This design comes from an exercise in tuning for small area, a short achievable clock period and few clock cycles per item on the open sky130 flow, not from production work. At most, simulation tests tie the RTL to the original design; equivalence was not proved. Some runs may be left out. An edit can pass the tests and still lose a function that they never use. No functional check of the RTL was part of runs 2 to 5.

`flow/design.v`:
```
package cordic_pkg;
    localparam int XY_W = 16;
    localparam int ANGLE_W = 32;
    localparam int MAX_ITER = 32;  
    localparam logic signed [31:0] ANG_PI = 32'sh8000_0000;
    localparam logic signed [31:0] ANG_PI_2 = 32'sh4000_0000;
    localparam logic signed [15:0] KINV_Q15 = 16'sd19898;  
    localparam int KINV_SHIFT = 15;
    localparam real PI = 3.14159265358979323846;
    function automatic logic signed [MAX_ITER-1:0] atan_lut(input int unsigned idx);
        case (idx)
          0: atan_lut = 32'sh2000_0000;
          1: atan_lut = 32'sh12E4_051D;
          2: atan_lut = 32'sh09FB_385B;
          3: atan_lut = 32'sh0511_11D4;
          4: atan_lut = 32'sh028B_0D43;
          5: atan_lut = 32'sh0145_77E1;
          6: atan_lut = 32'sh00A2_EC1E;
          7: atan_lut = 32'sh0051_F155;
          8: atan_lut = 32'sh0028_F953;
          9: atan_lut = 32'sh0014_7E6E;
          10: atan_lut = 32'sh000A_7CC8;
          11: atan_lut = 32'sh0005_3E64;
          12: atan_lut = 32'sh0002_9F32;
          13: atan_lut = 32'sh0001_4F99;
          14: atan_lut = 32'sh0000_A7CC;
          15: atan_lut = 32'sh0000_53E6;
          default: atan_lut = 32'sd0;
        endcase
    endfunction
endpackage
module cordic_stage #(
    parameter int XYI = 19,
    parameter int ANGLE_W = 32,
    parameter int I = 0,
    parameter logic MODE = 1'b0  
)(
    input logic clk,
    input logic rst_n,
    input logic ce,
    input logic signed [XYI:0] x_in,
    input logic signed [XYI:0] y_in,
    input logic signed [ANGLE_W-1:0] z_in,
    output logic signed [XYI:0] x_out,
    output logic signed [XYI:0] y_out,
    output logic signed [ANGLE_W-1:0] z_out
);
    typedef enum logic {MODE_ROT = 1'b0, MODE_VEC = 1'b1} cordic_mode_e;
    logic signed [XYI:0] x_shr;
    logic signed [XYI:0] y_shr;
    logic signed [ANGLE_W-1:0] atan_i;
    logic dir;
    always_comb begin
        x_shr = x_in >>> I;
        y_shr = y_in >>> I;
        atan_i = $signed(cordic_pkg::atan_lut(I));
        dir = (MODE == MODE_ROT) ? z_in[ANGLE_W-1] : y_in[XYI];
    end
    always_ff @(posedge clk or negedge rst_n) begin
        if (!rst_n) begin
            x_out <= '0;
            y_out <= '0;
            z_out <= '0;
        end else if (ce) begin
            if (MODE == MODE_ROT) begin
                x_out <= dir ? (x_in + y_shr) : (x_in - y_shr);
                y_out <= dir ? (y_in - x_shr) : (y_in + x_shr);
                z_out <= dir ? (z_in + atan_i) : (z_in - atan_i);
            end else begin
                x_out <= dir ? (x_in - y_shr) : (x_in + y_shr);
                y_out <= dir ? (y_in + x_shr) : (y_in - x_shr);
                z_out <= dir ? (z_in - atan_i) : (z_in + atan_i);
            end
        end
      end
endmodule
module cordic_preproc_vec #(
  parameter int XY_W = 16,
  parameter int XYI = 19,
  parameter int ANGLE_W = 32
)(
  input logic clk, 
  input logic rst_n,
  input logic ce,
  input logic load,
  input logic signed [XY_W-1:0] x_in,
  input logic signed [XY_W-1:0] y_in,
  output logic signed [XYI:0] x0,
  output logic signed [XYI:0] y0,
  output logic signed [ANGLE_W-1:0] z0
);
  logic signed [XYI:0] x_ext, y_ext;
  always_comb begin
    x_ext = {{(XYI-XY_W+1){x_in[XY_W-1]}}, x_in};
    y_ext = {{(XYI-XY_W+1){y_in[XY_W-1]}}, y_in};
  end
  always_ff @(posedge clk or negedge rst_n) begin
    if (!rst_n) begin
      x0 <= '0;
      y0 <= '0;
      z0 <= '0;
    end else if (ce) begin
      if (load) begin
        if (x_ext == 0) begin
          x0 <= (y_ext < 0) ? -y_ext : y_ext;
          y0 <= '0;
          z0 <= (y_ext < 0) ? -$signed(cordic_pkg::ANG_PI_2) : $signed(cordic_pkg::ANG_PI_2);
        end else if (x_ext < 0) begin
          x0 <= -x_ext;
          y0 <= -y_ext;
          z0 <= (y_ext < 0) ? -$signed(cordic_pkg::ANG_PI) : $signed(cordic_pkg::ANG_PI);
        end else begin
          x0 <= x_ext;
          y0 <= y_ext;
          z0 <= '0;
        end
      end
    end
  end
endmodule
module cordic_vectoring #(
    parameter int XY_W = 16,
    parameter int ANGLE_W = 32,
    parameter int ITER = 16,
    parameter int GUARD = 3,
    parameter int GAIN_COMP = 0
)(
    input logic clk,
    input logic rst_n,
    input logic in_valid,
    output logic in_ready,
    input logic signed [XY_W-1:0] x_start,
    input logic signed [XY_W-1:0] y_start,
    output logic out_valid,
    input logic out_ready,
    output logic signed [XY_W-1:0] mag,
    output logic signed [ANGLE_W-1:0] theta
);
    logic stall;
    logic accept;
    assign stall = out_valid && !out_ready;
    assign in_ready = !stall;
    assign accept = in_valid && in_ready;
    logic [ITER:0] vld;
    always_ff @(posedge clk or negedge rst_n) begin
        if (!rst_n) begin
            vld <= '0;
        end else if (!stall) begin
            vld <= {vld[ITER-1:0], accept};
        end
    end
    assign out_valid = vld[ITER];
    localparam int XYI = XY_W + GUARD;
    logic signed [XYI:0] x0, y0;
    logic signed [ANGLE_W-1:0] z0;
    cordic_preproc_vec #(
        .XY_W(XY_W),
        .XYI(XYI),
        .ANGLE_W(ANGLE_W)
    ) u_preproc_vec (
        .clk(clk),
        .rst_n(rst_n),
        .ce(!stall),
        .load(accept),
        .x_in(x_start),
        .y_in(y_start),
        .x0(x0),
        .y0(y0),
        .z0(z0)
    );
    logic signed [XYI:0] x_pipe [0:ITER];
    logic signed [XYI:0] y_pipe [0:ITER];
    logic signed [ANGLE_W-1:0] z_pipe [0:ITER];
    assign x_pipe[0] = x0;
    assign y_pipe[0] = y0;
    assign z_pipe[0] = z0;
    genvar i;
    generate
        for (i = 0; i < ITER; i++) begin : STG
            cordic_stage #(
                .XYI(XYI),
                .ANGLE_W(ANGLE_W),
                .I(i),
                .MODE(1'b1)
            ) u_stage (
                .clk(clk),
                .rst_n(rst_n),
                .ce(!stall),
                .x_in(x_pipe[i]),
                .y_in(y_pipe[i]),
                .z_in(z_pipe[i]),
                .x_out(x_pipe[i+1]),
                .y_out(y_pipe[i+1]),
                .z_out(z_pipe[i+1])
            );
        end
    endgenerate
    logic signed [XYI:0] mag_raw;
    assign mag_raw = x_pipe[ITER];
    localparam int MULT_W = (XYI+1) + 16;
    logic signed [MULT_W-1:0] mag_prod;
    logic signed [XYI:0] mag_sc;
    logic signed [XYI:0] mag_sel;
    always_comb begin
        mag_prod = $signed(mag_raw) * $signed(cordic_pkg::KINV_Q15);
        mag_sc = $signed(mag_prod >>> cordic_pkg::KINV_SHIFT);
        mag_sel = (GAIN_COMP != 0) ? mag_sc : mag_raw;
    end
    assign mag = mag_sel[XY_W-1:0];
    assign theta = z_pipe[ITER];
endmodule
module cordic_vec_top (
    input logic clk,
    input logic rst_n,
    input logic in_valid,
    output logic in_ready,
    input logic signed [15:0] x_start,
    input logic signed [15:0] y_start,
    output logic out_valid,
    input logic out_ready,
    output logic signed [15:0] mag,
    output logic signed [31:0] theta
);
    cordic_vectoring #(
        .XY_W(16),
        .ANGLE_W(32),
        .ITER(16),
        .GUARD(3),
        .GAIN_COMP(1)
    ) u_vec (
        .clk(clk),
        .rst_n(rst_n),
        .in_valid(in_valid),
        .in_ready(in_ready),
        .x_start(x_start),
        .y_start(y_start),
        .out_valid(out_valid),
        .out_ready(out_ready),
        .mag(mag),
        .theta(theta)
    );
endmodule
```
`flow/run.sh`:
```
#!/bin/bash
# synth_recipe.tcl (not shown) runs the flow's synth.tcl, then flattens the netlist and writes it again
# the make line also repeats each setting of config.mk as NAME=value (left out here)
make -C /OpenROAD-flow-scripts/flow DESIGN_CONFIG=/design/flow/config.mk WORK_HOME=/design/flow/orfs CLKGATE_MAP_FILE= SYNTH_SCRIPT=/design/flow/synth_recipe.tcl finish
```
`flow/config.mk`:
```
export PLATFORM = sky130hd
export DESIGN_NAME = cordic_vec_top
export DESIGN_NICKNAME = cordic_vec_top
export VERILOG_FILES = /design/flow/design.v
export SDC_FILE = /design/flow/constraint.sdc
export NUM_CORES = 4
export LEC_CHECK = 0
export CAP_MARGIN = 20
export CORE_MARGIN = 2
export CORE_UTILIZATION = 40
export SLEW_MARGIN = 20
```
`flow/constraint.sdc`:
```
create_clock -name core_clock -period 9.0 [get_ports {clk}]
set_input_delay 1.8000 -clock core_clock [delete_from_list [all_inputs] [get_ports {clk}]]
set_output_delay 1.8000 -clock core_clock [all_outputs]
set_load 0.01 [all_outputs]
```
Fig. 1: run 1, sequential cells colored by netlist name
Other sequential cells in the stronger gray, the rest of the logic in the fainter gray.
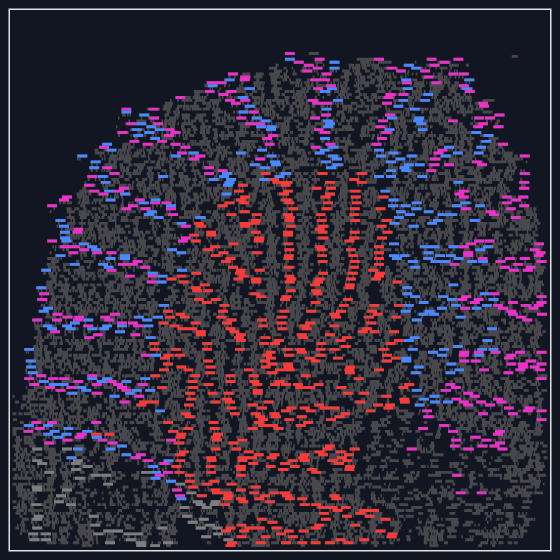
`u_vec.STG.u_stage.x_out` -> magenta  # sequential cells 319, where all over the die
`u_vec.STG.u_stage.z_out` -> red  # sequential cells 456
`u_vec.STG.u_stage.y_out` -> blue  # sequential cells 285

Fig. 2: run 1, congestion heat map
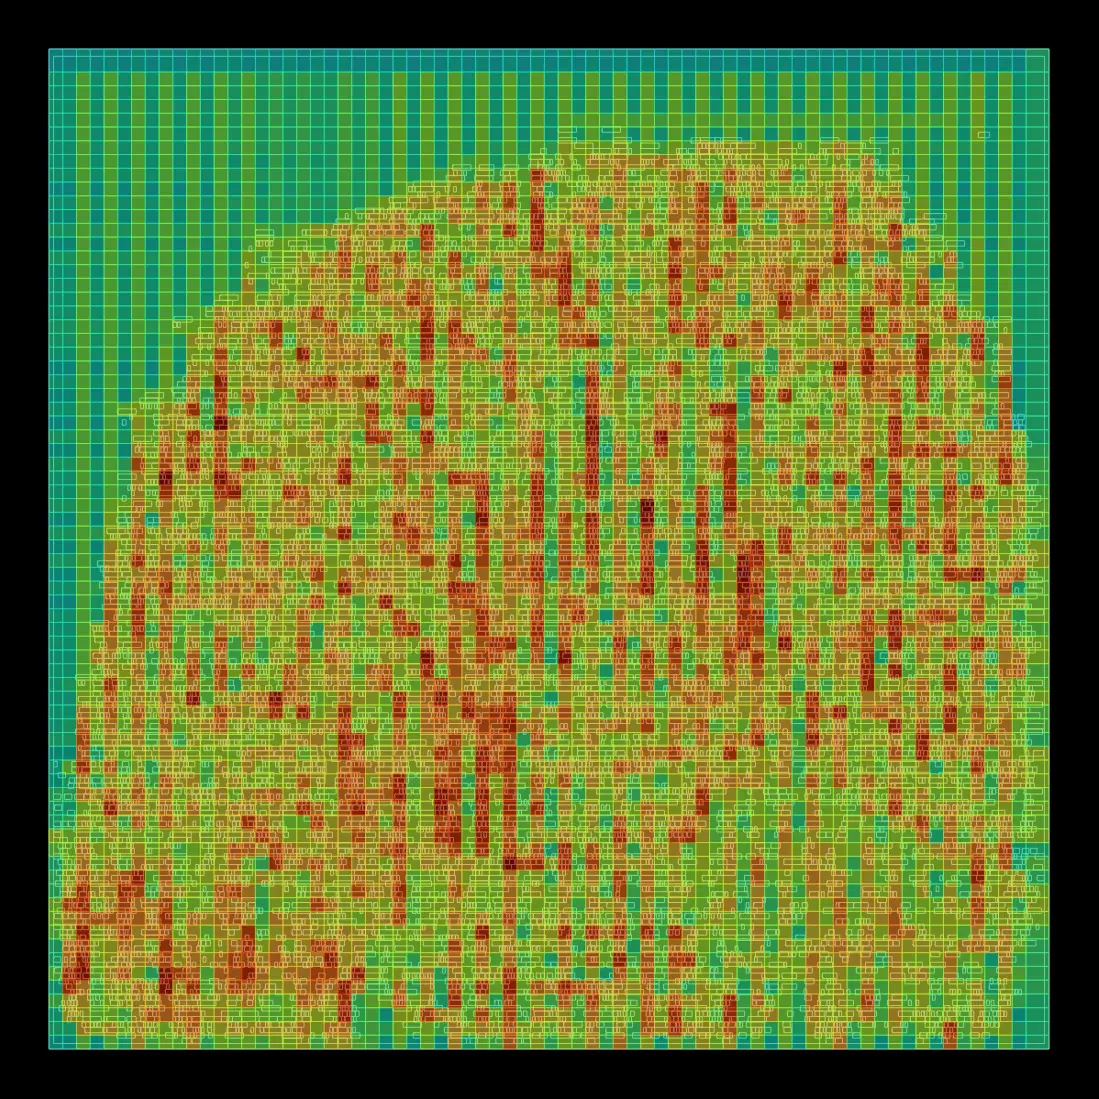
WL/cell: 17.19 um
routing usage on met3: 0.02039
GRT Util Overall: 0.2053
Finished Core Util: 0.4409

Fig. 3: run 1, metal layers overlaid
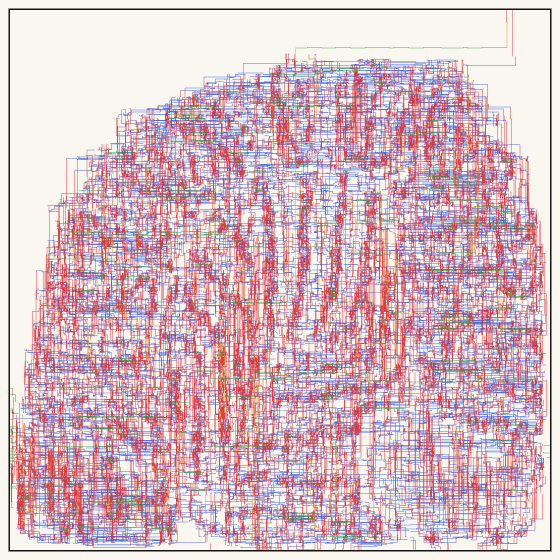
M1 -> blue  # wire length 121 mm
M2 -> red  # wire length 127 mm
M4 -> orange  # wire length 5700 um
M3 -> green  # wire length 8170 um

Fig. 4: run 1, metal 2
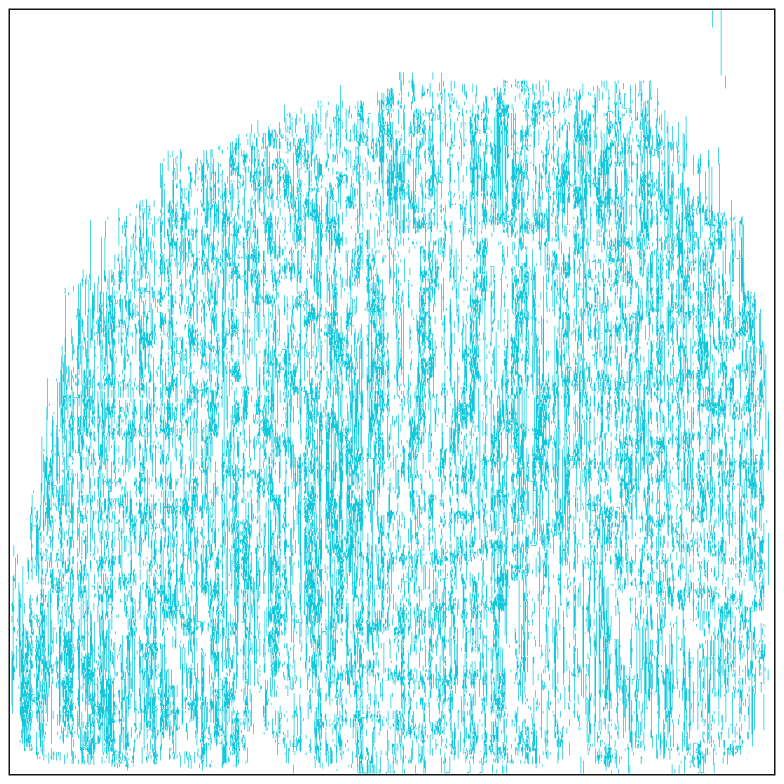
share of all routed wire = 49%
longest straight run = 130 um
main direction = vertical
wire length on this layer = 127 mm
nets with wire on the layer = 10997

==> out/qor.txt, run 1 <==
post-synthesis simple-gate area fraction: 0.1727
CP endpoint kind: output pin
Max Cap Violations: 0
flops & latches, synth: 1119
Remaining Overflow, GRT: 0
buffer and inverter count on the worst path: 6
Syn. warnings: 24
Setup TNS Final: 0 ns
xor/xnor share of the synthesized area: 0.09779
core area: 245900 um2
Final setup viols: 0
Clk Latency, worst-skew pair: 0.82 ns
mux cell area share after synthesis: 0.008332
share of cells above drive strength 1: 0.03923
Synth Area in Adders: 0.1790
CP Cell Sequence: ha_1 > xor2_1 > ha_1 > inv_1 > fa_1 > fa_1 > inv_1 > fa_1 > inv_1 > fa_1 > inv_1 > ha_1 > a21o_1 > a21oi_1 > o21ai_2 > a2111oi_2 > buf_4 > o31ai_4 > and2_1 > o21a_1 > o21a_1 > nor2_1 > clkdlybuf4s50_1
Critical Path AT: 6.80 ns
Die Span Y: 501.4 um
Slew @ Worst Pin: 1.186 ns
first-pass GRT wire length: 433100 um
Main synth FF type: dfrtp_1
clock sink count: 1119
post-route ant nets: 0
worst hold path class: flop to flop
asr flop ratio synth: 1.000
register area: 28020 um2
TritonCTS clock tree: yes
pin count of the biggest net entering global routing: 204
post-synthesis cell count: 11950
outcome: timing/DRC/antenna clean
H-Tree Depth: 4
post-synthesis sequential area ratio: 0.2829
Compound-Gate Fraction of Synth Area: 0.2197
largest family of logic cells by synthesized area: compound AO/OA/AOI/OAI gates
CTS root buffer: clkbuf_16
Crit-path slowest cell: fa_1
PortBufs: 85
clk buf depth: 3
Synth Net Count: 13310
Tmin final: 8.601 ns
initial cell density of the core: 0.4024
RSZ-0062 raised after global routing: false
DRT iter0 DRCs: 5162
clock-pin slew on the worst setup and hold paths: 0.06 ns
Worst Path Max Fanout: 5
Worst Skew: 0.04078 ns
crit-path leading delay family: adder cells
Die X: 501.4 um
Netlist cell types: 80
Area growth syn-to-layout: 9.577%
Testbench counts for the RTL of run 1, summed over its fixed seeds: cycles 16,136, items 16,000.
-- run 1: synth_stat cells, types with 92 or more instances --
cell	n	share of area
a211oi_1	134	0.010
a21o_1	302	0.023
a21oi_1	1306	0.066
a31oi_1	119	0.0075
and3_1	114	0.0072
clkbuf_1	343	0.013
dfrtp_1	1119	0.28
fa_1	151	0.031
ha_1	1174	0.15
inv_1	651	0.025
nand2_1	1178	0.045
nand2b_1	115	0.0073
nand3_1	180	0.0091
nor2_1	1231	0.047
nor2b_1	135	0.0085
nor3_1	308	0.016
nor4_1	92	0.0058
o21a_1	128	0.0097
o21ai_0	806	0.041
o21bai_1	124	0.0094
o31ai_1	144	0.011
or3_1	114	0.0072
xnor2_1	581	0.051
xor2_1	524	0.046
-- run 1: repair_timing --
action	CTS	global route
endpoints found under the hold margin	0	0
pin swaps	4	4
buffers inserted	10	1
hold buffers	0	0
setup endpoints to repair	13	4
gates resized for setup	16	6
-- run 1: placed cells by master (no fill, tap or decap), types with 51 or more instances in the layout --
cell type        instances
o21a_1                 128
buf_4                   82
o21ai_0                804
nand2_1               1177
a21o_1                 302
fa_1                   151
clkbuf_16              143
clkdlybuf4s50_1         78
nor4_1                  92
and3_1                 114
nand3_1                180
nor2b_1                134
nand2b_1               115
o31ai_1                143
inv_1                  650
or3_1                  114
nor3_1                 307
a21oi_1               1304
dfrtp_1               1106
o21bai_1               124
ha_1                  1174
o211ai_1                51
xnor2_1                581
a31oi_1                119
xor2_1                 524
nor2_1                1231
a21boi_0                53
a211oi_1               133
-- run 1: flip-flops by register name, summed over array words and instances (netlist names) --
register,count
u_vec.STG.u_stage.y_out,285
u_vec.u_preproc_vec.z0,2
u_vec.u_preproc_vec.x0,20
u_vec.vld,17
u_vec.STG.u_stage.z_out,456
u_vec.STG.u_stage.x_out,319
u_vec.u_preproc_vec.y0,20
-- run 1: cell type report --
class	instances	area share
diodes	1	0.00002308
clock buffers	206	0.03822
clock inverters	54	0.008480
inverters	656	0.02278
multi-input cells	9792	0.6189
flip-flops and latches	1119	0.2584
well taps	3220	0.03715
repair buffers	180	0.01604
-- run 1: stage by stage --
| stage | setup WS, ns | cell area [um2] | hold slack (ns) | instances |
|---|---|---|---|---|
| floorplan | 1.575 | 98970 | 0.4300 | 11950 |
| global placement | 0.02519 | 103200 | 0.4430 | 14960 |
| detailed placement | 0.02619 | 103200 | 0.4552 | 14960 |
| CTS | 0.01453 | 108400 | 0.4611 | 15230 |
| global route | 0.006716 | 108400 | 0.4885 | 15230 |
| finish | 0.3990 | 108400 | 0.4614 | 15230 |
-- run 1: worst register-to-register path, stage by stage (launching register included) --
cell and delay [ns]:
dfrtp_1 0.45, nor3_1 0.32, nor4bb_1 0.97, inv_1 0.11, ha_1 0.31, a21oi_1 0.21, ha_1 0.31, and3_1 0.25
and3_1 0.20, a2111oi_0 0.77, nor3_1 0.19, a2111o_1 0.43, a31oi_1 0.21, xor2_1 0.19, o21ai_0 0.09
-- run 1: worst paths after layout --
check | start | end | slack, ns | cells after the start
max | u_vec.STG[15].u_stage.x_out[7] | mag[8] | 0.40 | 23
min | u_vec.vld[15] | u_vec.vld[15] | 0.46 | 2
max reg2reg | u_vec.STG[11].u_stage.x_out[14] | u_vec.STG[12].u_stage.y_out[19] | 3.85 | 14
min reg2reg | u_vec.vld[15] | u_vec.vld[15] | 0.46 | 2
max in group asynchronous | rst_n | u_vec.u_preproc_vec.x0[13] | 5.94 | 3
min in group asynchronous | rst_n | u_vec.STG[7].u_stage.y_out[1] | 1.00 | 1
-- run 1: metal layers --
metal	GRT usage	share of wire	up-vias
met2	0.3582	0.49	1360
li1	-	-	42370
met1	0.2707	0.46	40860
met3	0.02039	0.031	361
met5	0	0	-
met4	0.05170	0.022	0
-- run 1: cells by family after synthesis --
kind of cell               count (synthesis)
adders and majority gates               1325
buffers and inverters                   1042
muxes                                     78
DFF                                     1119
and+or+nand+nor                         3739
xor gates and xnor gates                1105
AOI/OAI and AO/OA                       3545
## Run 2: files that changed since run 1, shown whole
==> flow/design.v <==
module cordic_vec_top (
    input  logic clk,
    input  logic rst_n,
    input  logic in_valid,
    output logic in_ready,
    input  logic signed [15:0] x_start,
    input  logic signed [15:0] y_start,
    output logic out_valid,
    input  logic out_ready,
    output logic signed [15:0] mag,
    output logic signed [31:0] theta
);
    logic k_v, o_v, adv;
    assign adv = ~k_v;
    assign in_ready = adv;
    logic o_en;
    assign o_en = ~o_v | out_ready;
    logic [15:0] s0_x, s0_y;
    logic s0_v;
    always_ff @(posedge clk) if (adv) begin s0_x <= x_start; s0_y <= y_start; end
    logic xneg, yneg, xz, yz, sflip;
    logic [16:0] pa, pb;
    assign xneg = s0_x[15]; assign yneg = s0_y[15];
    assign xz = (s0_x == 16'd0); assign yz = (s0_y == 16'd0);
    assign pa = xneg ? (17'd0 - {1'b1, s0_x}) : {1'b0, s0_x};
    assign pb = yneg ? (17'd0 - {1'b1, s0_y}) : {1'b0, s0_y};
    assign sflip = (~xneg & ~xz & ~yneg) | (xneg & (yneg | yz));
    logic [16:0] x_1;
    logic [15:0] y_1;
    logic d_0;
    logic [1:0] q0;
    assign x_1 = pa + pb;
    assign y_1 = sflip ? (pb[15:0] - pa[15:0]) : (pa[15:0] - pb[15:0]);
    assign d_0 = (~xneg & ~xz & yneg) | (xneg & ~yneg & ~yz);
    assign q0 = xz ? {yneg, 1'b1} : (xneg ? 2'b10 : 2'b00);
    logic s1_v;
    logic [16:0] s1_x;
    logic [0:0] s1_d;
    logic [1:0] s1_q;
    logic [15:0] s1_y;
    always_ff @(posedge clk) if (adv) begin s1_x <= x_1; s1_d <= {d_0}; s1_q <= q0; s1_y <= y_1; end
    logic d_1;
    assign d_1 = s1_y[15];
    logic [16:0] x_2;
    logic signed [16:0] ysh_1;
    assign ysh_1 = $signed({{1{s1_y[15]}}, s1_y}) >>> 1;
    assign x_2 = s1_x + (ysh_1 ^ {17{d_1}}) + {16'd0, d_1};
    logic [15:0] xsh_1, y_2;
    assign xsh_1 = 16'(s1_x >> 1);
    assign y_2 = s1_y[15:0] + (xsh_1 ^ {16{~d_1}}) + {15'd0, ~d_1};
    logic s2_v;
    logic [16:0] s2_x;
    logic [1:0] s2_d;
    logic [1:0] s2_q;
    logic [15:0] s2_y;
    always_ff @(posedge clk) if (adv) begin s2_x <= x_2; s2_d <= {d_1, s1_d[0]}; s2_q <= s1_q; s2_y <= y_2; end
    logic d_2;
    assign d_2 = s2_y[15];
    logic [16:0] x_3;
    logic signed [16:0] ysh_2;
    assign ysh_2 = $signed({{1{s2_y[15]}}, s2_y}) >>> 2;
    assign x_3 = s2_x + (ysh_2 ^ {17{d_2}}) + {16'd0, d_2};
    logic [14:0] xsh_2, y_3;
    assign xsh_2 = 15'(s2_x >> 2);
    assign y_3 = s2_y[14:0] + (xsh_2 ^ {15{~d_2}}) + {14'd0, ~d_2};
    logic s3_v;
    logic [16:0] s3_x;
    logic [2:0] s3_d;
    logic [1:0] s3_q;
    logic [14:0] s3_y;
    always_ff @(posedge clk) if (adv) begin s3_x <= x_3; s3_d <= {d_2, s2_d[1], s2_d[0]}; s3_q <= s2_q; s3_y <= y_3; end
    logic d_3;
    assign d_3 = s3_y[14];
    logic [16:0] x_4;
    logic signed [16:0] ysh_3;
    assign ysh_3 = $signed({{2{s3_y[14]}}, s3_y}) >>> 3;
    assign x_4 = s3_x + (ysh_3 ^ {17{d_3}}) + {16'd0, d_3};
    logic [13:0] xsh_3, y_4;
    assign xsh_3 = 14'(s3_x >> 3);
    assign y_4 = s3_y[13:0] + (xsh_3 ^ {14{~d_3}}) + {13'd0, ~d_3};
    logic s4_v;
    logic [16:0] s4_x;
    logic [3:0] s4_d;
    logic [1:0] s4_q;
    logic [13:0] s4_y;
    always_ff @(posedge clk) if (adv) begin s4_x <= x_4; s4_d <= {d_3, s3_d[2], s3_d[1], s3_d[0]}; s4_q <= s3_q; s4_y <= y_4; end
    logic d_4;
    assign d_4 = s4_y[13];
    logic [16:0] x_5;
    logic signed [16:0] ysh_4;
    assign ysh_4 = $signed({{3{s4_y[13]}}, s4_y}) >>> 4;
    assign x_5 = s4_x + (ysh_4 ^ {17{d_4}}) + {16'd0, d_4};
    logic [13:0] xsh_4, y_5;
    assign xsh_4 = 14'(s4_x >> 4);
    assign y_5 = s4_y[13:0] + (xsh_4 ^ {14{~d_4}}) + {13'd0, ~d_4};
    logic s5_v;
    logic [16:0] s5_x;
    logic [4:0] s5_d;
    logic [1:0] s5_q;
    logic [13:0] s5_y;
    always_ff @(posedge clk) if (adv) begin s5_x <= x_5; s5_d <= {d_4, s4_d[3], s4_d[2], s4_d[1], s4_d[0]}; s5_q <= s4_q; s5_y <= y_5; end
    logic d_5;
    assign d_5 = s5_y[13];
    logic [16:0] x_6;
    logic signed [16:0] ysh_5;
    assign ysh_5 = $signed({{3{s5_y[13]}}, s5_y}) >>> 5;
    assign x_6 = s5_x + (ysh_5 ^ {17{d_5}}) + {16'd0, d_5};
    logic [12:0] xsh_5, y_6;
    assign xsh_5 = 13'(s5_x >> 5);
    assign y_6 = s5_y[12:0] + (xsh_5 ^ {13{~d_5}}) + {12'd0, ~d_5};
    logic s6_v;
    logic [16:0] s6_x;
    logic [5:0] s6_d;
    logic [1:0] s6_q;
    logic [12:0] s6_y;
    always_ff @(posedge clk) if (adv) begin s6_x <= x_6; s6_d <= {d_5, s5_d[4], s5_d[3], s5_d[2], s5_d[1], s5_d[0]}; s6_q <= s5_q; s6_y <= y_6; end
    logic d_6;
    assign d_6 = s6_y[12];
    logic [16:0] x_7;
    logic signed [16:0] ysh_6;
    assign ysh_6 = $signed({{4{s6_y[12]}}, s6_y}) >>> 6;
    assign x_7 = s6_x + (ysh_6 ^ {17{d_6}}) + {16'd0, d_6};
    logic [11:0] xsh_6, y_7;
    assign xsh_6 = 12'(s6_x >> 6);
    assign y_7 = s6_y[11:0] + (xsh_6 ^ {12{~d_6}}) + {11'd0, ~d_6};
    logic d_7;
    assign d_7 = y_7[11];
    logic [16:0] x_8;
    logic signed [16:0] ysh_7;
    assign ysh_7 = $signed({{5{y_7[11]}}, y_7}) >>> 7;
    assign x_8 = x_7 + (ysh_7 ^ {17{d_7}}) + {16'd0, d_7};
    logic [10:0] xsh_7, y_8;
    assign xsh_7 = 11'(x_7 >> 7);
    assign y_8 = y_7[10:0] + (xsh_7 ^ {11{~d_7}}) + {10'd0, ~d_7};
    logic s7_v;
    logic [16:0] s7_x;
    logic [7:0] s7_d;
    logic [1:0] s7_q;
    logic [10:0] s7_y;
    always_ff @(posedge clk) if (adv) begin s7_x <= x_8; s7_d <= {d_7, d_6, s6_d[5], s6_d[4], s6_d[3], s6_d[2], s6_d[1], s6_d[0]}; s7_q <= s6_q; s7_y <= y_8; end
    logic d_8;
    assign d_8 = s7_y[10];
    logic [16:0] x_9;
    logic signed [16:0] ysh_8;
    assign ysh_8 = $signed({{6{s7_y[10]}}, s7_y}) >>> 8;
    assign x_9 = s7_x + (ysh_8 ^ {17{d_8}}) + {16'd0, d_8};
    logic [9:0] xsh_8, y_9;
    assign xsh_8 = 10'(s7_x >> 8);
    assign y_9 = s7_y[9:0] + (xsh_8 ^ {10{~d_8}}) + {9'd0, ~d_8};
    logic d_9;
    assign d_9 = y_9[9];
    logic [16:0] x_10;
    assign x_10 = x_9 + {16'd0, d_9};
    logic [8:0] xsh_9, y_10;
    assign xsh_9 = 9'(x_9 >> 9);
    assign y_10 = y_9[8:0] + (xsh_9 ^ {9{~d_9}}) + {8'd0, ~d_9};
    logic s8_v;
    logic [16:0] s8_x;
    logic [9:0] s8_d;
    logic [1:0] s8_q;
    logic [8:0] s8_y;
    always_ff @(posedge clk) if (adv) begin s8_x <= x_10; s8_d <= {d_9, d_8, s7_d[7], s7_d[6], s7_d[5], s7_d[4], s7_d[3], s7_d[2], s7_d[1], s7_d[0]}; s8_q <= s7_q; s8_y <= y_10; end
    logic d_10;
    assign d_10 = s8_y[8];
    logic [16:0] x_11;
    assign x_11 = s8_x + {16'd0, d_10};
    logic [7:0] xsh_10, y_11;
    assign xsh_10 = 8'(s8_x >> 10);
    assign y_11 = s8_y[7:0] + (xsh_10 ^ {8{~d_10}}) + {7'd0, ~d_10};
    logic d_11;
    assign d_11 = y_11[7];
    logic [16:0] x_12;
    assign x_12 = x_11 + {16'd0, d_11};
    logic [6:0] xsh_11, y_12;
    assign xsh_11 = 7'(x_11 >> 11);
    assign y_12 = y_11[6:0] + (xsh_11 ^ {7{~d_11}}) + {6'd0, ~d_11};
    logic d_12;
    assign d_12 = y_12[6];
    logic [16:0] x_13;
    assign x_13 = x_12 + {16'd0, d_12};
    logic [5:0] xsh_12, y_13;
    assign xsh_12 = 6'(x_12 >> 12);
    assign y_13 = y_12[5:0] + (xsh_12 ^ {6{~d_12}}) + {5'd0, ~d_12};
    logic s9_v;
    logic [16:0] s9_x;
    logic [12:0] s9_d;
    logic [1:0] s9_q;
    logic [5:0] s9_y;
    always_ff @(posedge clk) if (adv) begin s9_x <= x_13; s9_d <= {d_12, d_11, d_10, s8_d[9], s8_d[8], s8_d[7], s8_d[6], s8_d[5], s8_d[4], s8_d[3], s8_d[2], s8_d[1], s8_d[0]}; s9_q <= s8_q; s9_y <= y_13; end
    logic d_13;
    assign d_13 = s9_y[5];
    logic [16:0] x_14;
    assign x_14 = s9_x + {16'd0, d_13};
    logic [4:0] xsh_13, y_14;
    assign xsh_13 = 5'(s9_x >> 13);
    assign y_14 = s9_y[4:0] + (xsh_13 ^ {5{~d_13}}) + {4'd0, ~d_13};
    logic d_14;
    assign d_14 = y_14[4];
    logic [16:0] x_15;
    assign x_15 = x_14 + {16'd0, d_14};
    logic [4:0] xsh_14, y_15;
    assign xsh_14 = 5'(x_14 >> 14);
    assign y_15 = y_14[4:0] + (xsh_14 ^ {5{~d_14}}) + {4'd0, ~d_14};
    logic d_15;
    assign d_15 = y_15[4];
    logic [16:0] x_16;
    assign x_16 = x_15 + {16'd0, d_15};
    logic s10_v;
    logic [16:0] s10_x;
    logic [15:0] s10_d;
    logic [1:0] s10_q;
    always_ff @(posedge clk) if (adv) begin s10_x <= x_16; s10_d <= {d_15, d_14, d_13, s9_d[12], s9_d[11], s9_d[10], s9_d[9], s9_d[8], s9_d[7], s9_d[6], s9_d[5], s9_d[4], s9_d[3], s9_d[2], s9_d[1], s9_d[0]}; s10_q <= s9_q; end
    wire mc_1;
    wire mc_2;
    assign mc_1 = 1'b1 ^ ~s10_x[0] ^ s10_x[2];
    assign mc_2 = (1'b1 & ~s10_x[0]) | (1'b1 & s10_x[2]) | (~s10_x[0] & s10_x[2]);
    wire mc_3;
    wire mc_4;
    assign mc_3 = 1'b1 ^ ~s10_x[3] ^ ~s10_x[0];
    assign mc_4 = (1'b1 & ~s10_x[3]) | (1'b1 & ~s10_x[0]) | (~s10_x[3] & ~s10_x[0]);
    wire mc_5;
    wire mc_6;
    assign mc_5 = ~s10_x[4] ^ ~s10_x[1] ^ s10_x[6];
    assign mc_6 = (~s10_x[4] & ~s10_x[1]) | (~s10_x[4] & s10_x[6]) | (~s10_x[1] & s10_x[6]);
    wire mc_7;
    wire mc_8;
    assign mc_7 = ~s10_x[5] ^ ~s10_x[2] ^ s10_x[7];
    assign mc_8 = (~s10_x[5] & ~s10_x[2]) | (~s10_x[5] & s10_x[7]) | (~s10_x[2] & s10_x[7]);
    wire mc_9;
    wire mc_10;
    assign mc_9 = 1'b1 ^ ~s10_x[6] ^ ~s10_x[3];
    assign mc_10 = (1'b1 & ~s10_x[6]) | (1'b1 & ~s10_x[3]) | (~s10_x[6] & ~s10_x[3]);
    wire mc_11;
    wire mc_12;
    assign mc_11 = ~s10_x[7] ^ ~s10_x[4] ^ ~s10_x[1];
    assign mc_12 = (~s10_x[7] & ~s10_x[4]) | (~s10_x[7] & ~s10_x[1]) | (~s10_x[4] & ~s10_x[1]);
    wire mc_13;
    wire mc_14;
    assign mc_13 = ~s10_x[8] ^ ~s10_x[5] ^ ~s10_x[2];
    assign mc_14 = (~s10_x[8] & ~s10_x[5]) | (~s10_x[8] & ~s10_x[2]) | (~s10_x[5] & ~s10_x[2]);
    wire mc_15;
    wire mc_16;
    assign mc_15 = ~s10_x[9] ^ ~s10_x[6] ^ ~s10_x[3];
    assign mc_16 = (~s10_x[9] & ~s10_x[6]) | (~s10_x[9] & ~s10_x[3]) | (~s10_x[6] & ~s10_x[3]);
    wire mc_17;
    wire mc_18;
    assign mc_17 = ~s10_x[10] ^ ~s10_x[7] ^ ~s10_x[4];
    assign mc_18 = (~s10_x[10] & ~s10_x[7]) | (~s10_x[10] & ~s10_x[4]) | (~s10_x[7] & ~s10_x[4]);
    wire mc_19;
    wire mc_20;
    assign mc_19 = ~s10_x[11] ^ ~s10_x[8] ^ ~s10_x[5];
    assign mc_20 = (~s10_x[11] & ~s10_x[8]) | (~s10_x[11] & ~s10_x[5]) | (~s10_x[8] & ~s10_x[5]);
    wire mc_21;
    wire mc_22;
    assign mc_21 = s10_x[13] ^ s10_x[2] ^ s10_x[0];
    assign mc_22 = (s10_x[13] & s10_x[2]) | (s10_x[13] & s10_x[0]) | (s10_x[2] & s10_x[0]);
    wire mc_23;
    wire mc_24;
    assign mc_23 = ~s10_x[12] ^ ~s10_x[9] ^ ~s10_x[6];
    assign mc_24 = (~s10_x[12] & ~s10_x[9]) | (~s10_x[12] & ~s10_x[6]) | (~s10_x[9] & ~s10_x[6]);
    wire mc_25;
    wire mc_26;
    assign mc_25 = s10_x[14] ^ s10_x[3] ^ s10_x[1];
    assign mc_26 = (s10_x[14] & s10_x[3]) | (s10_x[14] & s10_x[1]) | (s10_x[3] & s10_x[1]);
    wire mc_27;
    wire mc_28;
    assign mc_27 = ~s10_x[13] ^ ~s10_x[10] ^ ~s10_x[7];
    assign mc_28 = (~s10_x[13] & ~s10_x[10]) | (~s10_x[13] & ~s10_x[7]) | (~s10_x[10] & ~s10_x[7]);
    wire mc_29;
    wire mc_30;
    assign mc_29 = s10_x[15] ^ s10_x[4] ^ s10_x[2];
    assign mc_30 = (s10_x[15] & s10_x[4]) | (s10_x[15] & s10_x[2]) | (s10_x[4] & s10_x[2]);
    wire mc_31;
    wire mc_32;
    assign mc_31 = ~s10_x[14] ^ ~s10_x[11] ^ ~s10_x[8];
    assign mc_32 = (~s10_x[14] & ~s10_x[11]) | (~s10_x[14] & ~s10_x[8]) | (~s10_x[11] & ~s10_x[8]);
    wire mc_33;
    wire mc_34;
    assign mc_33 = s10_x[16] ^ s10_x[5] ^ s10_x[3];
    assign mc_34 = (s10_x[16] & s10_x[5]) | (s10_x[16] & s10_x[3]) | (s10_x[5] & s10_x[3]);
    wire mc_35;
    wire mc_36;
    assign mc_35 = ~s10_x[15] ^ ~s10_x[12] ^ ~s10_x[9];
    assign mc_36 = (~s10_x[15] & ~s10_x[12]) | (~s10_x[15] & ~s10_x[9]) | (~s10_x[12] & ~s10_x[9]);
    wire mc_37;
    wire mc_38;
    assign mc_37 = ~s10_x[16] ^ ~s10_x[13] ^ ~s10_x[10];
    assign mc_38 = (~s10_x[16] & ~s10_x[13]) | (~s10_x[16] & ~s10_x[10]) | (~s10_x[13] & ~s10_x[10]);
    wire mc_39;
    wire mc_40;
    assign mc_39 = 1'b1 ^ ~s10_x[14] ^ ~s10_x[11];
    assign mc_40 = (1'b1 & ~s10_x[14]) | (1'b1 & ~s10_x[11]) | (~s10_x[14] & ~s10_x[11]);
    wire mc_41;
    wire mc_42;
    assign mc_41 = 1'b1 ^ ~s10_x[15] ^ ~s10_x[12];
    assign mc_42 = (1'b1 & ~s10_x[15]) | (1'b1 & ~s10_x[12]) | (~s10_x[15] & ~s10_x[12]);
    wire mc_43;
    wire mc_44;
    assign mc_43 = 1'b1 ^ ~s10_x[16] ^ ~s10_x[13];
    assign mc_44 = (1'b1 & ~s10_x[16]) | (1'b1 & ~s10_x[13]) | (~s10_x[16] & ~s10_x[13]);
    wire mc_45;
    wire mc_46;
    assign mc_45 = ~s10_x[14] ^ s10_x[11] ^ s10_x[9];
    assign mc_46 = (~s10_x[14] & s10_x[11]) | (~s10_x[14] & s10_x[9]) | (s10_x[11] & s10_x[9]);
    wire mc_47;
    wire mc_48;
    assign mc_47 = 1'b1 ^ ~s10_x[15] ^ s10_x[12];
    assign mc_48 = (1'b1 & ~s10_x[15]) | (1'b1 & s10_x[12]) | (~s10_x[15] & s10_x[12]);
    wire mc_49;
    wire mc_50;
    assign mc_49 = 1'b1 ^ ~s10_x[16] ^ s10_x[13];
    assign mc_50 = (1'b1 & ~s10_x[16]) | (1'b1 & s10_x[13]) | (~s10_x[16] & s10_x[13]);
    wire mc_51;
    wire mc_52;
    assign mc_51 = 1'b1 ^ s10_x[15] ^ s10_x[13];
    assign mc_52 = (1'b1 & s10_x[15]) | (1'b1 & s10_x[13]) | (s10_x[15] & s10_x[13]);
    wire mc_53;
    wire mc_54;
    assign mc_53 = 1'b1 ^ s10_x[16] ^ s10_x[14];
    assign mc_54 = (1'b1 & s10_x[16]) | (1'b1 & s10_x[14]) | (s10_x[16] & s10_x[14]);
    wire mc_55;
    wire mc_56;
    assign mc_55 = ~s10_x[1] ^ s10_x[3] ^ mc_2;
    assign mc_56 = (~s10_x[1] & s10_x[3]) | (~s10_x[1] & mc_2) | (s10_x[3] & mc_2);
    wire mc_57;
    wire mc_58;
    assign mc_57 = ~s10_x[0] ^ s10_x[8] ^ mc_9;
    assign mc_58 = (~s10_x[0] & s10_x[8]) | (~s10_x[0] & mc_9) | (s10_x[8] & mc_9);
    wire mc_59;
    wire mc_60;
    assign mc_59 = s10_x[9] ^ mc_11 ^ mc_10;
    assign mc_60 = (s10_x[9] & mc_11) | (s10_x[9] & mc_10) | (mc_11 & mc_10);
    wire mc_61;
    wire mc_62;
    assign mc_61 = s10_x[10] ^ mc_13 ^ mc_12;
    assign mc_62 = (s10_x[10] & mc_13) | (s10_x[10] & mc_12) | (mc_13 & mc_12);
    wire mc_63;
    wire mc_64;
    assign mc_63 = s10_x[11] ^ s10_x[0] ^ mc_15;
    assign mc_64 = (s10_x[11] & s10_x[0]) | (s10_x[11] & mc_15) | (s10_x[0] & mc_15);
    wire mc_65;
    wire mc_66;
    assign mc_65 = s10_x[12] ^ s10_x[1] ^ mc_17;
    assign mc_66 = (s10_x[12] & s10_x[1]) | (s10_x[12] & mc_17) | (s10_x[1] & mc_17);
    wire mc_67;
    wire mc_68;
    assign mc_67 = mc_21 ^ mc_19 ^ mc_18;
    assign mc_68 = (mc_21 & mc_19) | (mc_21 & mc_18) | (mc_19 & mc_18);
    wire mc_69;
    wire mc_70;
    assign mc_69 = mc_25 ^ mc_23 ^ mc_22;
    assign mc_70 = (mc_25 & mc_23) | (mc_25 & mc_22) | (mc_23 & mc_22);
    wire mc_71;
    wire mc_72;
    assign mc_71 = mc_29 ^ mc_27 ^ mc_26;
    assign mc_72 = (mc_29 & mc_27) | (mc_29 & mc_26) | (mc_27 & mc_26);
    wire mc_73;
    wire mc_74;
    assign mc_73 = mc_33 ^ mc_31 ^ mc_30;
    assign mc_74 = (mc_33 & mc_31) | (mc_33 & mc_30) | (mc_31 & mc_30);
    wire mc_75;
    wire mc_76;
    assign mc_75 = s10_x[6] ^ s10_x[4] ^ mc_35;
    assign mc_76 = (s10_x[6] & s10_x[4]) | (s10_x[6] & mc_35) | (s10_x[4] & mc_35);
    wire mc_77;
    wire mc_78;
    assign mc_77 = s10_x[7] ^ s10_x[5] ^ mc_37;
    assign mc_78 = (s10_x[7] & s10_x[5]) | (s10_x[7] & mc_37) | (s10_x[5] & mc_37);
    wire mc_79;
    wire mc_80;
    assign mc_79 = s10_x[8] ^ s10_x[6] ^ mc_39;
    assign mc_80 = (s10_x[8] & s10_x[6]) | (s10_x[8] & mc_39) | (s10_x[6] & mc_39);
    wire mc_81;
    wire mc_82;
    assign mc_81 = s10_x[9] ^ s10_x[7] ^ mc_41;
    assign mc_82 = (s10_x[9] & s10_x[7]) | (s10_x[9] & mc_41) | (s10_x[7] & mc_41);
    wire mc_83;
    wire mc_84;
    assign mc_83 = s10_x[10] ^ s10_x[8] ^ mc_43;
    assign mc_84 = (s10_x[10] & s10_x[8]) | (s10_x[10] & mc_43) | (s10_x[8] & mc_43);
    wire mc_85;
    wire mc_86;
    assign mc_85 = s10_x[10] ^ mc_47 ^ mc_46;
    assign mc_86 = (s10_x[10] & mc_47) | (s10_x[10] & mc_46) | (mc_47 & mc_46);
    wire mc_87;
    wire mc_88;
    assign mc_87 = s10_x[11] ^ mc_49 ^ mc_48;
    assign mc_88 = (s10_x[11] & mc_49) | (s10_x[11] & mc_48) | (mc_49 & mc_48);
    wire mc_89;
    wire mc_90;
    assign mc_89 = s10_x[14] ^ s10_x[12] ^ mc_50;
    assign mc_90 = (s10_x[14] & s10_x[12]) | (s10_x[14] & mc_50) | (s10_x[12] & mc_50);
    wire mc_91;
    wire mc_92;
    assign mc_91 = 1'b1 ^ s10_x[15] ^ mc_54;
    assign mc_92 = (1'b1 & s10_x[15]) | (1'b1 & mc_54) | (s10_x[15] & mc_54);
    wire mc_93;
    wire mc_94;
    assign mc_93 = ~s10_x[2] ^ s10_x[4] ^ mc_56;
    assign mc_94 = (~s10_x[2] & s10_x[4]) | (~s10_x[2] & mc_56) | (s10_x[4] & mc_56);
    wire mc_95;
    wire mc_96;
    assign mc_95 = mc_14 ^ mc_63 ^ mc_62;
    assign mc_96 = (mc_14 & mc_63) | (mc_14 & mc_62) | (mc_63 & mc_62);
    wire mc_97;
    wire mc_98;
    assign mc_97 = mc_16 ^ mc_65 ^ mc_64;
    assign mc_98 = (mc_16 & mc_65) | (mc_16 & mc_64) | (mc_65 & mc_64);
    wire mc_99;
    wire mc_100;
    assign mc_99 = mc_20 ^ mc_69 ^ mc_68;
    assign mc_100 = (mc_20 & mc_69) | (mc_20 & mc_68) | (mc_69 & mc_68);
    wire mc_101;
    wire mc_102;
    assign mc_101 = mc_24 ^ mc_71 ^ mc_70;
    assign mc_102 = (mc_24 & mc_71) | (mc_24 & mc_70) | (mc_71 & mc_70);
    wire mc_103;
    wire mc_104;
    assign mc_103 = mc_28 ^ mc_73 ^ mc_72;
    assign mc_104 = (mc_28 & mc_73) | (mc_28 & mc_72) | (mc_73 & mc_72);
    wire mc_105;
    wire mc_106;
    assign mc_105 = mc_34 ^ mc_32 ^ mc_75;
    assign mc_106 = (mc_34 & mc_32) | (mc_34 & mc_75) | (mc_32 & mc_75);
    wire mc_107;
    wire mc_108;
    assign mc_107 = mc_36 ^ mc_77 ^ mc_76;
    assign mc_108 = (mc_36 & mc_77) | (mc_36 & mc_76) | (mc_77 & mc_76);
    wire mc_109;
    wire mc_110;
    assign mc_109 = mc_38 ^ mc_79 ^ mc_78;
    assign mc_110 = (mc_38 & mc_79) | (mc_38 & mc_78) | (mc_79 & mc_78);
    wire mc_111;
    wire mc_112;
    assign mc_111 = mc_40 ^ mc_81 ^ mc_80;
    assign mc_112 = (mc_40 & mc_81) | (mc_40 & mc_80) | (mc_81 & mc_80);
    wire mc_113;
    wire mc_114;
    assign mc_113 = mc_42 ^ mc_83 ^ mc_82;
    assign mc_114 = (mc_42 & mc_83) | (mc_42 & mc_82) | (mc_83 & mc_82);
    wire mc_115;
    wire mc_116;
    assign mc_115 = mc_45 ^ mc_44 ^ mc_84;
    assign mc_116 = (mc_45 & mc_44) | (mc_45 & mc_84) | (mc_44 & mc_84);
    wire mc_117;
    wire mc_118;
    assign mc_117 = 1'b1 ^ s10_x[16] ^ mc_92;
    assign mc_118 = (1'b1 & s10_x[16]) | (1'b1 & mc_92) | (s10_x[16] & mc_92);
    wire mc_119;
    wire mc_120;
    assign mc_119 = s10_x[5] ^ mc_3 ^ mc_94;
    assign mc_120 = (s10_x[5] & mc_3) | (s10_x[5] & mc_94) | (mc_3 & mc_94);
    wire mc_121;
    wire mc_122;
    assign mc_121 = mc_67 ^ mc_66 ^ mc_98;
    assign mc_122 = (mc_67 & mc_66) | (mc_67 & mc_98) | (mc_66 & mc_98);
    wire mc_123;
    wire mc_124;
    assign mc_123 = mc_74 ^ mc_105 ^ mc_104;
    assign mc_124 = (mc_74 & mc_105) | (mc_74 & mc_104) | (mc_105 & mc_104);
    wire mc_125;
    wire mc_126;
    assign mc_125 = mc_5 ^ mc_4 ^ mc_120;
    assign mc_126 = (mc_5 & mc_4) | (mc_5 & mc_120) | (mc_4 & mc_120);
    wire mc_127;
    wire mc_128;
    assign mc_127 = mc_107 ^ mc_106 ^ mc_124;
    assign mc_128 = (mc_107 & mc_106) | (mc_107 & mc_124) | (mc_106 & mc_124);
    wire mc_129;
    wire mc_130;
    assign mc_129 = mc_7 ^ mc_6 ^ mc_126;
    assign mc_130 = (mc_7 & mc_6) | (mc_7 & mc_126) | (mc_6 & mc_126);
    wire mc_131;
    wire mc_132;
    assign mc_131 = mc_109 ^ mc_108 ^ mc_128;
    assign mc_132 = (mc_109 & mc_108) | (mc_109 & mc_128) | (mc_108 & mc_128);
    wire mc_133;
    wire mc_134;
    assign mc_133 = mc_8 ^ mc_57 ^ mc_130;
    assign mc_134 = (mc_8 & mc_57) | (mc_8 & mc_130) | (mc_57 & mc_130);
    wire mc_135;
    wire mc_136;
    assign mc_135 = mc_111 ^ mc_110 ^ mc_132;
    assign mc_136 = (mc_111 & mc_110) | (mc_111 & mc_132) | (mc_110 & mc_132);
    wire mc_137;
    wire mc_138;
    assign mc_137 = mc_59 ^ mc_58 ^ mc_134;
    assign mc_138 = (mc_59 & mc_58) | (mc_59 & mc_134) | (mc_58 & mc_134);
    wire mc_139;
    wire mc_140;
    assign mc_139 = mc_113 ^ mc_112 ^ mc_136;
    assign mc_140 = (mc_113 & mc_112) | (mc_113 & mc_136) | (mc_112 & mc_136);
    wire mc_141;
    wire mc_142;
    assign mc_141 = mc_61 ^ mc_60 ^ mc_138;
    assign mc_142 = (mc_61 & mc_60) | (mc_61 & mc_138) | (mc_60 & mc_138);
    wire mc_143;
    wire mc_144;
    assign mc_143 = mc_115 ^ mc_114 ^ mc_140;
    assign mc_144 = (mc_115 & mc_114) | (mc_115 & mc_140) | (mc_114 & mc_140);
    wire mc_145;
    wire mc_146;
    assign mc_145 = mc_85 ^ mc_116 ^ mc_144;
    assign mc_146 = (mc_85 & mc_116) | (mc_85 & mc_144) | (mc_116 & mc_144);
    wire mc_147;
    wire mc_148;
    assign mc_147 = mc_87 ^ mc_86 ^ mc_146;
    assign mc_148 = (mc_87 & mc_86) | (mc_87 & mc_146) | (mc_86 & mc_146);
    wire mc_149;
    wire mc_150;
    assign mc_149 = mc_89 ^ mc_88 ^ mc_148;
    assign mc_150 = (mc_89 & mc_88) | (mc_89 & mc_148) | (mc_88 & mc_148);
    wire mc_151;
    wire mc_152;
    assign mc_151 = mc_51 ^ mc_90 ^ mc_150;
    assign mc_152 = (mc_51 & mc_90) | (mc_51 & mc_150) | (mc_90 & mc_150);
    wire mc_153;
    wire mc_154;
    assign mc_153 = mc_53 ^ mc_52 ^ mc_152;
    assign mc_154 = (mc_53 & mc_52) | (mc_53 & mc_152) | (mc_52 & mc_152);
    logic [31:0] zt0;
    always_comb case ({~s10_d[3], ~s10_d[2], ~s10_d[1], ~s10_d[0]})
        4'd0: zt0 = 32'hb8f830b3;
        4'd1: zt0 = 32'hf8f830b3;
        4'd2: zt0 = 32'hdec03aed;
        4'd3: zt0 = 32'h1ec03aed;
        4'd4: zt0 = 32'hcceea169;
        4'd5: zt0 = 32'hceea169;
        4'd6: zt0 = 32'hf2b6aba3;
        4'd7: zt0 = 32'h32b6aba3;
        4'd8: zt0 = 32'hc31a545b;
        4'd9: zt0 = 32'h31a545b;
        4'd10: zt0 = 32'he8e25e95;
        4'd11: zt0 = 32'h28e25e95;
        4'd12: zt0 = 32'hd710c511;
        4'd13: zt0 = 32'h1710c511;
        4'd14: zt0 = 32'hfcd8cf4b;
        4'd15: zt0 = 32'h3cd8cf4b;
    endcase
    logic [27:0] zt1;
    always_comb case ({~s10_d[7], ~s10_d[6], ~s10_d[5], ~s10_d[4]})
        4'd0: zt1 = 28'h0;
        4'd1: zt1 = 28'h5161a86;
        4'd2: zt1 = 28'h28aefc2;
        4'd3: zt1 = 28'h7a10a48;
        4'd4: zt1 = 28'h145d83c;
        4'd5: zt1 = 28'h65bf2c2;
        4'd6: zt1 = 28'h3d0c7fe;
        4'd7: zt1 = 28'h8e6e284;
        4'd8: zt1 = 28'ha3e2aa;
        4'd9: zt1 = 28'h5b9fd30;
        4'd10: zt1 = 28'h32ed26c;
        4'd11: zt1 = 28'h844ecf2;
        4'd12: zt1 = 28'h1e9bae6;
        4'd13: zt1 = 28'h6ffd56c;
        4'd14: zt1 = 28'h474aaa8;
        4'd15: zt1 = 28'h98ac52e;
    endcase
    logic [23:0] zt2;
    always_comb case ({~s10_d[11], ~s10_d[10], ~s10_d[9], ~s10_d[8]})
        4'd0: zt2 = 24'h0;
        4'd1: zt2 = 24'h51f2a6;
        4'd2: zt2 = 24'h28fcdc;
        4'd3: zt2 = 24'h7aef82;
        4'd4: zt2 = 24'h14f990;
        4'd5: zt2 = 24'h66ec36;
        4'd6: zt2 = 24'h3df66c;
        4'd7: zt2 = 24'h8fe912;
        4'd8: zt2 = 24'ha7cc8;
        4'd9: zt2 = 24'h5c6f6e;
        4'd10: zt2 = 24'h3379a4;
        4'd11: zt2 = 24'h856c4a;
        4'd12: zt2 = 24'h1f7658;
        4'd13: zt2 = 24'h7168fe;
        4'd14: zt2 = 24'h487334;
        4'd15: zt2 = 24'h9a65da;
    endcase
    logic [19:0] zt3;
    always_comb case ({~s10_d[15], ~s10_d[14], ~s10_d[13], ~s10_d[12]})
        4'd0: zt3 = 20'h0;
        4'd1: zt3 = 20'h53e64;
        4'd2: zt3 = 20'h29f32;
        4'd3: zt3 = 20'h7dd96;
        4'd4: zt3 = 20'h14f98;
        4'd5: zt3 = 20'h68dfc;
        4'd6: zt3 = 20'h3eeca;
        4'd7: zt3 = 20'h92d2e;
        4'd8: zt3 = 20'ha7cc;
        4'd9: zt3 = 20'h5e630;
        4'd10: zt3 = 20'h346fe;
        4'd11: zt3 = 20'h88562;
        4'd12: zt3 = 20'h1f764;
        4'd13: zt3 = 20'h735c8;
        4'd14: zt3 = 20'h49696;
        4'd15: zt3 = 20'h9d4fa;
    endcase
    wire zc_1;
    wire zc_2;
    assign zc_1 = zt3[0] ^ zt2[0] ^ zt1[0];
    assign zc_2 = (zt3[0] & zt2[0]) | (zt3[0] & zt1[0]) | (zt2[0] & zt1[0]);
    wire zc_3;
    wire zc_4;
    assign zc_3 = zt3[1] ^ zt2[1] ^ zt1[1];
    assign zc_4 = (zt3[1] & zt2[1]) | (zt3[1] & zt1[1]) | (zt2[1] & zt1[1]);
    wire zc_5;
    wire zc_6;
    assign zc_5 = zt3[2] ^ zt2[2] ^ zt1[2];
    assign zc_6 = (zt3[2] & zt2[2]) | (zt3[2] & zt1[2]) | (zt2[2] & zt1[2]);
    wire zc_7;
    wire zc_8;
    assign zc_7 = zt3[3] ^ zt2[3] ^ zt1[3];
    assign zc_8 = (zt3[3] & zt2[3]) | (zt3[3] & zt1[3]) | (zt2[3] & zt1[3]);
    wire zc_9;
    wire zc_10;
    assign zc_9 = zt3[4] ^ zt2[4] ^ zt1[4];
    assign zc_10 = (zt3[4] & zt2[4]) | (zt3[4] & zt1[4]) | (zt2[4] & zt1[4]);
    wire zc_11;
    wire zc_12;
    assign zc_11 = zt3[5] ^ zt2[5] ^ zt1[5];
    assign zc_12 = (zt3[5] & zt2[5]) | (zt3[5] & zt1[5]) | (zt2[5] & zt1[5]);
    wire zc_13;
    wire zc_14;
    assign zc_13 = zt3[6] ^ zt2[6] ^ zt1[6];
    assign zc_14 = (zt3[6] & zt2[6]) | (zt3[6] & zt1[6]) | (zt2[6] & zt1[6]);
    wire zc_15;
    wire zc_16;
    assign zc_15 = zt3[7] ^ zt2[7] ^ zt1[7];
    assign zc_16 = (zt3[7] & zt2[7]) | (zt3[7] & zt1[7]) | (zt2[7] & zt1[7]);
    wire zc_17;
    wire zc_18;
    assign zc_17 = zt3[8] ^ zt2[8] ^ zt1[8];
    assign zc_18 = (zt3[8] & zt2[8]) | (zt3[8] & zt1[8]) | (zt2[8] & zt1[8]);
    wire zc_19;
    wire zc_20;
    assign zc_19 = zt3[9] ^ zt2[9] ^ zt1[9];
    assign zc_20 = (zt3[9] & zt2[9]) | (zt3[9] & zt1[9]) | (zt2[9] & zt1[9]);
    wire zc_21;
    wire zc_22;
    assign zc_21 = zt3[10] ^ zt2[10] ^ zt1[10];
    assign zc_22 = (zt3[10] & zt2[10]) | (zt3[10] & zt1[10]) | (zt2[10] & zt1[10]);
    wire zc_23;
    wire zc_24;
    assign zc_23 = zt3[11] ^ zt2[11] ^ zt1[11];
    assign zc_24 = (zt3[11] & zt2[11]) | (zt3[11] & zt1[11]) | (zt2[11] & zt1[11]);
    wire zc_25;
    wire zc_26;
    assign zc_25 = zt3[12] ^ zt2[12] ^ zt1[12];
    assign zc_26 = (zt3[12] & zt2[12]) | (zt3[12] & zt1[12]) | (zt2[12] & zt1[12]);
    wire zc_27;
    wire zc_28;
    assign zc_27 = zt3[13] ^ zt2[13] ^ zt1[13];
    assign zc_28 = (zt3[13] & zt2[13]) | (zt3[13] & zt1[13]) | (zt2[13] & zt1[13]);
    wire zc_29;
    wire zc_30;
    assign zc_29 = zt3[14] ^ zt2[14] ^ zt1[14];
    assign zc_30 = (zt3[14] & zt2[14]) | (zt3[14] & zt1[14]) | (zt2[14] & zt1[14]);
    wire zc_31;
    wire zc_32;
    assign zc_31 = zt3[15] ^ zt2[15] ^ zt1[15];
    assign zc_32 = (zt3[15] & zt2[15]) | (zt3[15] & zt1[15]) | (zt2[15] & zt1[15]);
    wire zc_33;
    wire zc_34;
    assign zc_33 = zt3[16] ^ zt2[16] ^ zt1[16];
    assign zc_34 = (zt3[16] & zt2[16]) | (zt3[16] & zt1[16]) | (zt2[16] & zt1[16]);
    wire zc_35;
    wire zc_36;
    assign zc_35 = zt3[17] ^ zt2[17] ^ zt1[17];
    assign zc_36 = (zt3[17] & zt2[17]) | (zt3[17] & zt1[17]) | (zt2[17] & zt1[17]);
    wire zc_37;
    wire zc_38;
    assign zc_37 = zt3[18] ^ zt2[18] ^ zt1[18];
    assign zc_38 = (zt3[18] & zt2[18]) | (zt3[18] & zt1[18]) | (zt2[18] & zt1[18]);
    wire zc_39;
    wire zc_40;
    assign zc_39 = zt3[19] ^ zt2[19] ^ zt1[19];
    assign zc_40 = (zt3[19] & zt2[19]) | (zt3[19] & zt1[19]) | (zt2[19] & zt1[19]);
    wire zc_41;
    wire zc_42;
    assign zc_41 = zt2[20] ^ zt1[20] ^ zt0[20];
    assign zc_42 = (zt2[20] & zt1[20]) | (zt2[20] & zt0[20]) | (zt1[20] & zt0[20]);
    wire zc_43;
    wire zc_44;
    assign zc_43 = zt2[21] ^ zt1[21] ^ zt0[21];
    assign zc_44 = (zt2[21] & zt1[21]) | (zt2[21] & zt0[21]) | (zt1[21] & zt0[21]);
    wire zc_45;
    wire zc_46;
    assign zc_45 = zt2[22] ^ zt1[22] ^ zt0[22];
    assign zc_46 = (zt2[22] & zt1[22]) | (zt2[22] & zt0[22]) | (zt1[22] & zt0[22]);
    wire zc_47;
    wire zc_48;
    assign zc_47 = zt2[23] ^ zt1[23] ^ zt0[23];
    assign zc_48 = (zt2[23] & zt1[23]) | (zt2[23] & zt0[23]) | (zt1[23] & zt0[23]);
    wire zc_49;
    wire zc_50;
    assign zc_49 = zt0[1] ^ zc_3 ^ zc_2;
    assign zc_50 = (zt0[1] & zc_3) | (zt0[1] & zc_2) | (zc_3 & zc_2);
    wire zc_51;
    wire zc_52;
    assign zc_51 = zt0[2] ^ zc_5 ^ zc_4;
    assign zc_52 = (zt0[2] & zc_5) | (zt0[2] & zc_4) | (zc_5 & zc_4);
    wire zc_53;
    wire zc_54;
    assign zc_53 = zt0[3] ^ zc_7 ^ zc_6;
    assign zc_54 = (zt0[3] & zc_7) | (zt0[3] & zc_6) | (zc_7 & zc_6);
    wire zc_55;
    wire zc_56;
    assign zc_55 = zt0[4] ^ zc_9 ^ zc_8;
    assign zc_56 = (zt0[4] & zc_9) | (zt0[4] & zc_8) | (zc_9 & zc_8);
    wire zc_57;
    wire zc_58;
    assign zc_57 = zt0[5] ^ zc_11 ^ zc_10;
    assign zc_58 = (zt0[5] & zc_11) | (zt0[5] & zc_10) | (zc_11 & zc_10);
    wire zc_59;
    wire zc_60;
    assign zc_59 = zt0[6] ^ zc_13 ^ zc_12;
    assign zc_60 = (zt0[6] & zc_13) | (zt0[6] & zc_12) | (zc_13 & zc_12);
    wire zc_61;
    wire zc_62;
    assign zc_61 = zt0[7] ^ zc_15 ^ zc_14;
    assign zc_62 = (zt0[7] & zc_15) | (zt0[7] & zc_14) | (zc_15 & zc_14);
    wire zc_63;
    wire zc_64;
    assign zc_63 = zt0[8] ^ zc_17 ^ zc_16;
    assign zc_64 = (zt0[8] & zc_17) | (zt0[8] & zc_16) | (zc_17 & zc_16);
    wire zc_65;
    wire zc_66;
    assign zc_65 = zt0[9] ^ zc_19 ^ zc_18;
    assign zc_66 = (zt0[9] & zc_19) | (zt0[9] & zc_18) | (zc_19 & zc_18);
    wire zc_67;
    wire zc_68;
    assign zc_67 = zt0[10] ^ zc_21 ^ zc_20;
    assign zc_68 = (zt0[10] & zc_21) | (zt0[10] & zc_20) | (zc_21 & zc_20);
    wire zc_69;
    wire zc_70;
    assign zc_69 = zt0[11] ^ zc_23 ^ zc_22;
    assign zc_70 = (zt0[11] & zc_23) | (zt0[11] & zc_22) | (zc_23 & zc_22);
    wire zc_71;
    wire zc_72;
    assign zc_71 = zt0[12] ^ zc_25 ^ zc_24;
    assign zc_72 = (zt0[12] & zc_25) | (zt0[12] & zc_24) | (zc_25 & zc_24);
    wire zc_73;
    wire zc_74;
    assign zc_73 = zt0[13] ^ zc_27 ^ zc_26;
    assign zc_74 = (zt0[13] & zc_27) | (zt0[13] & zc_26) | (zc_27 & zc_26);
    wire zc_75;
    wire zc_76;
    assign zc_75 = zt0[14] ^ zc_29 ^ zc_28;
    assign zc_76 = (zt0[14] & zc_29) | (zt0[14] & zc_28) | (zc_29 & zc_28);
    wire zc_77;
    wire zc_78;
    assign zc_77 = zt0[15] ^ zc_31 ^ zc_30;
    assign zc_78 = (zt0[15] & zc_31) | (zt0[15] & zc_30) | (zc_31 & zc_30);
    wire zc_79;
    wire zc_80;
    assign zc_79 = zt0[16] ^ zc_33 ^ zc_32;
    assign zc_80 = (zt0[16] & zc_33) | (zt0[16] & zc_32) | (zc_33 & zc_32);
    wire zc_81;
    wire zc_82;
    assign zc_81 = zt0[17] ^ zc_35 ^ zc_34;
    assign zc_82 = (zt0[17] & zc_35) | (zt0[17] & zc_34) | (zc_35 & zc_34);
    wire zc_83;
    wire zc_84;
    assign zc_83 = zt0[18] ^ zc_37 ^ zc_36;
    assign zc_84 = (zt0[18] & zc_37) | (zt0[18] & zc_36) | (zc_37 & zc_36);
    wire zc_85;
    wire zc_86;
    assign zc_85 = zt0[19] ^ zc_39 ^ zc_38;
    assign zc_86 = (zt0[19] & zc_39) | (zt0[19] & zc_38) | (zc_39 & zc_38);
    wire zc_87;
    wire zc_88;
    assign zc_87 = zt1[24] ^ zt0[24] ^ zc_48;
    assign zc_88 = (zt1[24] & zt0[24]) | (zt1[24] & zc_48) | (zt0[24] & zc_48);
    wire zc_89;
    wire zc_90;
    assign zc_89 = zc_41 ^ zc_40 ^ zc_86;
    assign zc_90 = (zc_41 & zc_40) | (zc_41 & zc_86) | (zc_40 & zc_86);
    wire zc_91;
    wire zc_92;
    assign zc_91 = zt1[25] ^ zt0[25] ^ zc_88;
    assign zc_92 = (zt1[25] & zt0[25]) | (zt1[25] & zc_88) | (zt0[25] & zc_88);
    wire zc_93;
    wire zc_94;
    assign zc_93 = zc_43 ^ zc_42 ^ zc_90;
    assign zc_94 = (zc_43 & zc_42) | (zc_43 & zc_90) | (zc_42 & zc_90);
    wire zc_95;
    wire zc_96;
    assign zc_95 = zt1[26] ^ zt0[26] ^ zc_92;
    assign zc_96 = (zt1[26] & zt0[26]) | (zt1[26] & zc_92) | (zt0[26] & zc_92);
    wire zc_97;
    wire zc_98;
    assign zc_97 = zc_45 ^ zc_44 ^ zc_94;
    assign zc_98 = (zc_45 & zc_44) | (zc_45 & zc_94) | (zc_44 & zc_94);
    wire zc_99;
    wire zc_100;
    assign zc_99 = zt1[27] ^ zt0[27] ^ zc_96;
    assign zc_100 = (zt1[27] & zt0[27]) | (zt1[27] & zc_96) | (zt0[27] & zc_96);
    wire zc_101;
    wire zc_102;
    assign zc_101 = zc_47 ^ zc_46 ^ zc_98;
    assign zc_102 = (zc_47 & zc_46) | (zc_47 & zc_98) | (zc_46 & zc_98);
    logic [30:0] mu, mv;
    logic [31:0] zu, zv;
    assign mu = {mc_117, mc_154, mc_153, mc_151, mc_149, mc_147, mc_145, mc_143, mc_139, mc_135, mc_131, mc_127, mc_123, mc_102, mc_100, mc_122, mc_121, mc_96, mc_142, mc_141, mc_137, mc_133, mc_129, mc_125, mc_119, mc_93, mc_55, mc_1, s10_x[1], s10_x[0], 1'b0};
    assign mv = {1'b0, mc_91, 1'b0, 1'b0, 1'b0, 1'b0, 1'b0, 1'b0, 1'b0, 1'b0, 1'b0, 1'b0, 1'b0, mc_103, mc_101, mc_99, 1'b0, mc_97, mc_95, 1'b0, 1'b0, 1'b0, 1'b0, 1'b0, 1'b0, 1'b0, 1'b0, 1'b0, 1'b0, 1'b0, 1'b0};
    assign zu = {zt0[31], zt0[30], zt0[29], zc_100, zc_99, zc_95, zc_91, zc_102, zc_101, zc_97, zc_93, zc_89, zc_84, zc_82, zc_80, zc_78, zc_76, zc_74, zc_72, zc_70, zc_68, zc_66, zc_64, zc_62, zc_60, zc_58, zc_56, zc_54, zc_52, zc_50, zc_49, zc_1};
    assign zv = {s10_q[1], s10_q[0], 1'b0, zt0[28], 1'b0, 1'b0, 1'b0, zc_87, 1'b0, 1'b0, 1'b0, 1'b0, zc_85, zc_83, zc_81, zc_79, zc_77, zc_75, zc_73, zc_71, zc_69, zc_67, zc_65, zc_63, zc_61, zc_59, zc_57, zc_55, zc_53, zc_51, 1'b0, zt0[0]};
    logic s11_v;
    logic [15:0] s11_mu, s11_mv;
    logic s11_mc;
    logic [31:0] s11_z;
    logic [15:0] mlo;
    assign mlo = {1'b0, mu[14:0]} + {1'b0, mv[14:0]};
    always_ff @(posedge clk) if (adv) begin s11_mu <= mu[30:15]; s11_mv <= mv[30:15]; s11_mc <= mlo[15]; s11_z <= zu + zv; end
    logic [15:0] f_mag;
    logic [31:0] f_theta;
    assign f_mag = s11_mu + s11_mv + {15'd0, s11_mc};
    assign f_theta = s11_z;
    always_ff @(posedge clk or negedge rst_n) begin
        if (!rst_n) begin
            s0_v <= 1'b0;
            s1_v <= 1'b0;
            s2_v <= 1'b0;
            s3_v <= 1'b0;
            s4_v <= 1'b0;
            s5_v <= 1'b0;
            s6_v <= 1'b0;
            s7_v <= 1'b0;
            s8_v <= 1'b0;
            s9_v <= 1'b0;
            s10_v <= 1'b0;
            s11_v <= 1'b0;
            k_v <= 1'b0;
            o_v <= 1'b0;
        end else begin
            if (adv) begin
                s0_v <= in_valid;
                s1_v <= s0_v;
                s2_v <= s1_v;
                s3_v <= s2_v;
                s4_v <= s3_v;
                s5_v <= s4_v;
                s6_v <= s5_v;
                s7_v <= s6_v;
                s8_v <= s7_v;
                s9_v <= s8_v;
                s10_v <= s9_v;
                s11_v <= s10_v;
            end
            k_v <= ~o_en & (k_v | s11_v);
            if (o_en) o_v <= k_v | s11_v;
        end
    end
    logic [15:0] k_mag, o_mag;
    logic [31:0] k_theta, o_theta;
    always_ff @(posedge clk) if (adv) begin k_mag <= f_mag; k_theta <= f_theta; end
    always_ff @(posedge clk) if (o_en) begin
        o_mag <= k_v ? k_mag : f_mag;
        o_theta <= k_v ? k_theta : f_theta;
    end
    assign out_valid = o_v;
    assign mag = o_mag;
    assign theta = o_theta;
endmodule
==> flow/config.mk <==
export PLATFORM = sky130hd
export DESIGN_NAME = cordic_vec_top
export DESIGN_NICKNAME = cordic_vec_top
export VERILOG_FILES = /design/flow/design.v
export SDC_FILE = /design/flow/constraint.sdc
export NUM_CORES = 4
export LEC_CHECK = 0
export ABC_CLOCK_PERIOD_IN_PS = 2500
export CAP_MARGIN = 20
export CORE_MARGIN = 2
export CORE_UTILIZATION = 40
export SETUP_SLACK_MARGIN = 5
export SLEW_MARGIN = 20
Fig. 5: run 2, metal 2
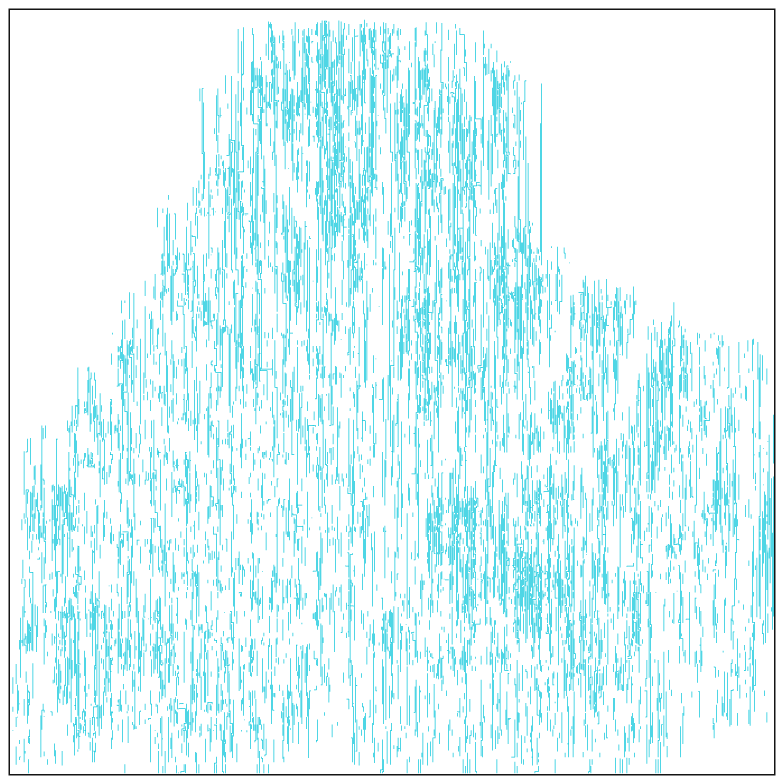
M2 GR Usage: 0.2887
Vias: 25810

Fig. 6: run 2, drive-strength map
Bar = 100 um.
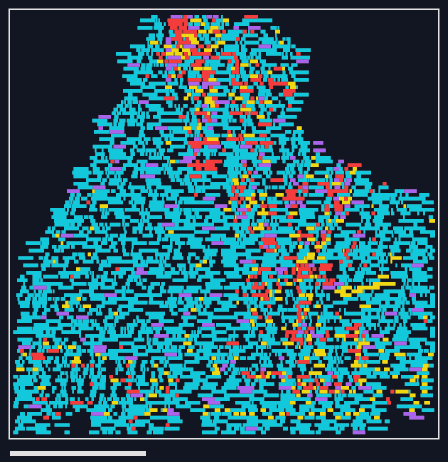
x6 and larger -> purple  # cells 164, share 4.2%
x1 and smaller -> cyan  # cells 3066, share 79%
x3 and x4 -> red  # cells 351, share 9.0%
x2 -> yellow  # cells 310, share 8.0%

==> run 2 against run 1 <==
  * Final area is 56% lower
  * Die area shrank 61%
  * Synthesized cell count is 71% lower
  * Synthesized area shrank 61%
  * Count of clock-buffer cells in the layout fell by 120
  * Sequential share of layout area is 8.7 points higher
  * Worst setup slack improved by 2.6 ns
  * Clock skew decreased by 0.0077 ns
  * Critical path depth fell by 4
  * Critical endpoint is now s11_mu[13]
  * Highest routed layer unchanged
==> out/qor.txt, run 2 <==
WL/cell: 15.94 um
outcome: timing/DRC/antenna clean
most frequent cells in the layout: edfxtp_1 (503), xnor2_1 (344), inv_1 (288)
worst hold path class: flop to flop
asr flop ratio synth: 0.02478
post-synthesis cell count: 3484
Worst R2R Setup Slack: 2.97 ns
most frequent cell after synthesis: edfxtp_1
share of cells above drive strength 1: 0.2120
Syn. warnings: 1
GRT Util Overall: 0.1641
Yosys top cell area share: 0.3938
Final setup viols: 0
Min Hold Slack: 0.4111 ns
Die Span Y: 313.7 um
worst reg2reg endpoint: s11_mu[13]
Synth area leader: edfxtp_1
first-pass GRT wire length: 131900 um
Max Cap Violations: 0
Tmin final: 6.032 ns
Critical Path AT: 6.39 ns
Largest regs: k_theta: 32 flops, o_theta: 32 flops, s11_z: 31 flops
Clk Latency, worst-skew pair: 0.62 ns
Slew @ Worst Pin: 1.176 ns
Post-DP Area: 41270 um2
Synth Net Count: 3961
DRT iter0 DRCs: 1388
most common cell after layout, fill and taps aside: edfxtp_1
core area: 95010 um2
CTS root buffer: clkbuf_16
Area growth syn-to-layout: 23.80%
RR Startpoint: s10_x[12]
Setup TNS Final: 0 ns
clock sink count: 565
n_diodes: 0
final worst setup slack: 2.968 ns
clock-pin slew on the worst setup and hold paths: 0.06 ns
Worst R2R Path Depth: 19
CP endpoint kind: flop
top cells by count, synth: edfxtp_1 (503), xnor2_1 (394), inv_1 (311)
Cell Count, Final, Fillers Out: 5156
post-synthesis sequential area ratio: 0.4280
Worst Path Max Fanout: 2
Netlist cell types: 86
Hold-fix buffers, CTS: 0
post-route ant nets: 0
PortBufs: 85
flops & latches, synth: 565
Cells after DPL: 4755
[run 2: worst max-delay path, cell delays in order (launching register included)]
cell and delay (ns):
edfxtp_1 0.40, inv_4 0.05, fa_1 0.49, inv_1 0.05
fa_1 0.47, inv_1 0.05, fa_1 0.45, inv_2 0.07
fa_2 0.19, inv_2 0.04, fa_2 0.34, fa_2 0.36
fa_2 0.34, fa_2 0.35, fa_2 0.35, fa_2 0.34
fa_2 0.34, fa_2 0.35, fa_2 0.34, fa_2 0.41
[run 2: metal layers]
| layer | global-route usage | vias up | part of all wire |
|---|---|---|---|
| li1 | - | 12880 | - |
| met2 | 0.2887 | 383 | 0.50 |
| met1 | 0.2059 | 12390 | 0.43 |
| met5 | 0 | - | 0 |
| met3 | 0.02599 | 164 | 0.034 |
| met4 | 0.05274 | 0 | 0.032 |
[run 2: worst max path at each step]
stage / from / to / slack, ns / cells after the start
6_report: s10_x[12] / s11_mu[13] / 2.97 / 19
5_1_grt: s10_x[12] / s11_mu[13] / 2.79 / 19
4_1_cts: s10_x[12] / s11_mu[13] / 2.94 / 19
3_5_place_dp: s10_x[12] / s11_mu[13] / 2.75 / 19
3_3_place_gp: s10_x[12] / s11_mu[13] / 2.84 / 19
2_1_floorplan: k_v / s0_x[0] / 0.98 / 4
[run 2: cell type report]
| cell class | instances | area, um2 | area share |
|---|---|---|---|
| Multi-Input combinational cell | 2511 | 22670 | 0.4775 |
| Sequential cell | 565 | 16420 | 0.3457 |
| Timing Repair Buffer | 374 | 3363 | 0.07083 |
| Clock buffer | 86 | 1883 | 0.03966 |
| Tap cell | 1265 | 1583 | 0.03333 |
| Inverter | 315 | 1206 | 0.02540 |
| Clock inverter | 40 | 356.6 | 0.007510 |
[run 2: kinds of logic (layout without fill, tap and decap cells)]
| kind of cell | after synthesis | count (layout) | share of synthesized area |
|---|---|---|---|
| compound gates | 636 | 636 | 0.1048 |
| xor+xnor | 590 | 590 | 0.1353 |
| fa+ha+maj | 450 | 450 | 0.1722 |
| simple gates | 758 | 758 | 0.09731 |
| buf+inv | 408 | 815 | 0.04038 |
| flops | 565 | 565 | 0.4280 |
| mux | 77 | 77 | 0.02199 |
[run 2: timing repair]
action | 4_1_cts | 5_1_grt
endpoints found under the hold margin | 0 | 0
gates resized for setup | 206 | 189
setup endpoints to repair | 134 | 129
pin swaps | 131 | 123
setup buffers | 190 | 85
--- run 3 (diff from run 2) ---
--- a/flow/config.mk
+++ b/flow/config.mk
@@ -6,8 +6,6 @@
 export NUM_CORES = 4
 export LEC_CHECK = 0
-export ABC_CLOCK_PERIOD_IN_PS = 2500
 export CAP_MARGIN = 20
 export CORE_MARGIN = 2
 export CORE_UTILIZATION = 40
-export SETUP_SLACK_MARGIN = 5
 export SLEW_MARGIN = 20
Fig. 7: run 3, metal 2
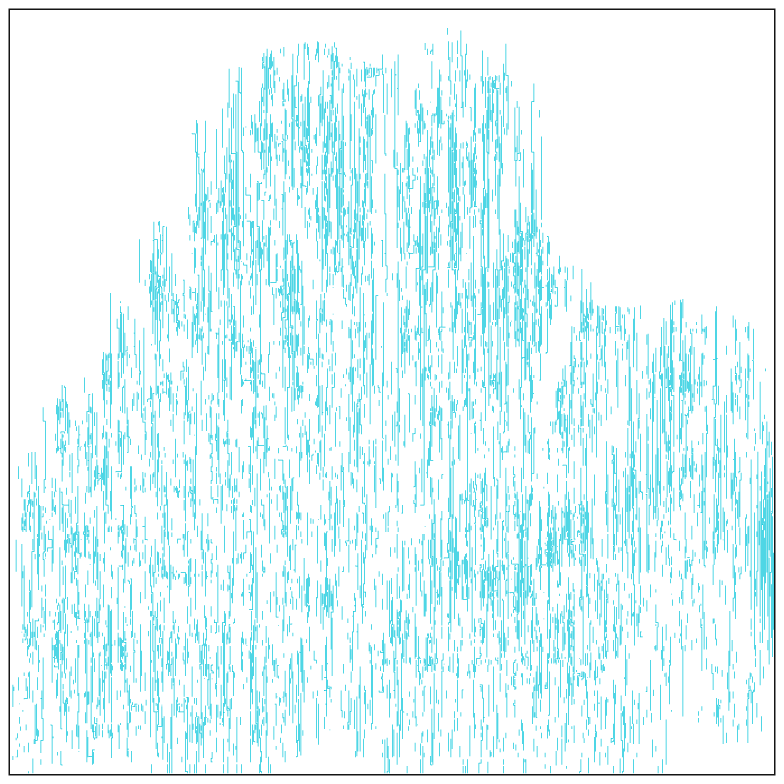
M2 GR Usage: 0.2713
routed wire length: 75060 um
Vias: 24200

Fig. 8: run 3, congestion heat map
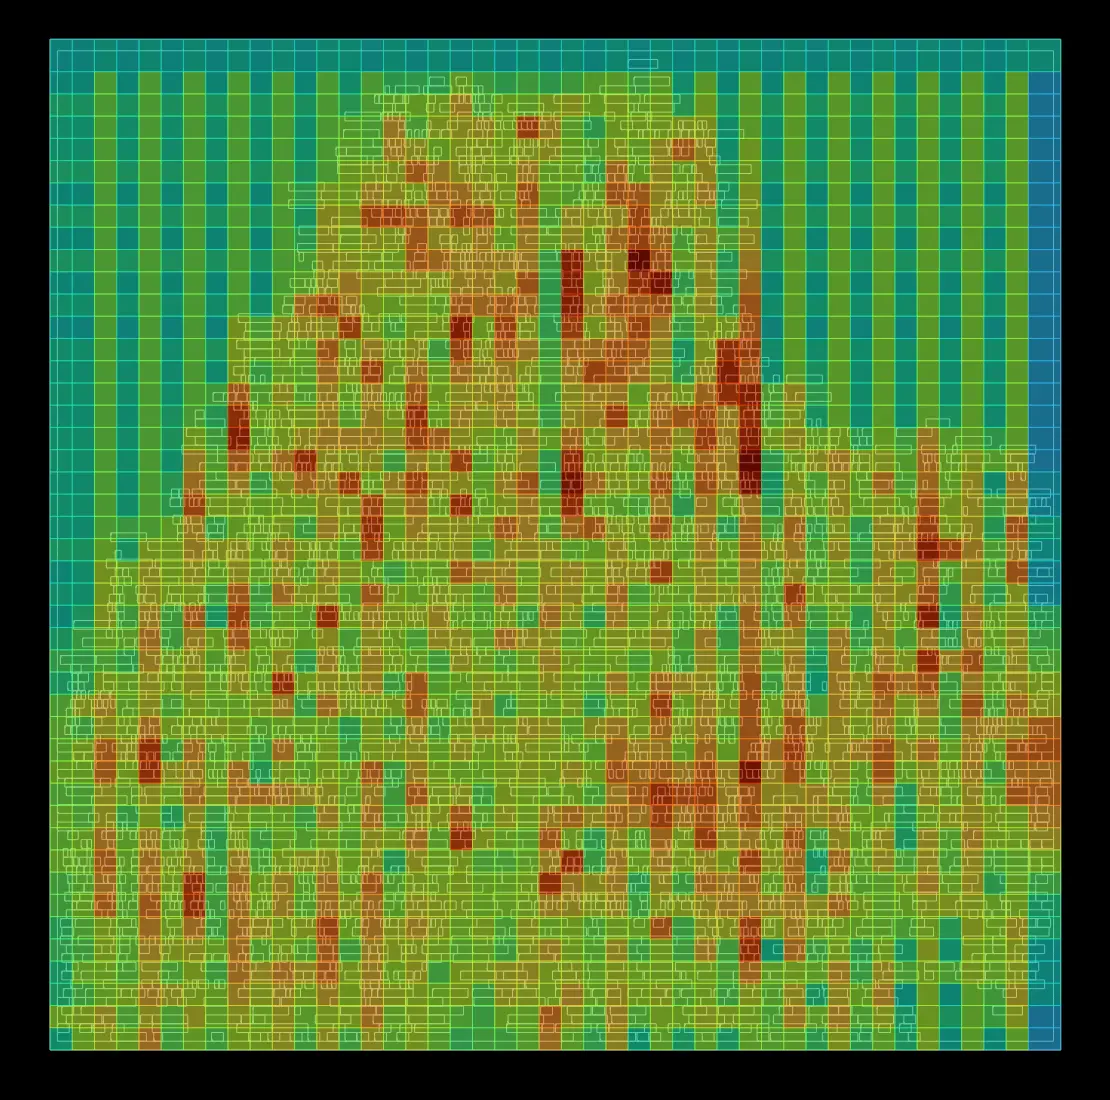
GRT Util Overall: 0.1552
met1 Use GR: 0.1996
Finished Core Util: 0.4514

==> run 3 against run 2 <==
  * Sequential cell count unchanged
  * Final area down 9.7%
  * Synthesized cell count unchanged
  * Highest routed layer unchanged
==> out/qor.txt, run 3 <==
Remaining Overflow, GRT: 0
Cell Count, Final, Fillers Out: 4881
TritonCTS clock tree: yes
Setup Slack @ Placement: 2.326 ns
Max Cap Violations: 0
Netlist cell types: 86
outcome: timing/DRC/antenna clean
top cells by count, synth: edfxtp_1 (503), xnor2_1 (394), inv_1 (311)
Slew @ Worst Pin: 0.9891 ns
most frequent cells in the layout: edfxtp_1 (503), xnor2_1 (394), inv_1 (310)
core area: 95010 um2
Critical Path AT: 6.97 ns
final worst setup slack: 2.385 ns
Cells after DPL: 4756
flops & latches, synth: 565
Yosys top cell area share: 0.3938
Worst Path Max Fanout: 4
Area growth syn-to-layout: 11.82%
H-Tree Depth: 3
Synth area leader: edfxtp_1
Clk Latency, worst-skew pair: 0.62 ns
Die X: 313.7 um
initial cell density of the core: 0.4037
share of cells above drive strength 1: 0.06278
clock-pin slew on the worst setup and hold paths: 0.06 ns
[run 3: critical path, delay by kind of cell (launching register included)]
kind,cells,cell delay [ns]
adder cells (fa/ha/maj),14,5.55
flip-flops,1,0.41
buffers and inverters,5,0.41
[run 3: layout make-up]
type | instances | area, um2 | area share
multi-input combinational | 2511 | 20390 | 0.4755
timing repair buffer | 100 | 988.4 | 0.02305
clock inverter | 46 | 525.5 | 0.01225
sequential | 565 | 16420 | 0.3828
clock buffer | 79 | 1794 | 0.04184
tap | 1265 | 1583 | 0.03691
inverter | 315 | 1186 | 0.02766
[run 3: cells by family after synthesis]
family / count (synthesis) / share of synthesized area
adder cells (fa/ha/maj): 450 / 0.1722
AO/OA/AOI/OAI: 636 / 0.1048
buffers and inverters: 408 / 0.04038
flip-flops: 565 / 0.4280
AND/OR/NAND/NOR: 758 / 0.09731
multiplexers: 77 / 0.02199
XOR/XNOR: 590 / 0.1353
[run 3: stage by stage]
step	hold slack [ns]	cell area, um2
after floorplan	0.4003	38360
after global placement	0.4010	40570
after detailed placement	0.4045	40570
after CTS	0.4066	42890
after global routing	0.4113	42890
final	0.4086	42890
[run 3: worst paths after layout]
kind	end	slack, ns	depth (start not counted)	start
worst max-delay path	s11_mu[13]	2.39	19	s10_x[9]
worst min register to register	s10_d[8]	0.41	0	s9_d[8]
worst max register to register	s11_mu[13]	2.39	19	s10_x[9]
worst min-delay path	s10_d[8]	0.41	0	s9_d[8]
min in group asynchronous	o_v	1.57	1	rst_n
max in group asynchronous	k_v	7.01	1	rst_n
[run 3: layer usage]
metal  vias to the layer above  wire (um)  track usage  part of all wire
li1                      12340          -            -                 -
met5                         -          0            0                 0
met1                     11460      34160       0.1996              0.46
met4                         0       1789      0.04872             0.024
met3                       103       2103      0.01992             0.028
met2                       297      37010       0.2713              0.49
--- run 4: outline of the changes from run 3 ---
flow/design.v: 863 -> 867 lines; modules unchanged: 0
  cordic_vec_top: edited, 863 -> 867 lines
Fig. 9: run 4, drive-strength map
Bar = 100 um.
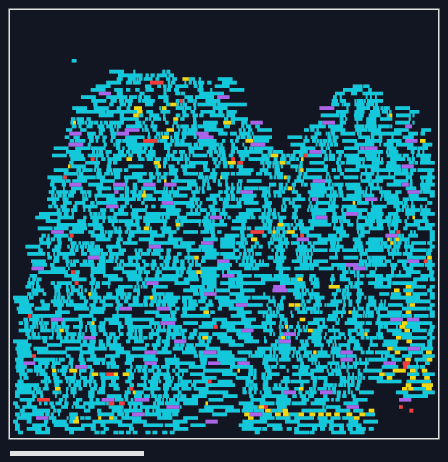
x1 and smaller -> cyan  # cells 3515, share 94%
x3 and x4 -> red  # cells 30, share 0.80%
x2 -> yellow  # cells 118, share 3.1%
x6 and larger -> purple  # cells 84, share 2.2%

==> run 4 against run 3 <==
  * Still clean on timing, DRC and antenna
  * Critical path depth grew 3
  * Global-route usage decreased by 0.28 points
  * Clock skew shrank 0.0073 ns
  * Critical endpoint is now s9_x[11]
==> out/qor.txt, run 4 <==
outcome: timing/DRC/antenna clean
Largest regs: k_theta: 32 flops, o_theta: 32 flops, s11_z: 31 flops
Slew @ Worst Pin: 1.037 ns
Final setup viols: 0
Worst R2R Path Depth: 22
most frequent cells in the layout: edfxtp_1 (515), xnor2_1 (374), ha_1 (354)
post-route ant nets: 0
pin count of the biggest net entering global routing: 86
most common cell after layout, fill and taps aside: edfxtp_1
Remaining Overflow, GRT: 0
setup bufs post-CTS: 0
Tmin final: 6.146 ns
core area: 98420 um2
Min Hold Slack: 0.4099 ns
cts repair resizes: 0
asr flop ratio synth: 0.02426
Die X: 319.4 um
Setup TNS Final: 0 ns
CTS root buffer: clkbuf_16
Die Span Y: 319.4 um
Crit path depth: 22
initial cell density of the core: 0.4042
Main synth FF type: edfxtp_1
top cells by count, synth: edfxtp_1 (515), xnor2_1 (374), ha_1 (354)
Netlist cell types: 107
Post-DP Area: 42010 um2
Cells after DPL: 4920
first-pass GRT wire length: 127700 um
Hold-fix buffers, CTS: 0
clk buf depth: 3
clock-pin slew on the worst setup and hold paths: 0.06 ns
crit-path max cell delay: 0.64 ns
CP Cell Sequence: ha_1 > ha_1 > nand4_1 > nor4_1 > xnor2_1 > xnor2_1 > inv_1 > fa_1 > nor2b_1 > nor3_1 > o21bai_1 > a21oi_1 > xnor3_1 > xor2_1 > inv_1 > ha_1 > and3_1 > nand2_1 > or4_1 > or2_1 > o32ai_1 > xnor2_1
H-Tree Depth: 3
Critical Path AT: 6.46 ns
GRT Util Overall: 0.1524
Cell Count, Final, Fillers Out: 5034
TritonCTS clock tree: yes
most frequent cell after synthesis: edfxtp_1
WL/cell: 15.26 um
post-synthesis sequential area ratio: 0.4217
Worst Skew: 0.02085 ns
Synth area leader: edfxtp_1
CP endpoint kind: flop
crit-path leading delay family: simple AND/OR/NAND/NOR gates
worst hold path class: flop to flop
Worst Path Max Fanout: 10
Fig. 10: run 4, metal layers overlaid
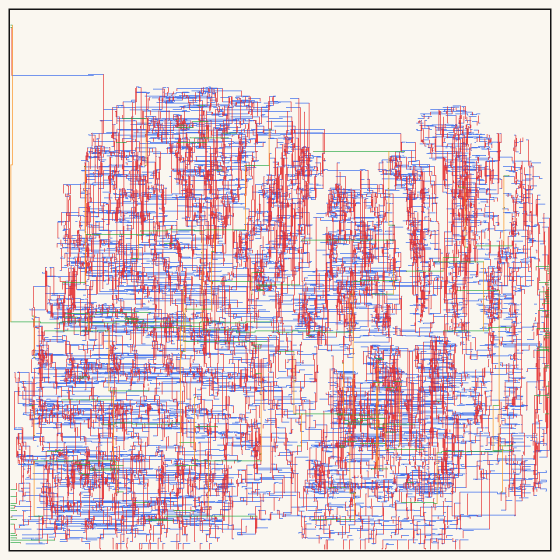
M2 -> red  # wire length 36.7 mm
M3 -> green  # wire length 2070 um
M4 -> orange  # wire length 1660 um
M1 -> blue  # wire length 36.4 mm

## run 4: final timing paths
path	startpoint	end	slack [ns]
max	s8_y[8]	s9_x[11]	2.85
min	s4_d[0]	s5_d[0]	0.41
max reg2reg	s8_y[8]	s9_x[11]	2.85
min reg2reg	s4_d[0]	s5_d[0]	0.41
max in group asynchronous	rst_n	k_v	6.98
min in group asynchronous	rst_n	k_v	1.59
## run 4: cells by family after synthesis
kind of cell,count (synthesis),synth area share
fa+ha+maj,472,0.1705
simple gates,745,0.09435
compound gates,721,0.1188
xor+xnor,585,0.1302
flops,577,0.4217
buf+inv,438,0.04258
mux,79,0.02192
## run 4: stage by stage
step           setup slack [ns]  utilization
6_report                  2.854       0.4493
3_3_place_gp              2.912       0.4269
4_1_cts                   2.814       0.4490
3_5_place_dp              2.829       0.4269
2_1_floorplan            0.5556            -
5_1_grt                   2.312       0.4493
## run 4: cell type report
cell class,count,area (um2)
fillers,9168,54200
multi-input cells,2602,21320
flip-flops and latches,577,16780
clock buffers,85,1828
well taps,1287,1610
inverters,351,1321
repair buffers,104,1013
clock inverters,28,349.1
## run 4: per-layer routing
| metal | wire [um] | vias to the layer above | GRT usage |
|---|---|---|---|
| met5 | 0 | - | 0 |
| met4 | 1661 | 0 | 0.04224 |
| met1 | 36380 | 12010 | 0.2027 |
| met3 | 2071 | 111 | 0.02153 |
| li1 | - | 12940 | - |
| met2 | 36680 | 279 | 0.2589 |
==> run 5: too many edits to list; what changed since run 4 <==
flow/design.v: 867 -> 1123 lines; modules unchanged: 0
  cordic_vec_top: edited, 867 -> 1123 lines
==> run 5 against run 4 <==
  * Worst hold slack better by 0.0032 ns
  * Wire length is 5.1% lower
  * Cell count is 6.2% lower
  * Maximum frequency is 21% lower
  * Synthesized cell count is 5.9% lower
  * Critical path type unchanged
  * Register-to-register slack worse by 1.6 ns
  * First-iteration DRC count is 11% lower
  * Sequential cell count is 111 lower
==> out/qor.txt, run 5 <==
outcome: timing/DRC/antenna clean
clock-pin slew on the worst setup and hold paths: 0.06 ns
Critical Path AT: 8.14 ns
GRT Util Overall: 0.1581
asr flop ratio synth: 0.02361
most frequent cell after synthesis: edfxtp_1
M2 GR Usage: 0.2726
Setup Slack @ Placement: 1.208 ns
share of cells above drive strength 1: 0.05048
n_diodes: 0
H-Tree Depth: 2
setup bufs post-CTS: 0
Remaining Overflow, GRT: 0
top cells by count, synth: edfxtp_1 (407), xnor2_1 (383), inv_1 (337)
Tmin final: 7.749 ns
Crit-path slowest cell: nor4_1
synth top area cells: edfxtp_1 (34%), fa_1 (11%), ha_1 (10%), xnor2_1 (9.3%), xor2_1 (4.7%)
pin count of the biggest net entering global routing: 160
first-pass GRT wire length: 121500 um
Die Span Y: 305.0 um
TritonCTS clock tree: yes
post-synthesis sequential area ratio: 0.3714
Slew @ Worst Pin: 1.011 ns
Max Cap Violations: 0
worst hold path class: flop to flop
clk buf depth: 3
clock sink count: 466
-- run 5: logic make-up after synthesis --
| logic type | share of synthesized area |
|---|---|
| xor+xnor | 0.1399 |
| fa+ha+maj | 0.2129 |
| simple gates | 0.1108 |
| compound gates | 0.1116 |
| flops | 0.3714 |
| mux | 0.01105 |
| buf+inv | 0.04237 |
-- run 5: area by class of cell --
class,count,area (um2)
tap,1176,1471
clock buffer,64,1420
inverter,339,1276
sequential,466,13460
multi-input combinational,2534,21260
clock inverter,37,395.4
timing repair buffer,106,1033
fill,8439,49560
-- run 5: critical path: cells and delay by family, from the launching register on --
kind / cells / cell delay [ns]
AO/OA/AOI/OAI: 4 / 0.73
XOR/XNOR: 6 / 1.57
adder cells (fa/ha/maj): 5 / 1.60
buffers and inverters: 1 / 0.07
flip-flops: 1 / 0.56
AND/OR/NAND/NOR: 12 / 2.96
-- run 5: through the flow --
stage	std cells	hold slack [ns]	util
5_1_grt	4722	0.4052	0.4486
6_report	4722	0.4131	0.4486
3_3_place_gp	4621	0.4008	0.4284
3_5_place_dp	4621	0.4045	0.4284
2_1_floorplan	3403	0.4003	-
4_1_cts	4722	0.4020	0.4486
-- run 5: path summary, 6_finish.rpt --
path / from / endpoint / slack [ns] / depth (start not counted)
min reg2reg: s3_d[4] / s4_d[4] / 0.41 / 0
max: s6_y[6] / s7_x[16] / 1.25 / 28
max in group asynchronous: rst_n / k_v / 7.16 / 1
max reg2reg: s6_y[6] / s7_x[16] / 1.25 / 28
min: s3_d[4] / s4_d[4] / 0.41 / 0
min in group asynchronous: rst_n / s8_v / 1.48 / 1
-- run 5: per-layer routing --
layer	wire length (um)	vias up	part of all wire
met5	0	-	0
met4	1693	0	0.023
met3	2035	102	0.028
met2	35090	271	0.48
met1	34020	11210	0.47
li1	-	12060	-
Fig. 11: run 5, congestion heat map
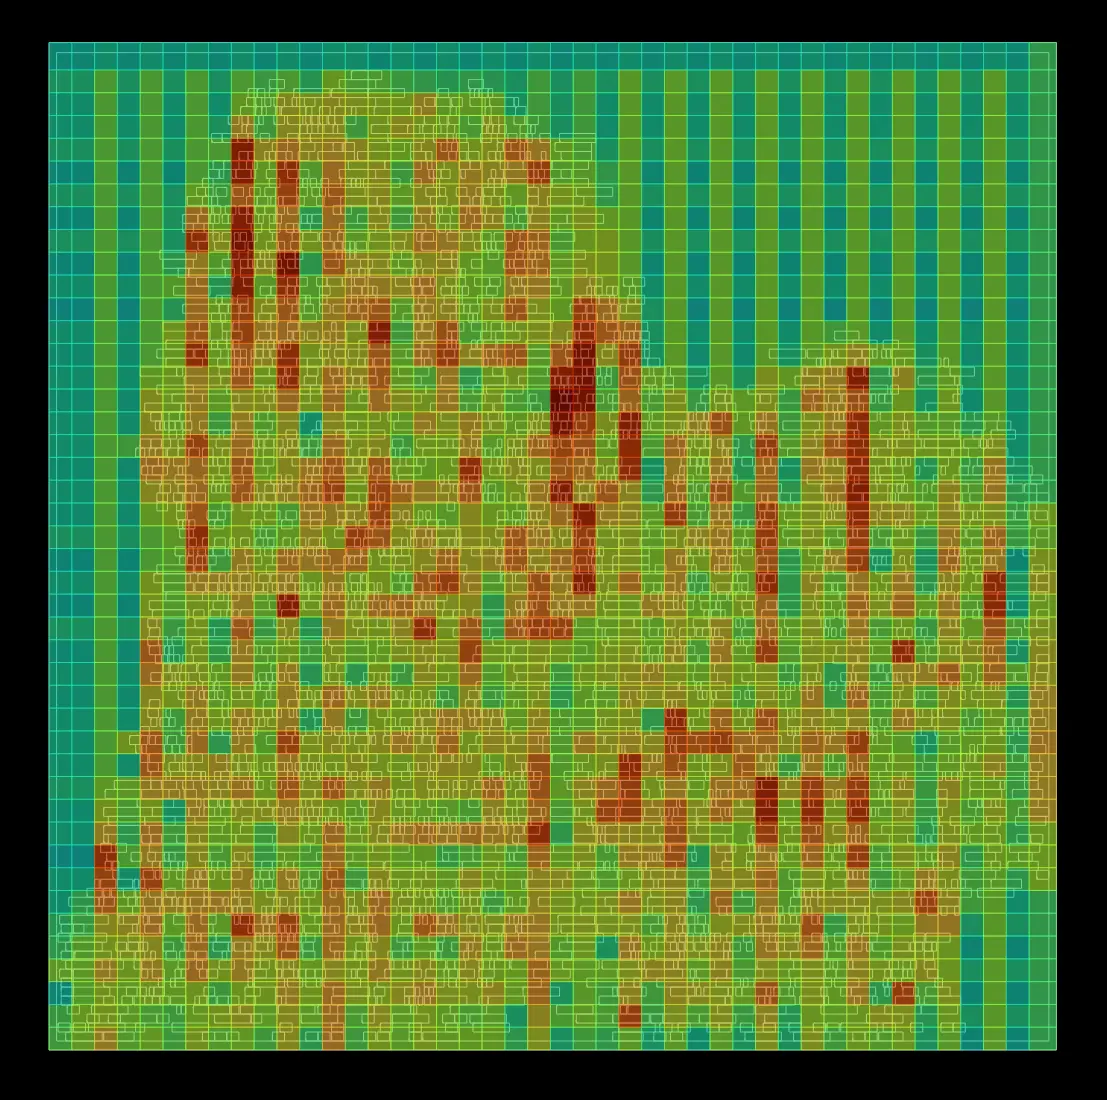
WL/cell: 15.43 um
Finished Core Util: 0.4486
global route hottest layer: met2

Fig. 12: run 5, metal layers overlaid
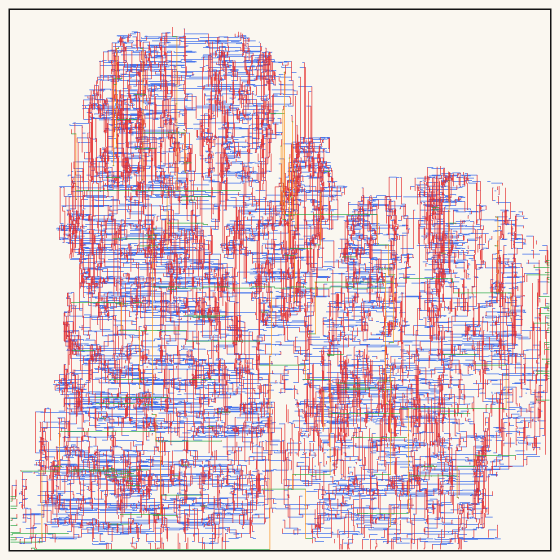
M2 -> red  # wire length 35.1 mm
M1 -> blue  # wire length 34.0 mm
M3 -> green  # wire length 2040 um
M4 -> orange  # wire length 1690 um


==> screenshots <==
Metal 1.
Bar = 100 um.
picture 1
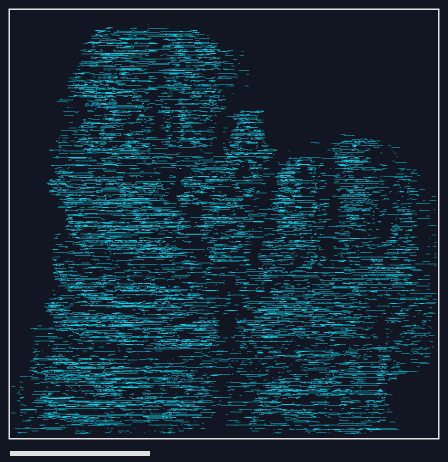
picture 2
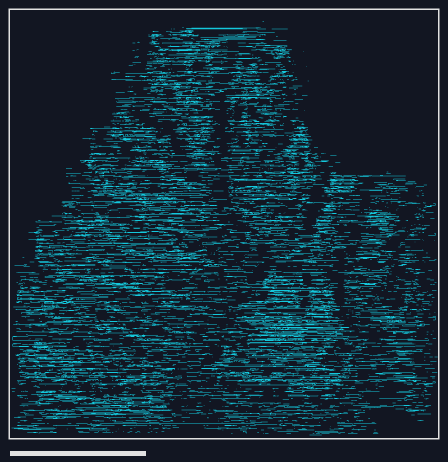
Picture 2 comes from run 3.
Picture 1 comes from run 5.

Key to picture 1:
longest straight run = 90.6 um
main direction = horizontal
nets with wire on the layer = 3817

[afterwards: timing with drivers on the ports]
The flow's constraints put no driver on any port. The routed layouts listed below were extracted and timed again, unchanged, in two steps.
Step 1, drivers: a clkbuf_16 drives clk and a buf_2 each remaining input, both assumed.
Step 2 also shifts input and output timing later by t, the mid clock arrival at the registers, as if the neighbouring blocks saw the same clock.
Slacks: ideal / step 1 / step 2; pairs: ideal / step 1.
run	t, ns	slack for setup (ns)	hold WS [ns]	worst data-port slew with drivers (ns)	pins driven straight from the clock port
run 1	0.895	0.399 / 0.308 / 1.204	0.461 / 0.461 / 0.461	0.07	1
run 2	0.666	2.968 / 2.968 / 2.968	0.411 / 0.411 / 0.411	0.04	1
run 3	0.674	2.385 / 2.385 / 2.385	0.409 / 0.409 / 0.409	0.05	1
run 4	0.669	2.854 / 2.854 / 2.854	0.410 / 0.410 / 0.410	0.06	1
run 5	0.672	1.251 / 1.251 / 1.251	0.413 / 0.413 / 0.413	0.04	1
After both steps every run listed still meets setup and hold.
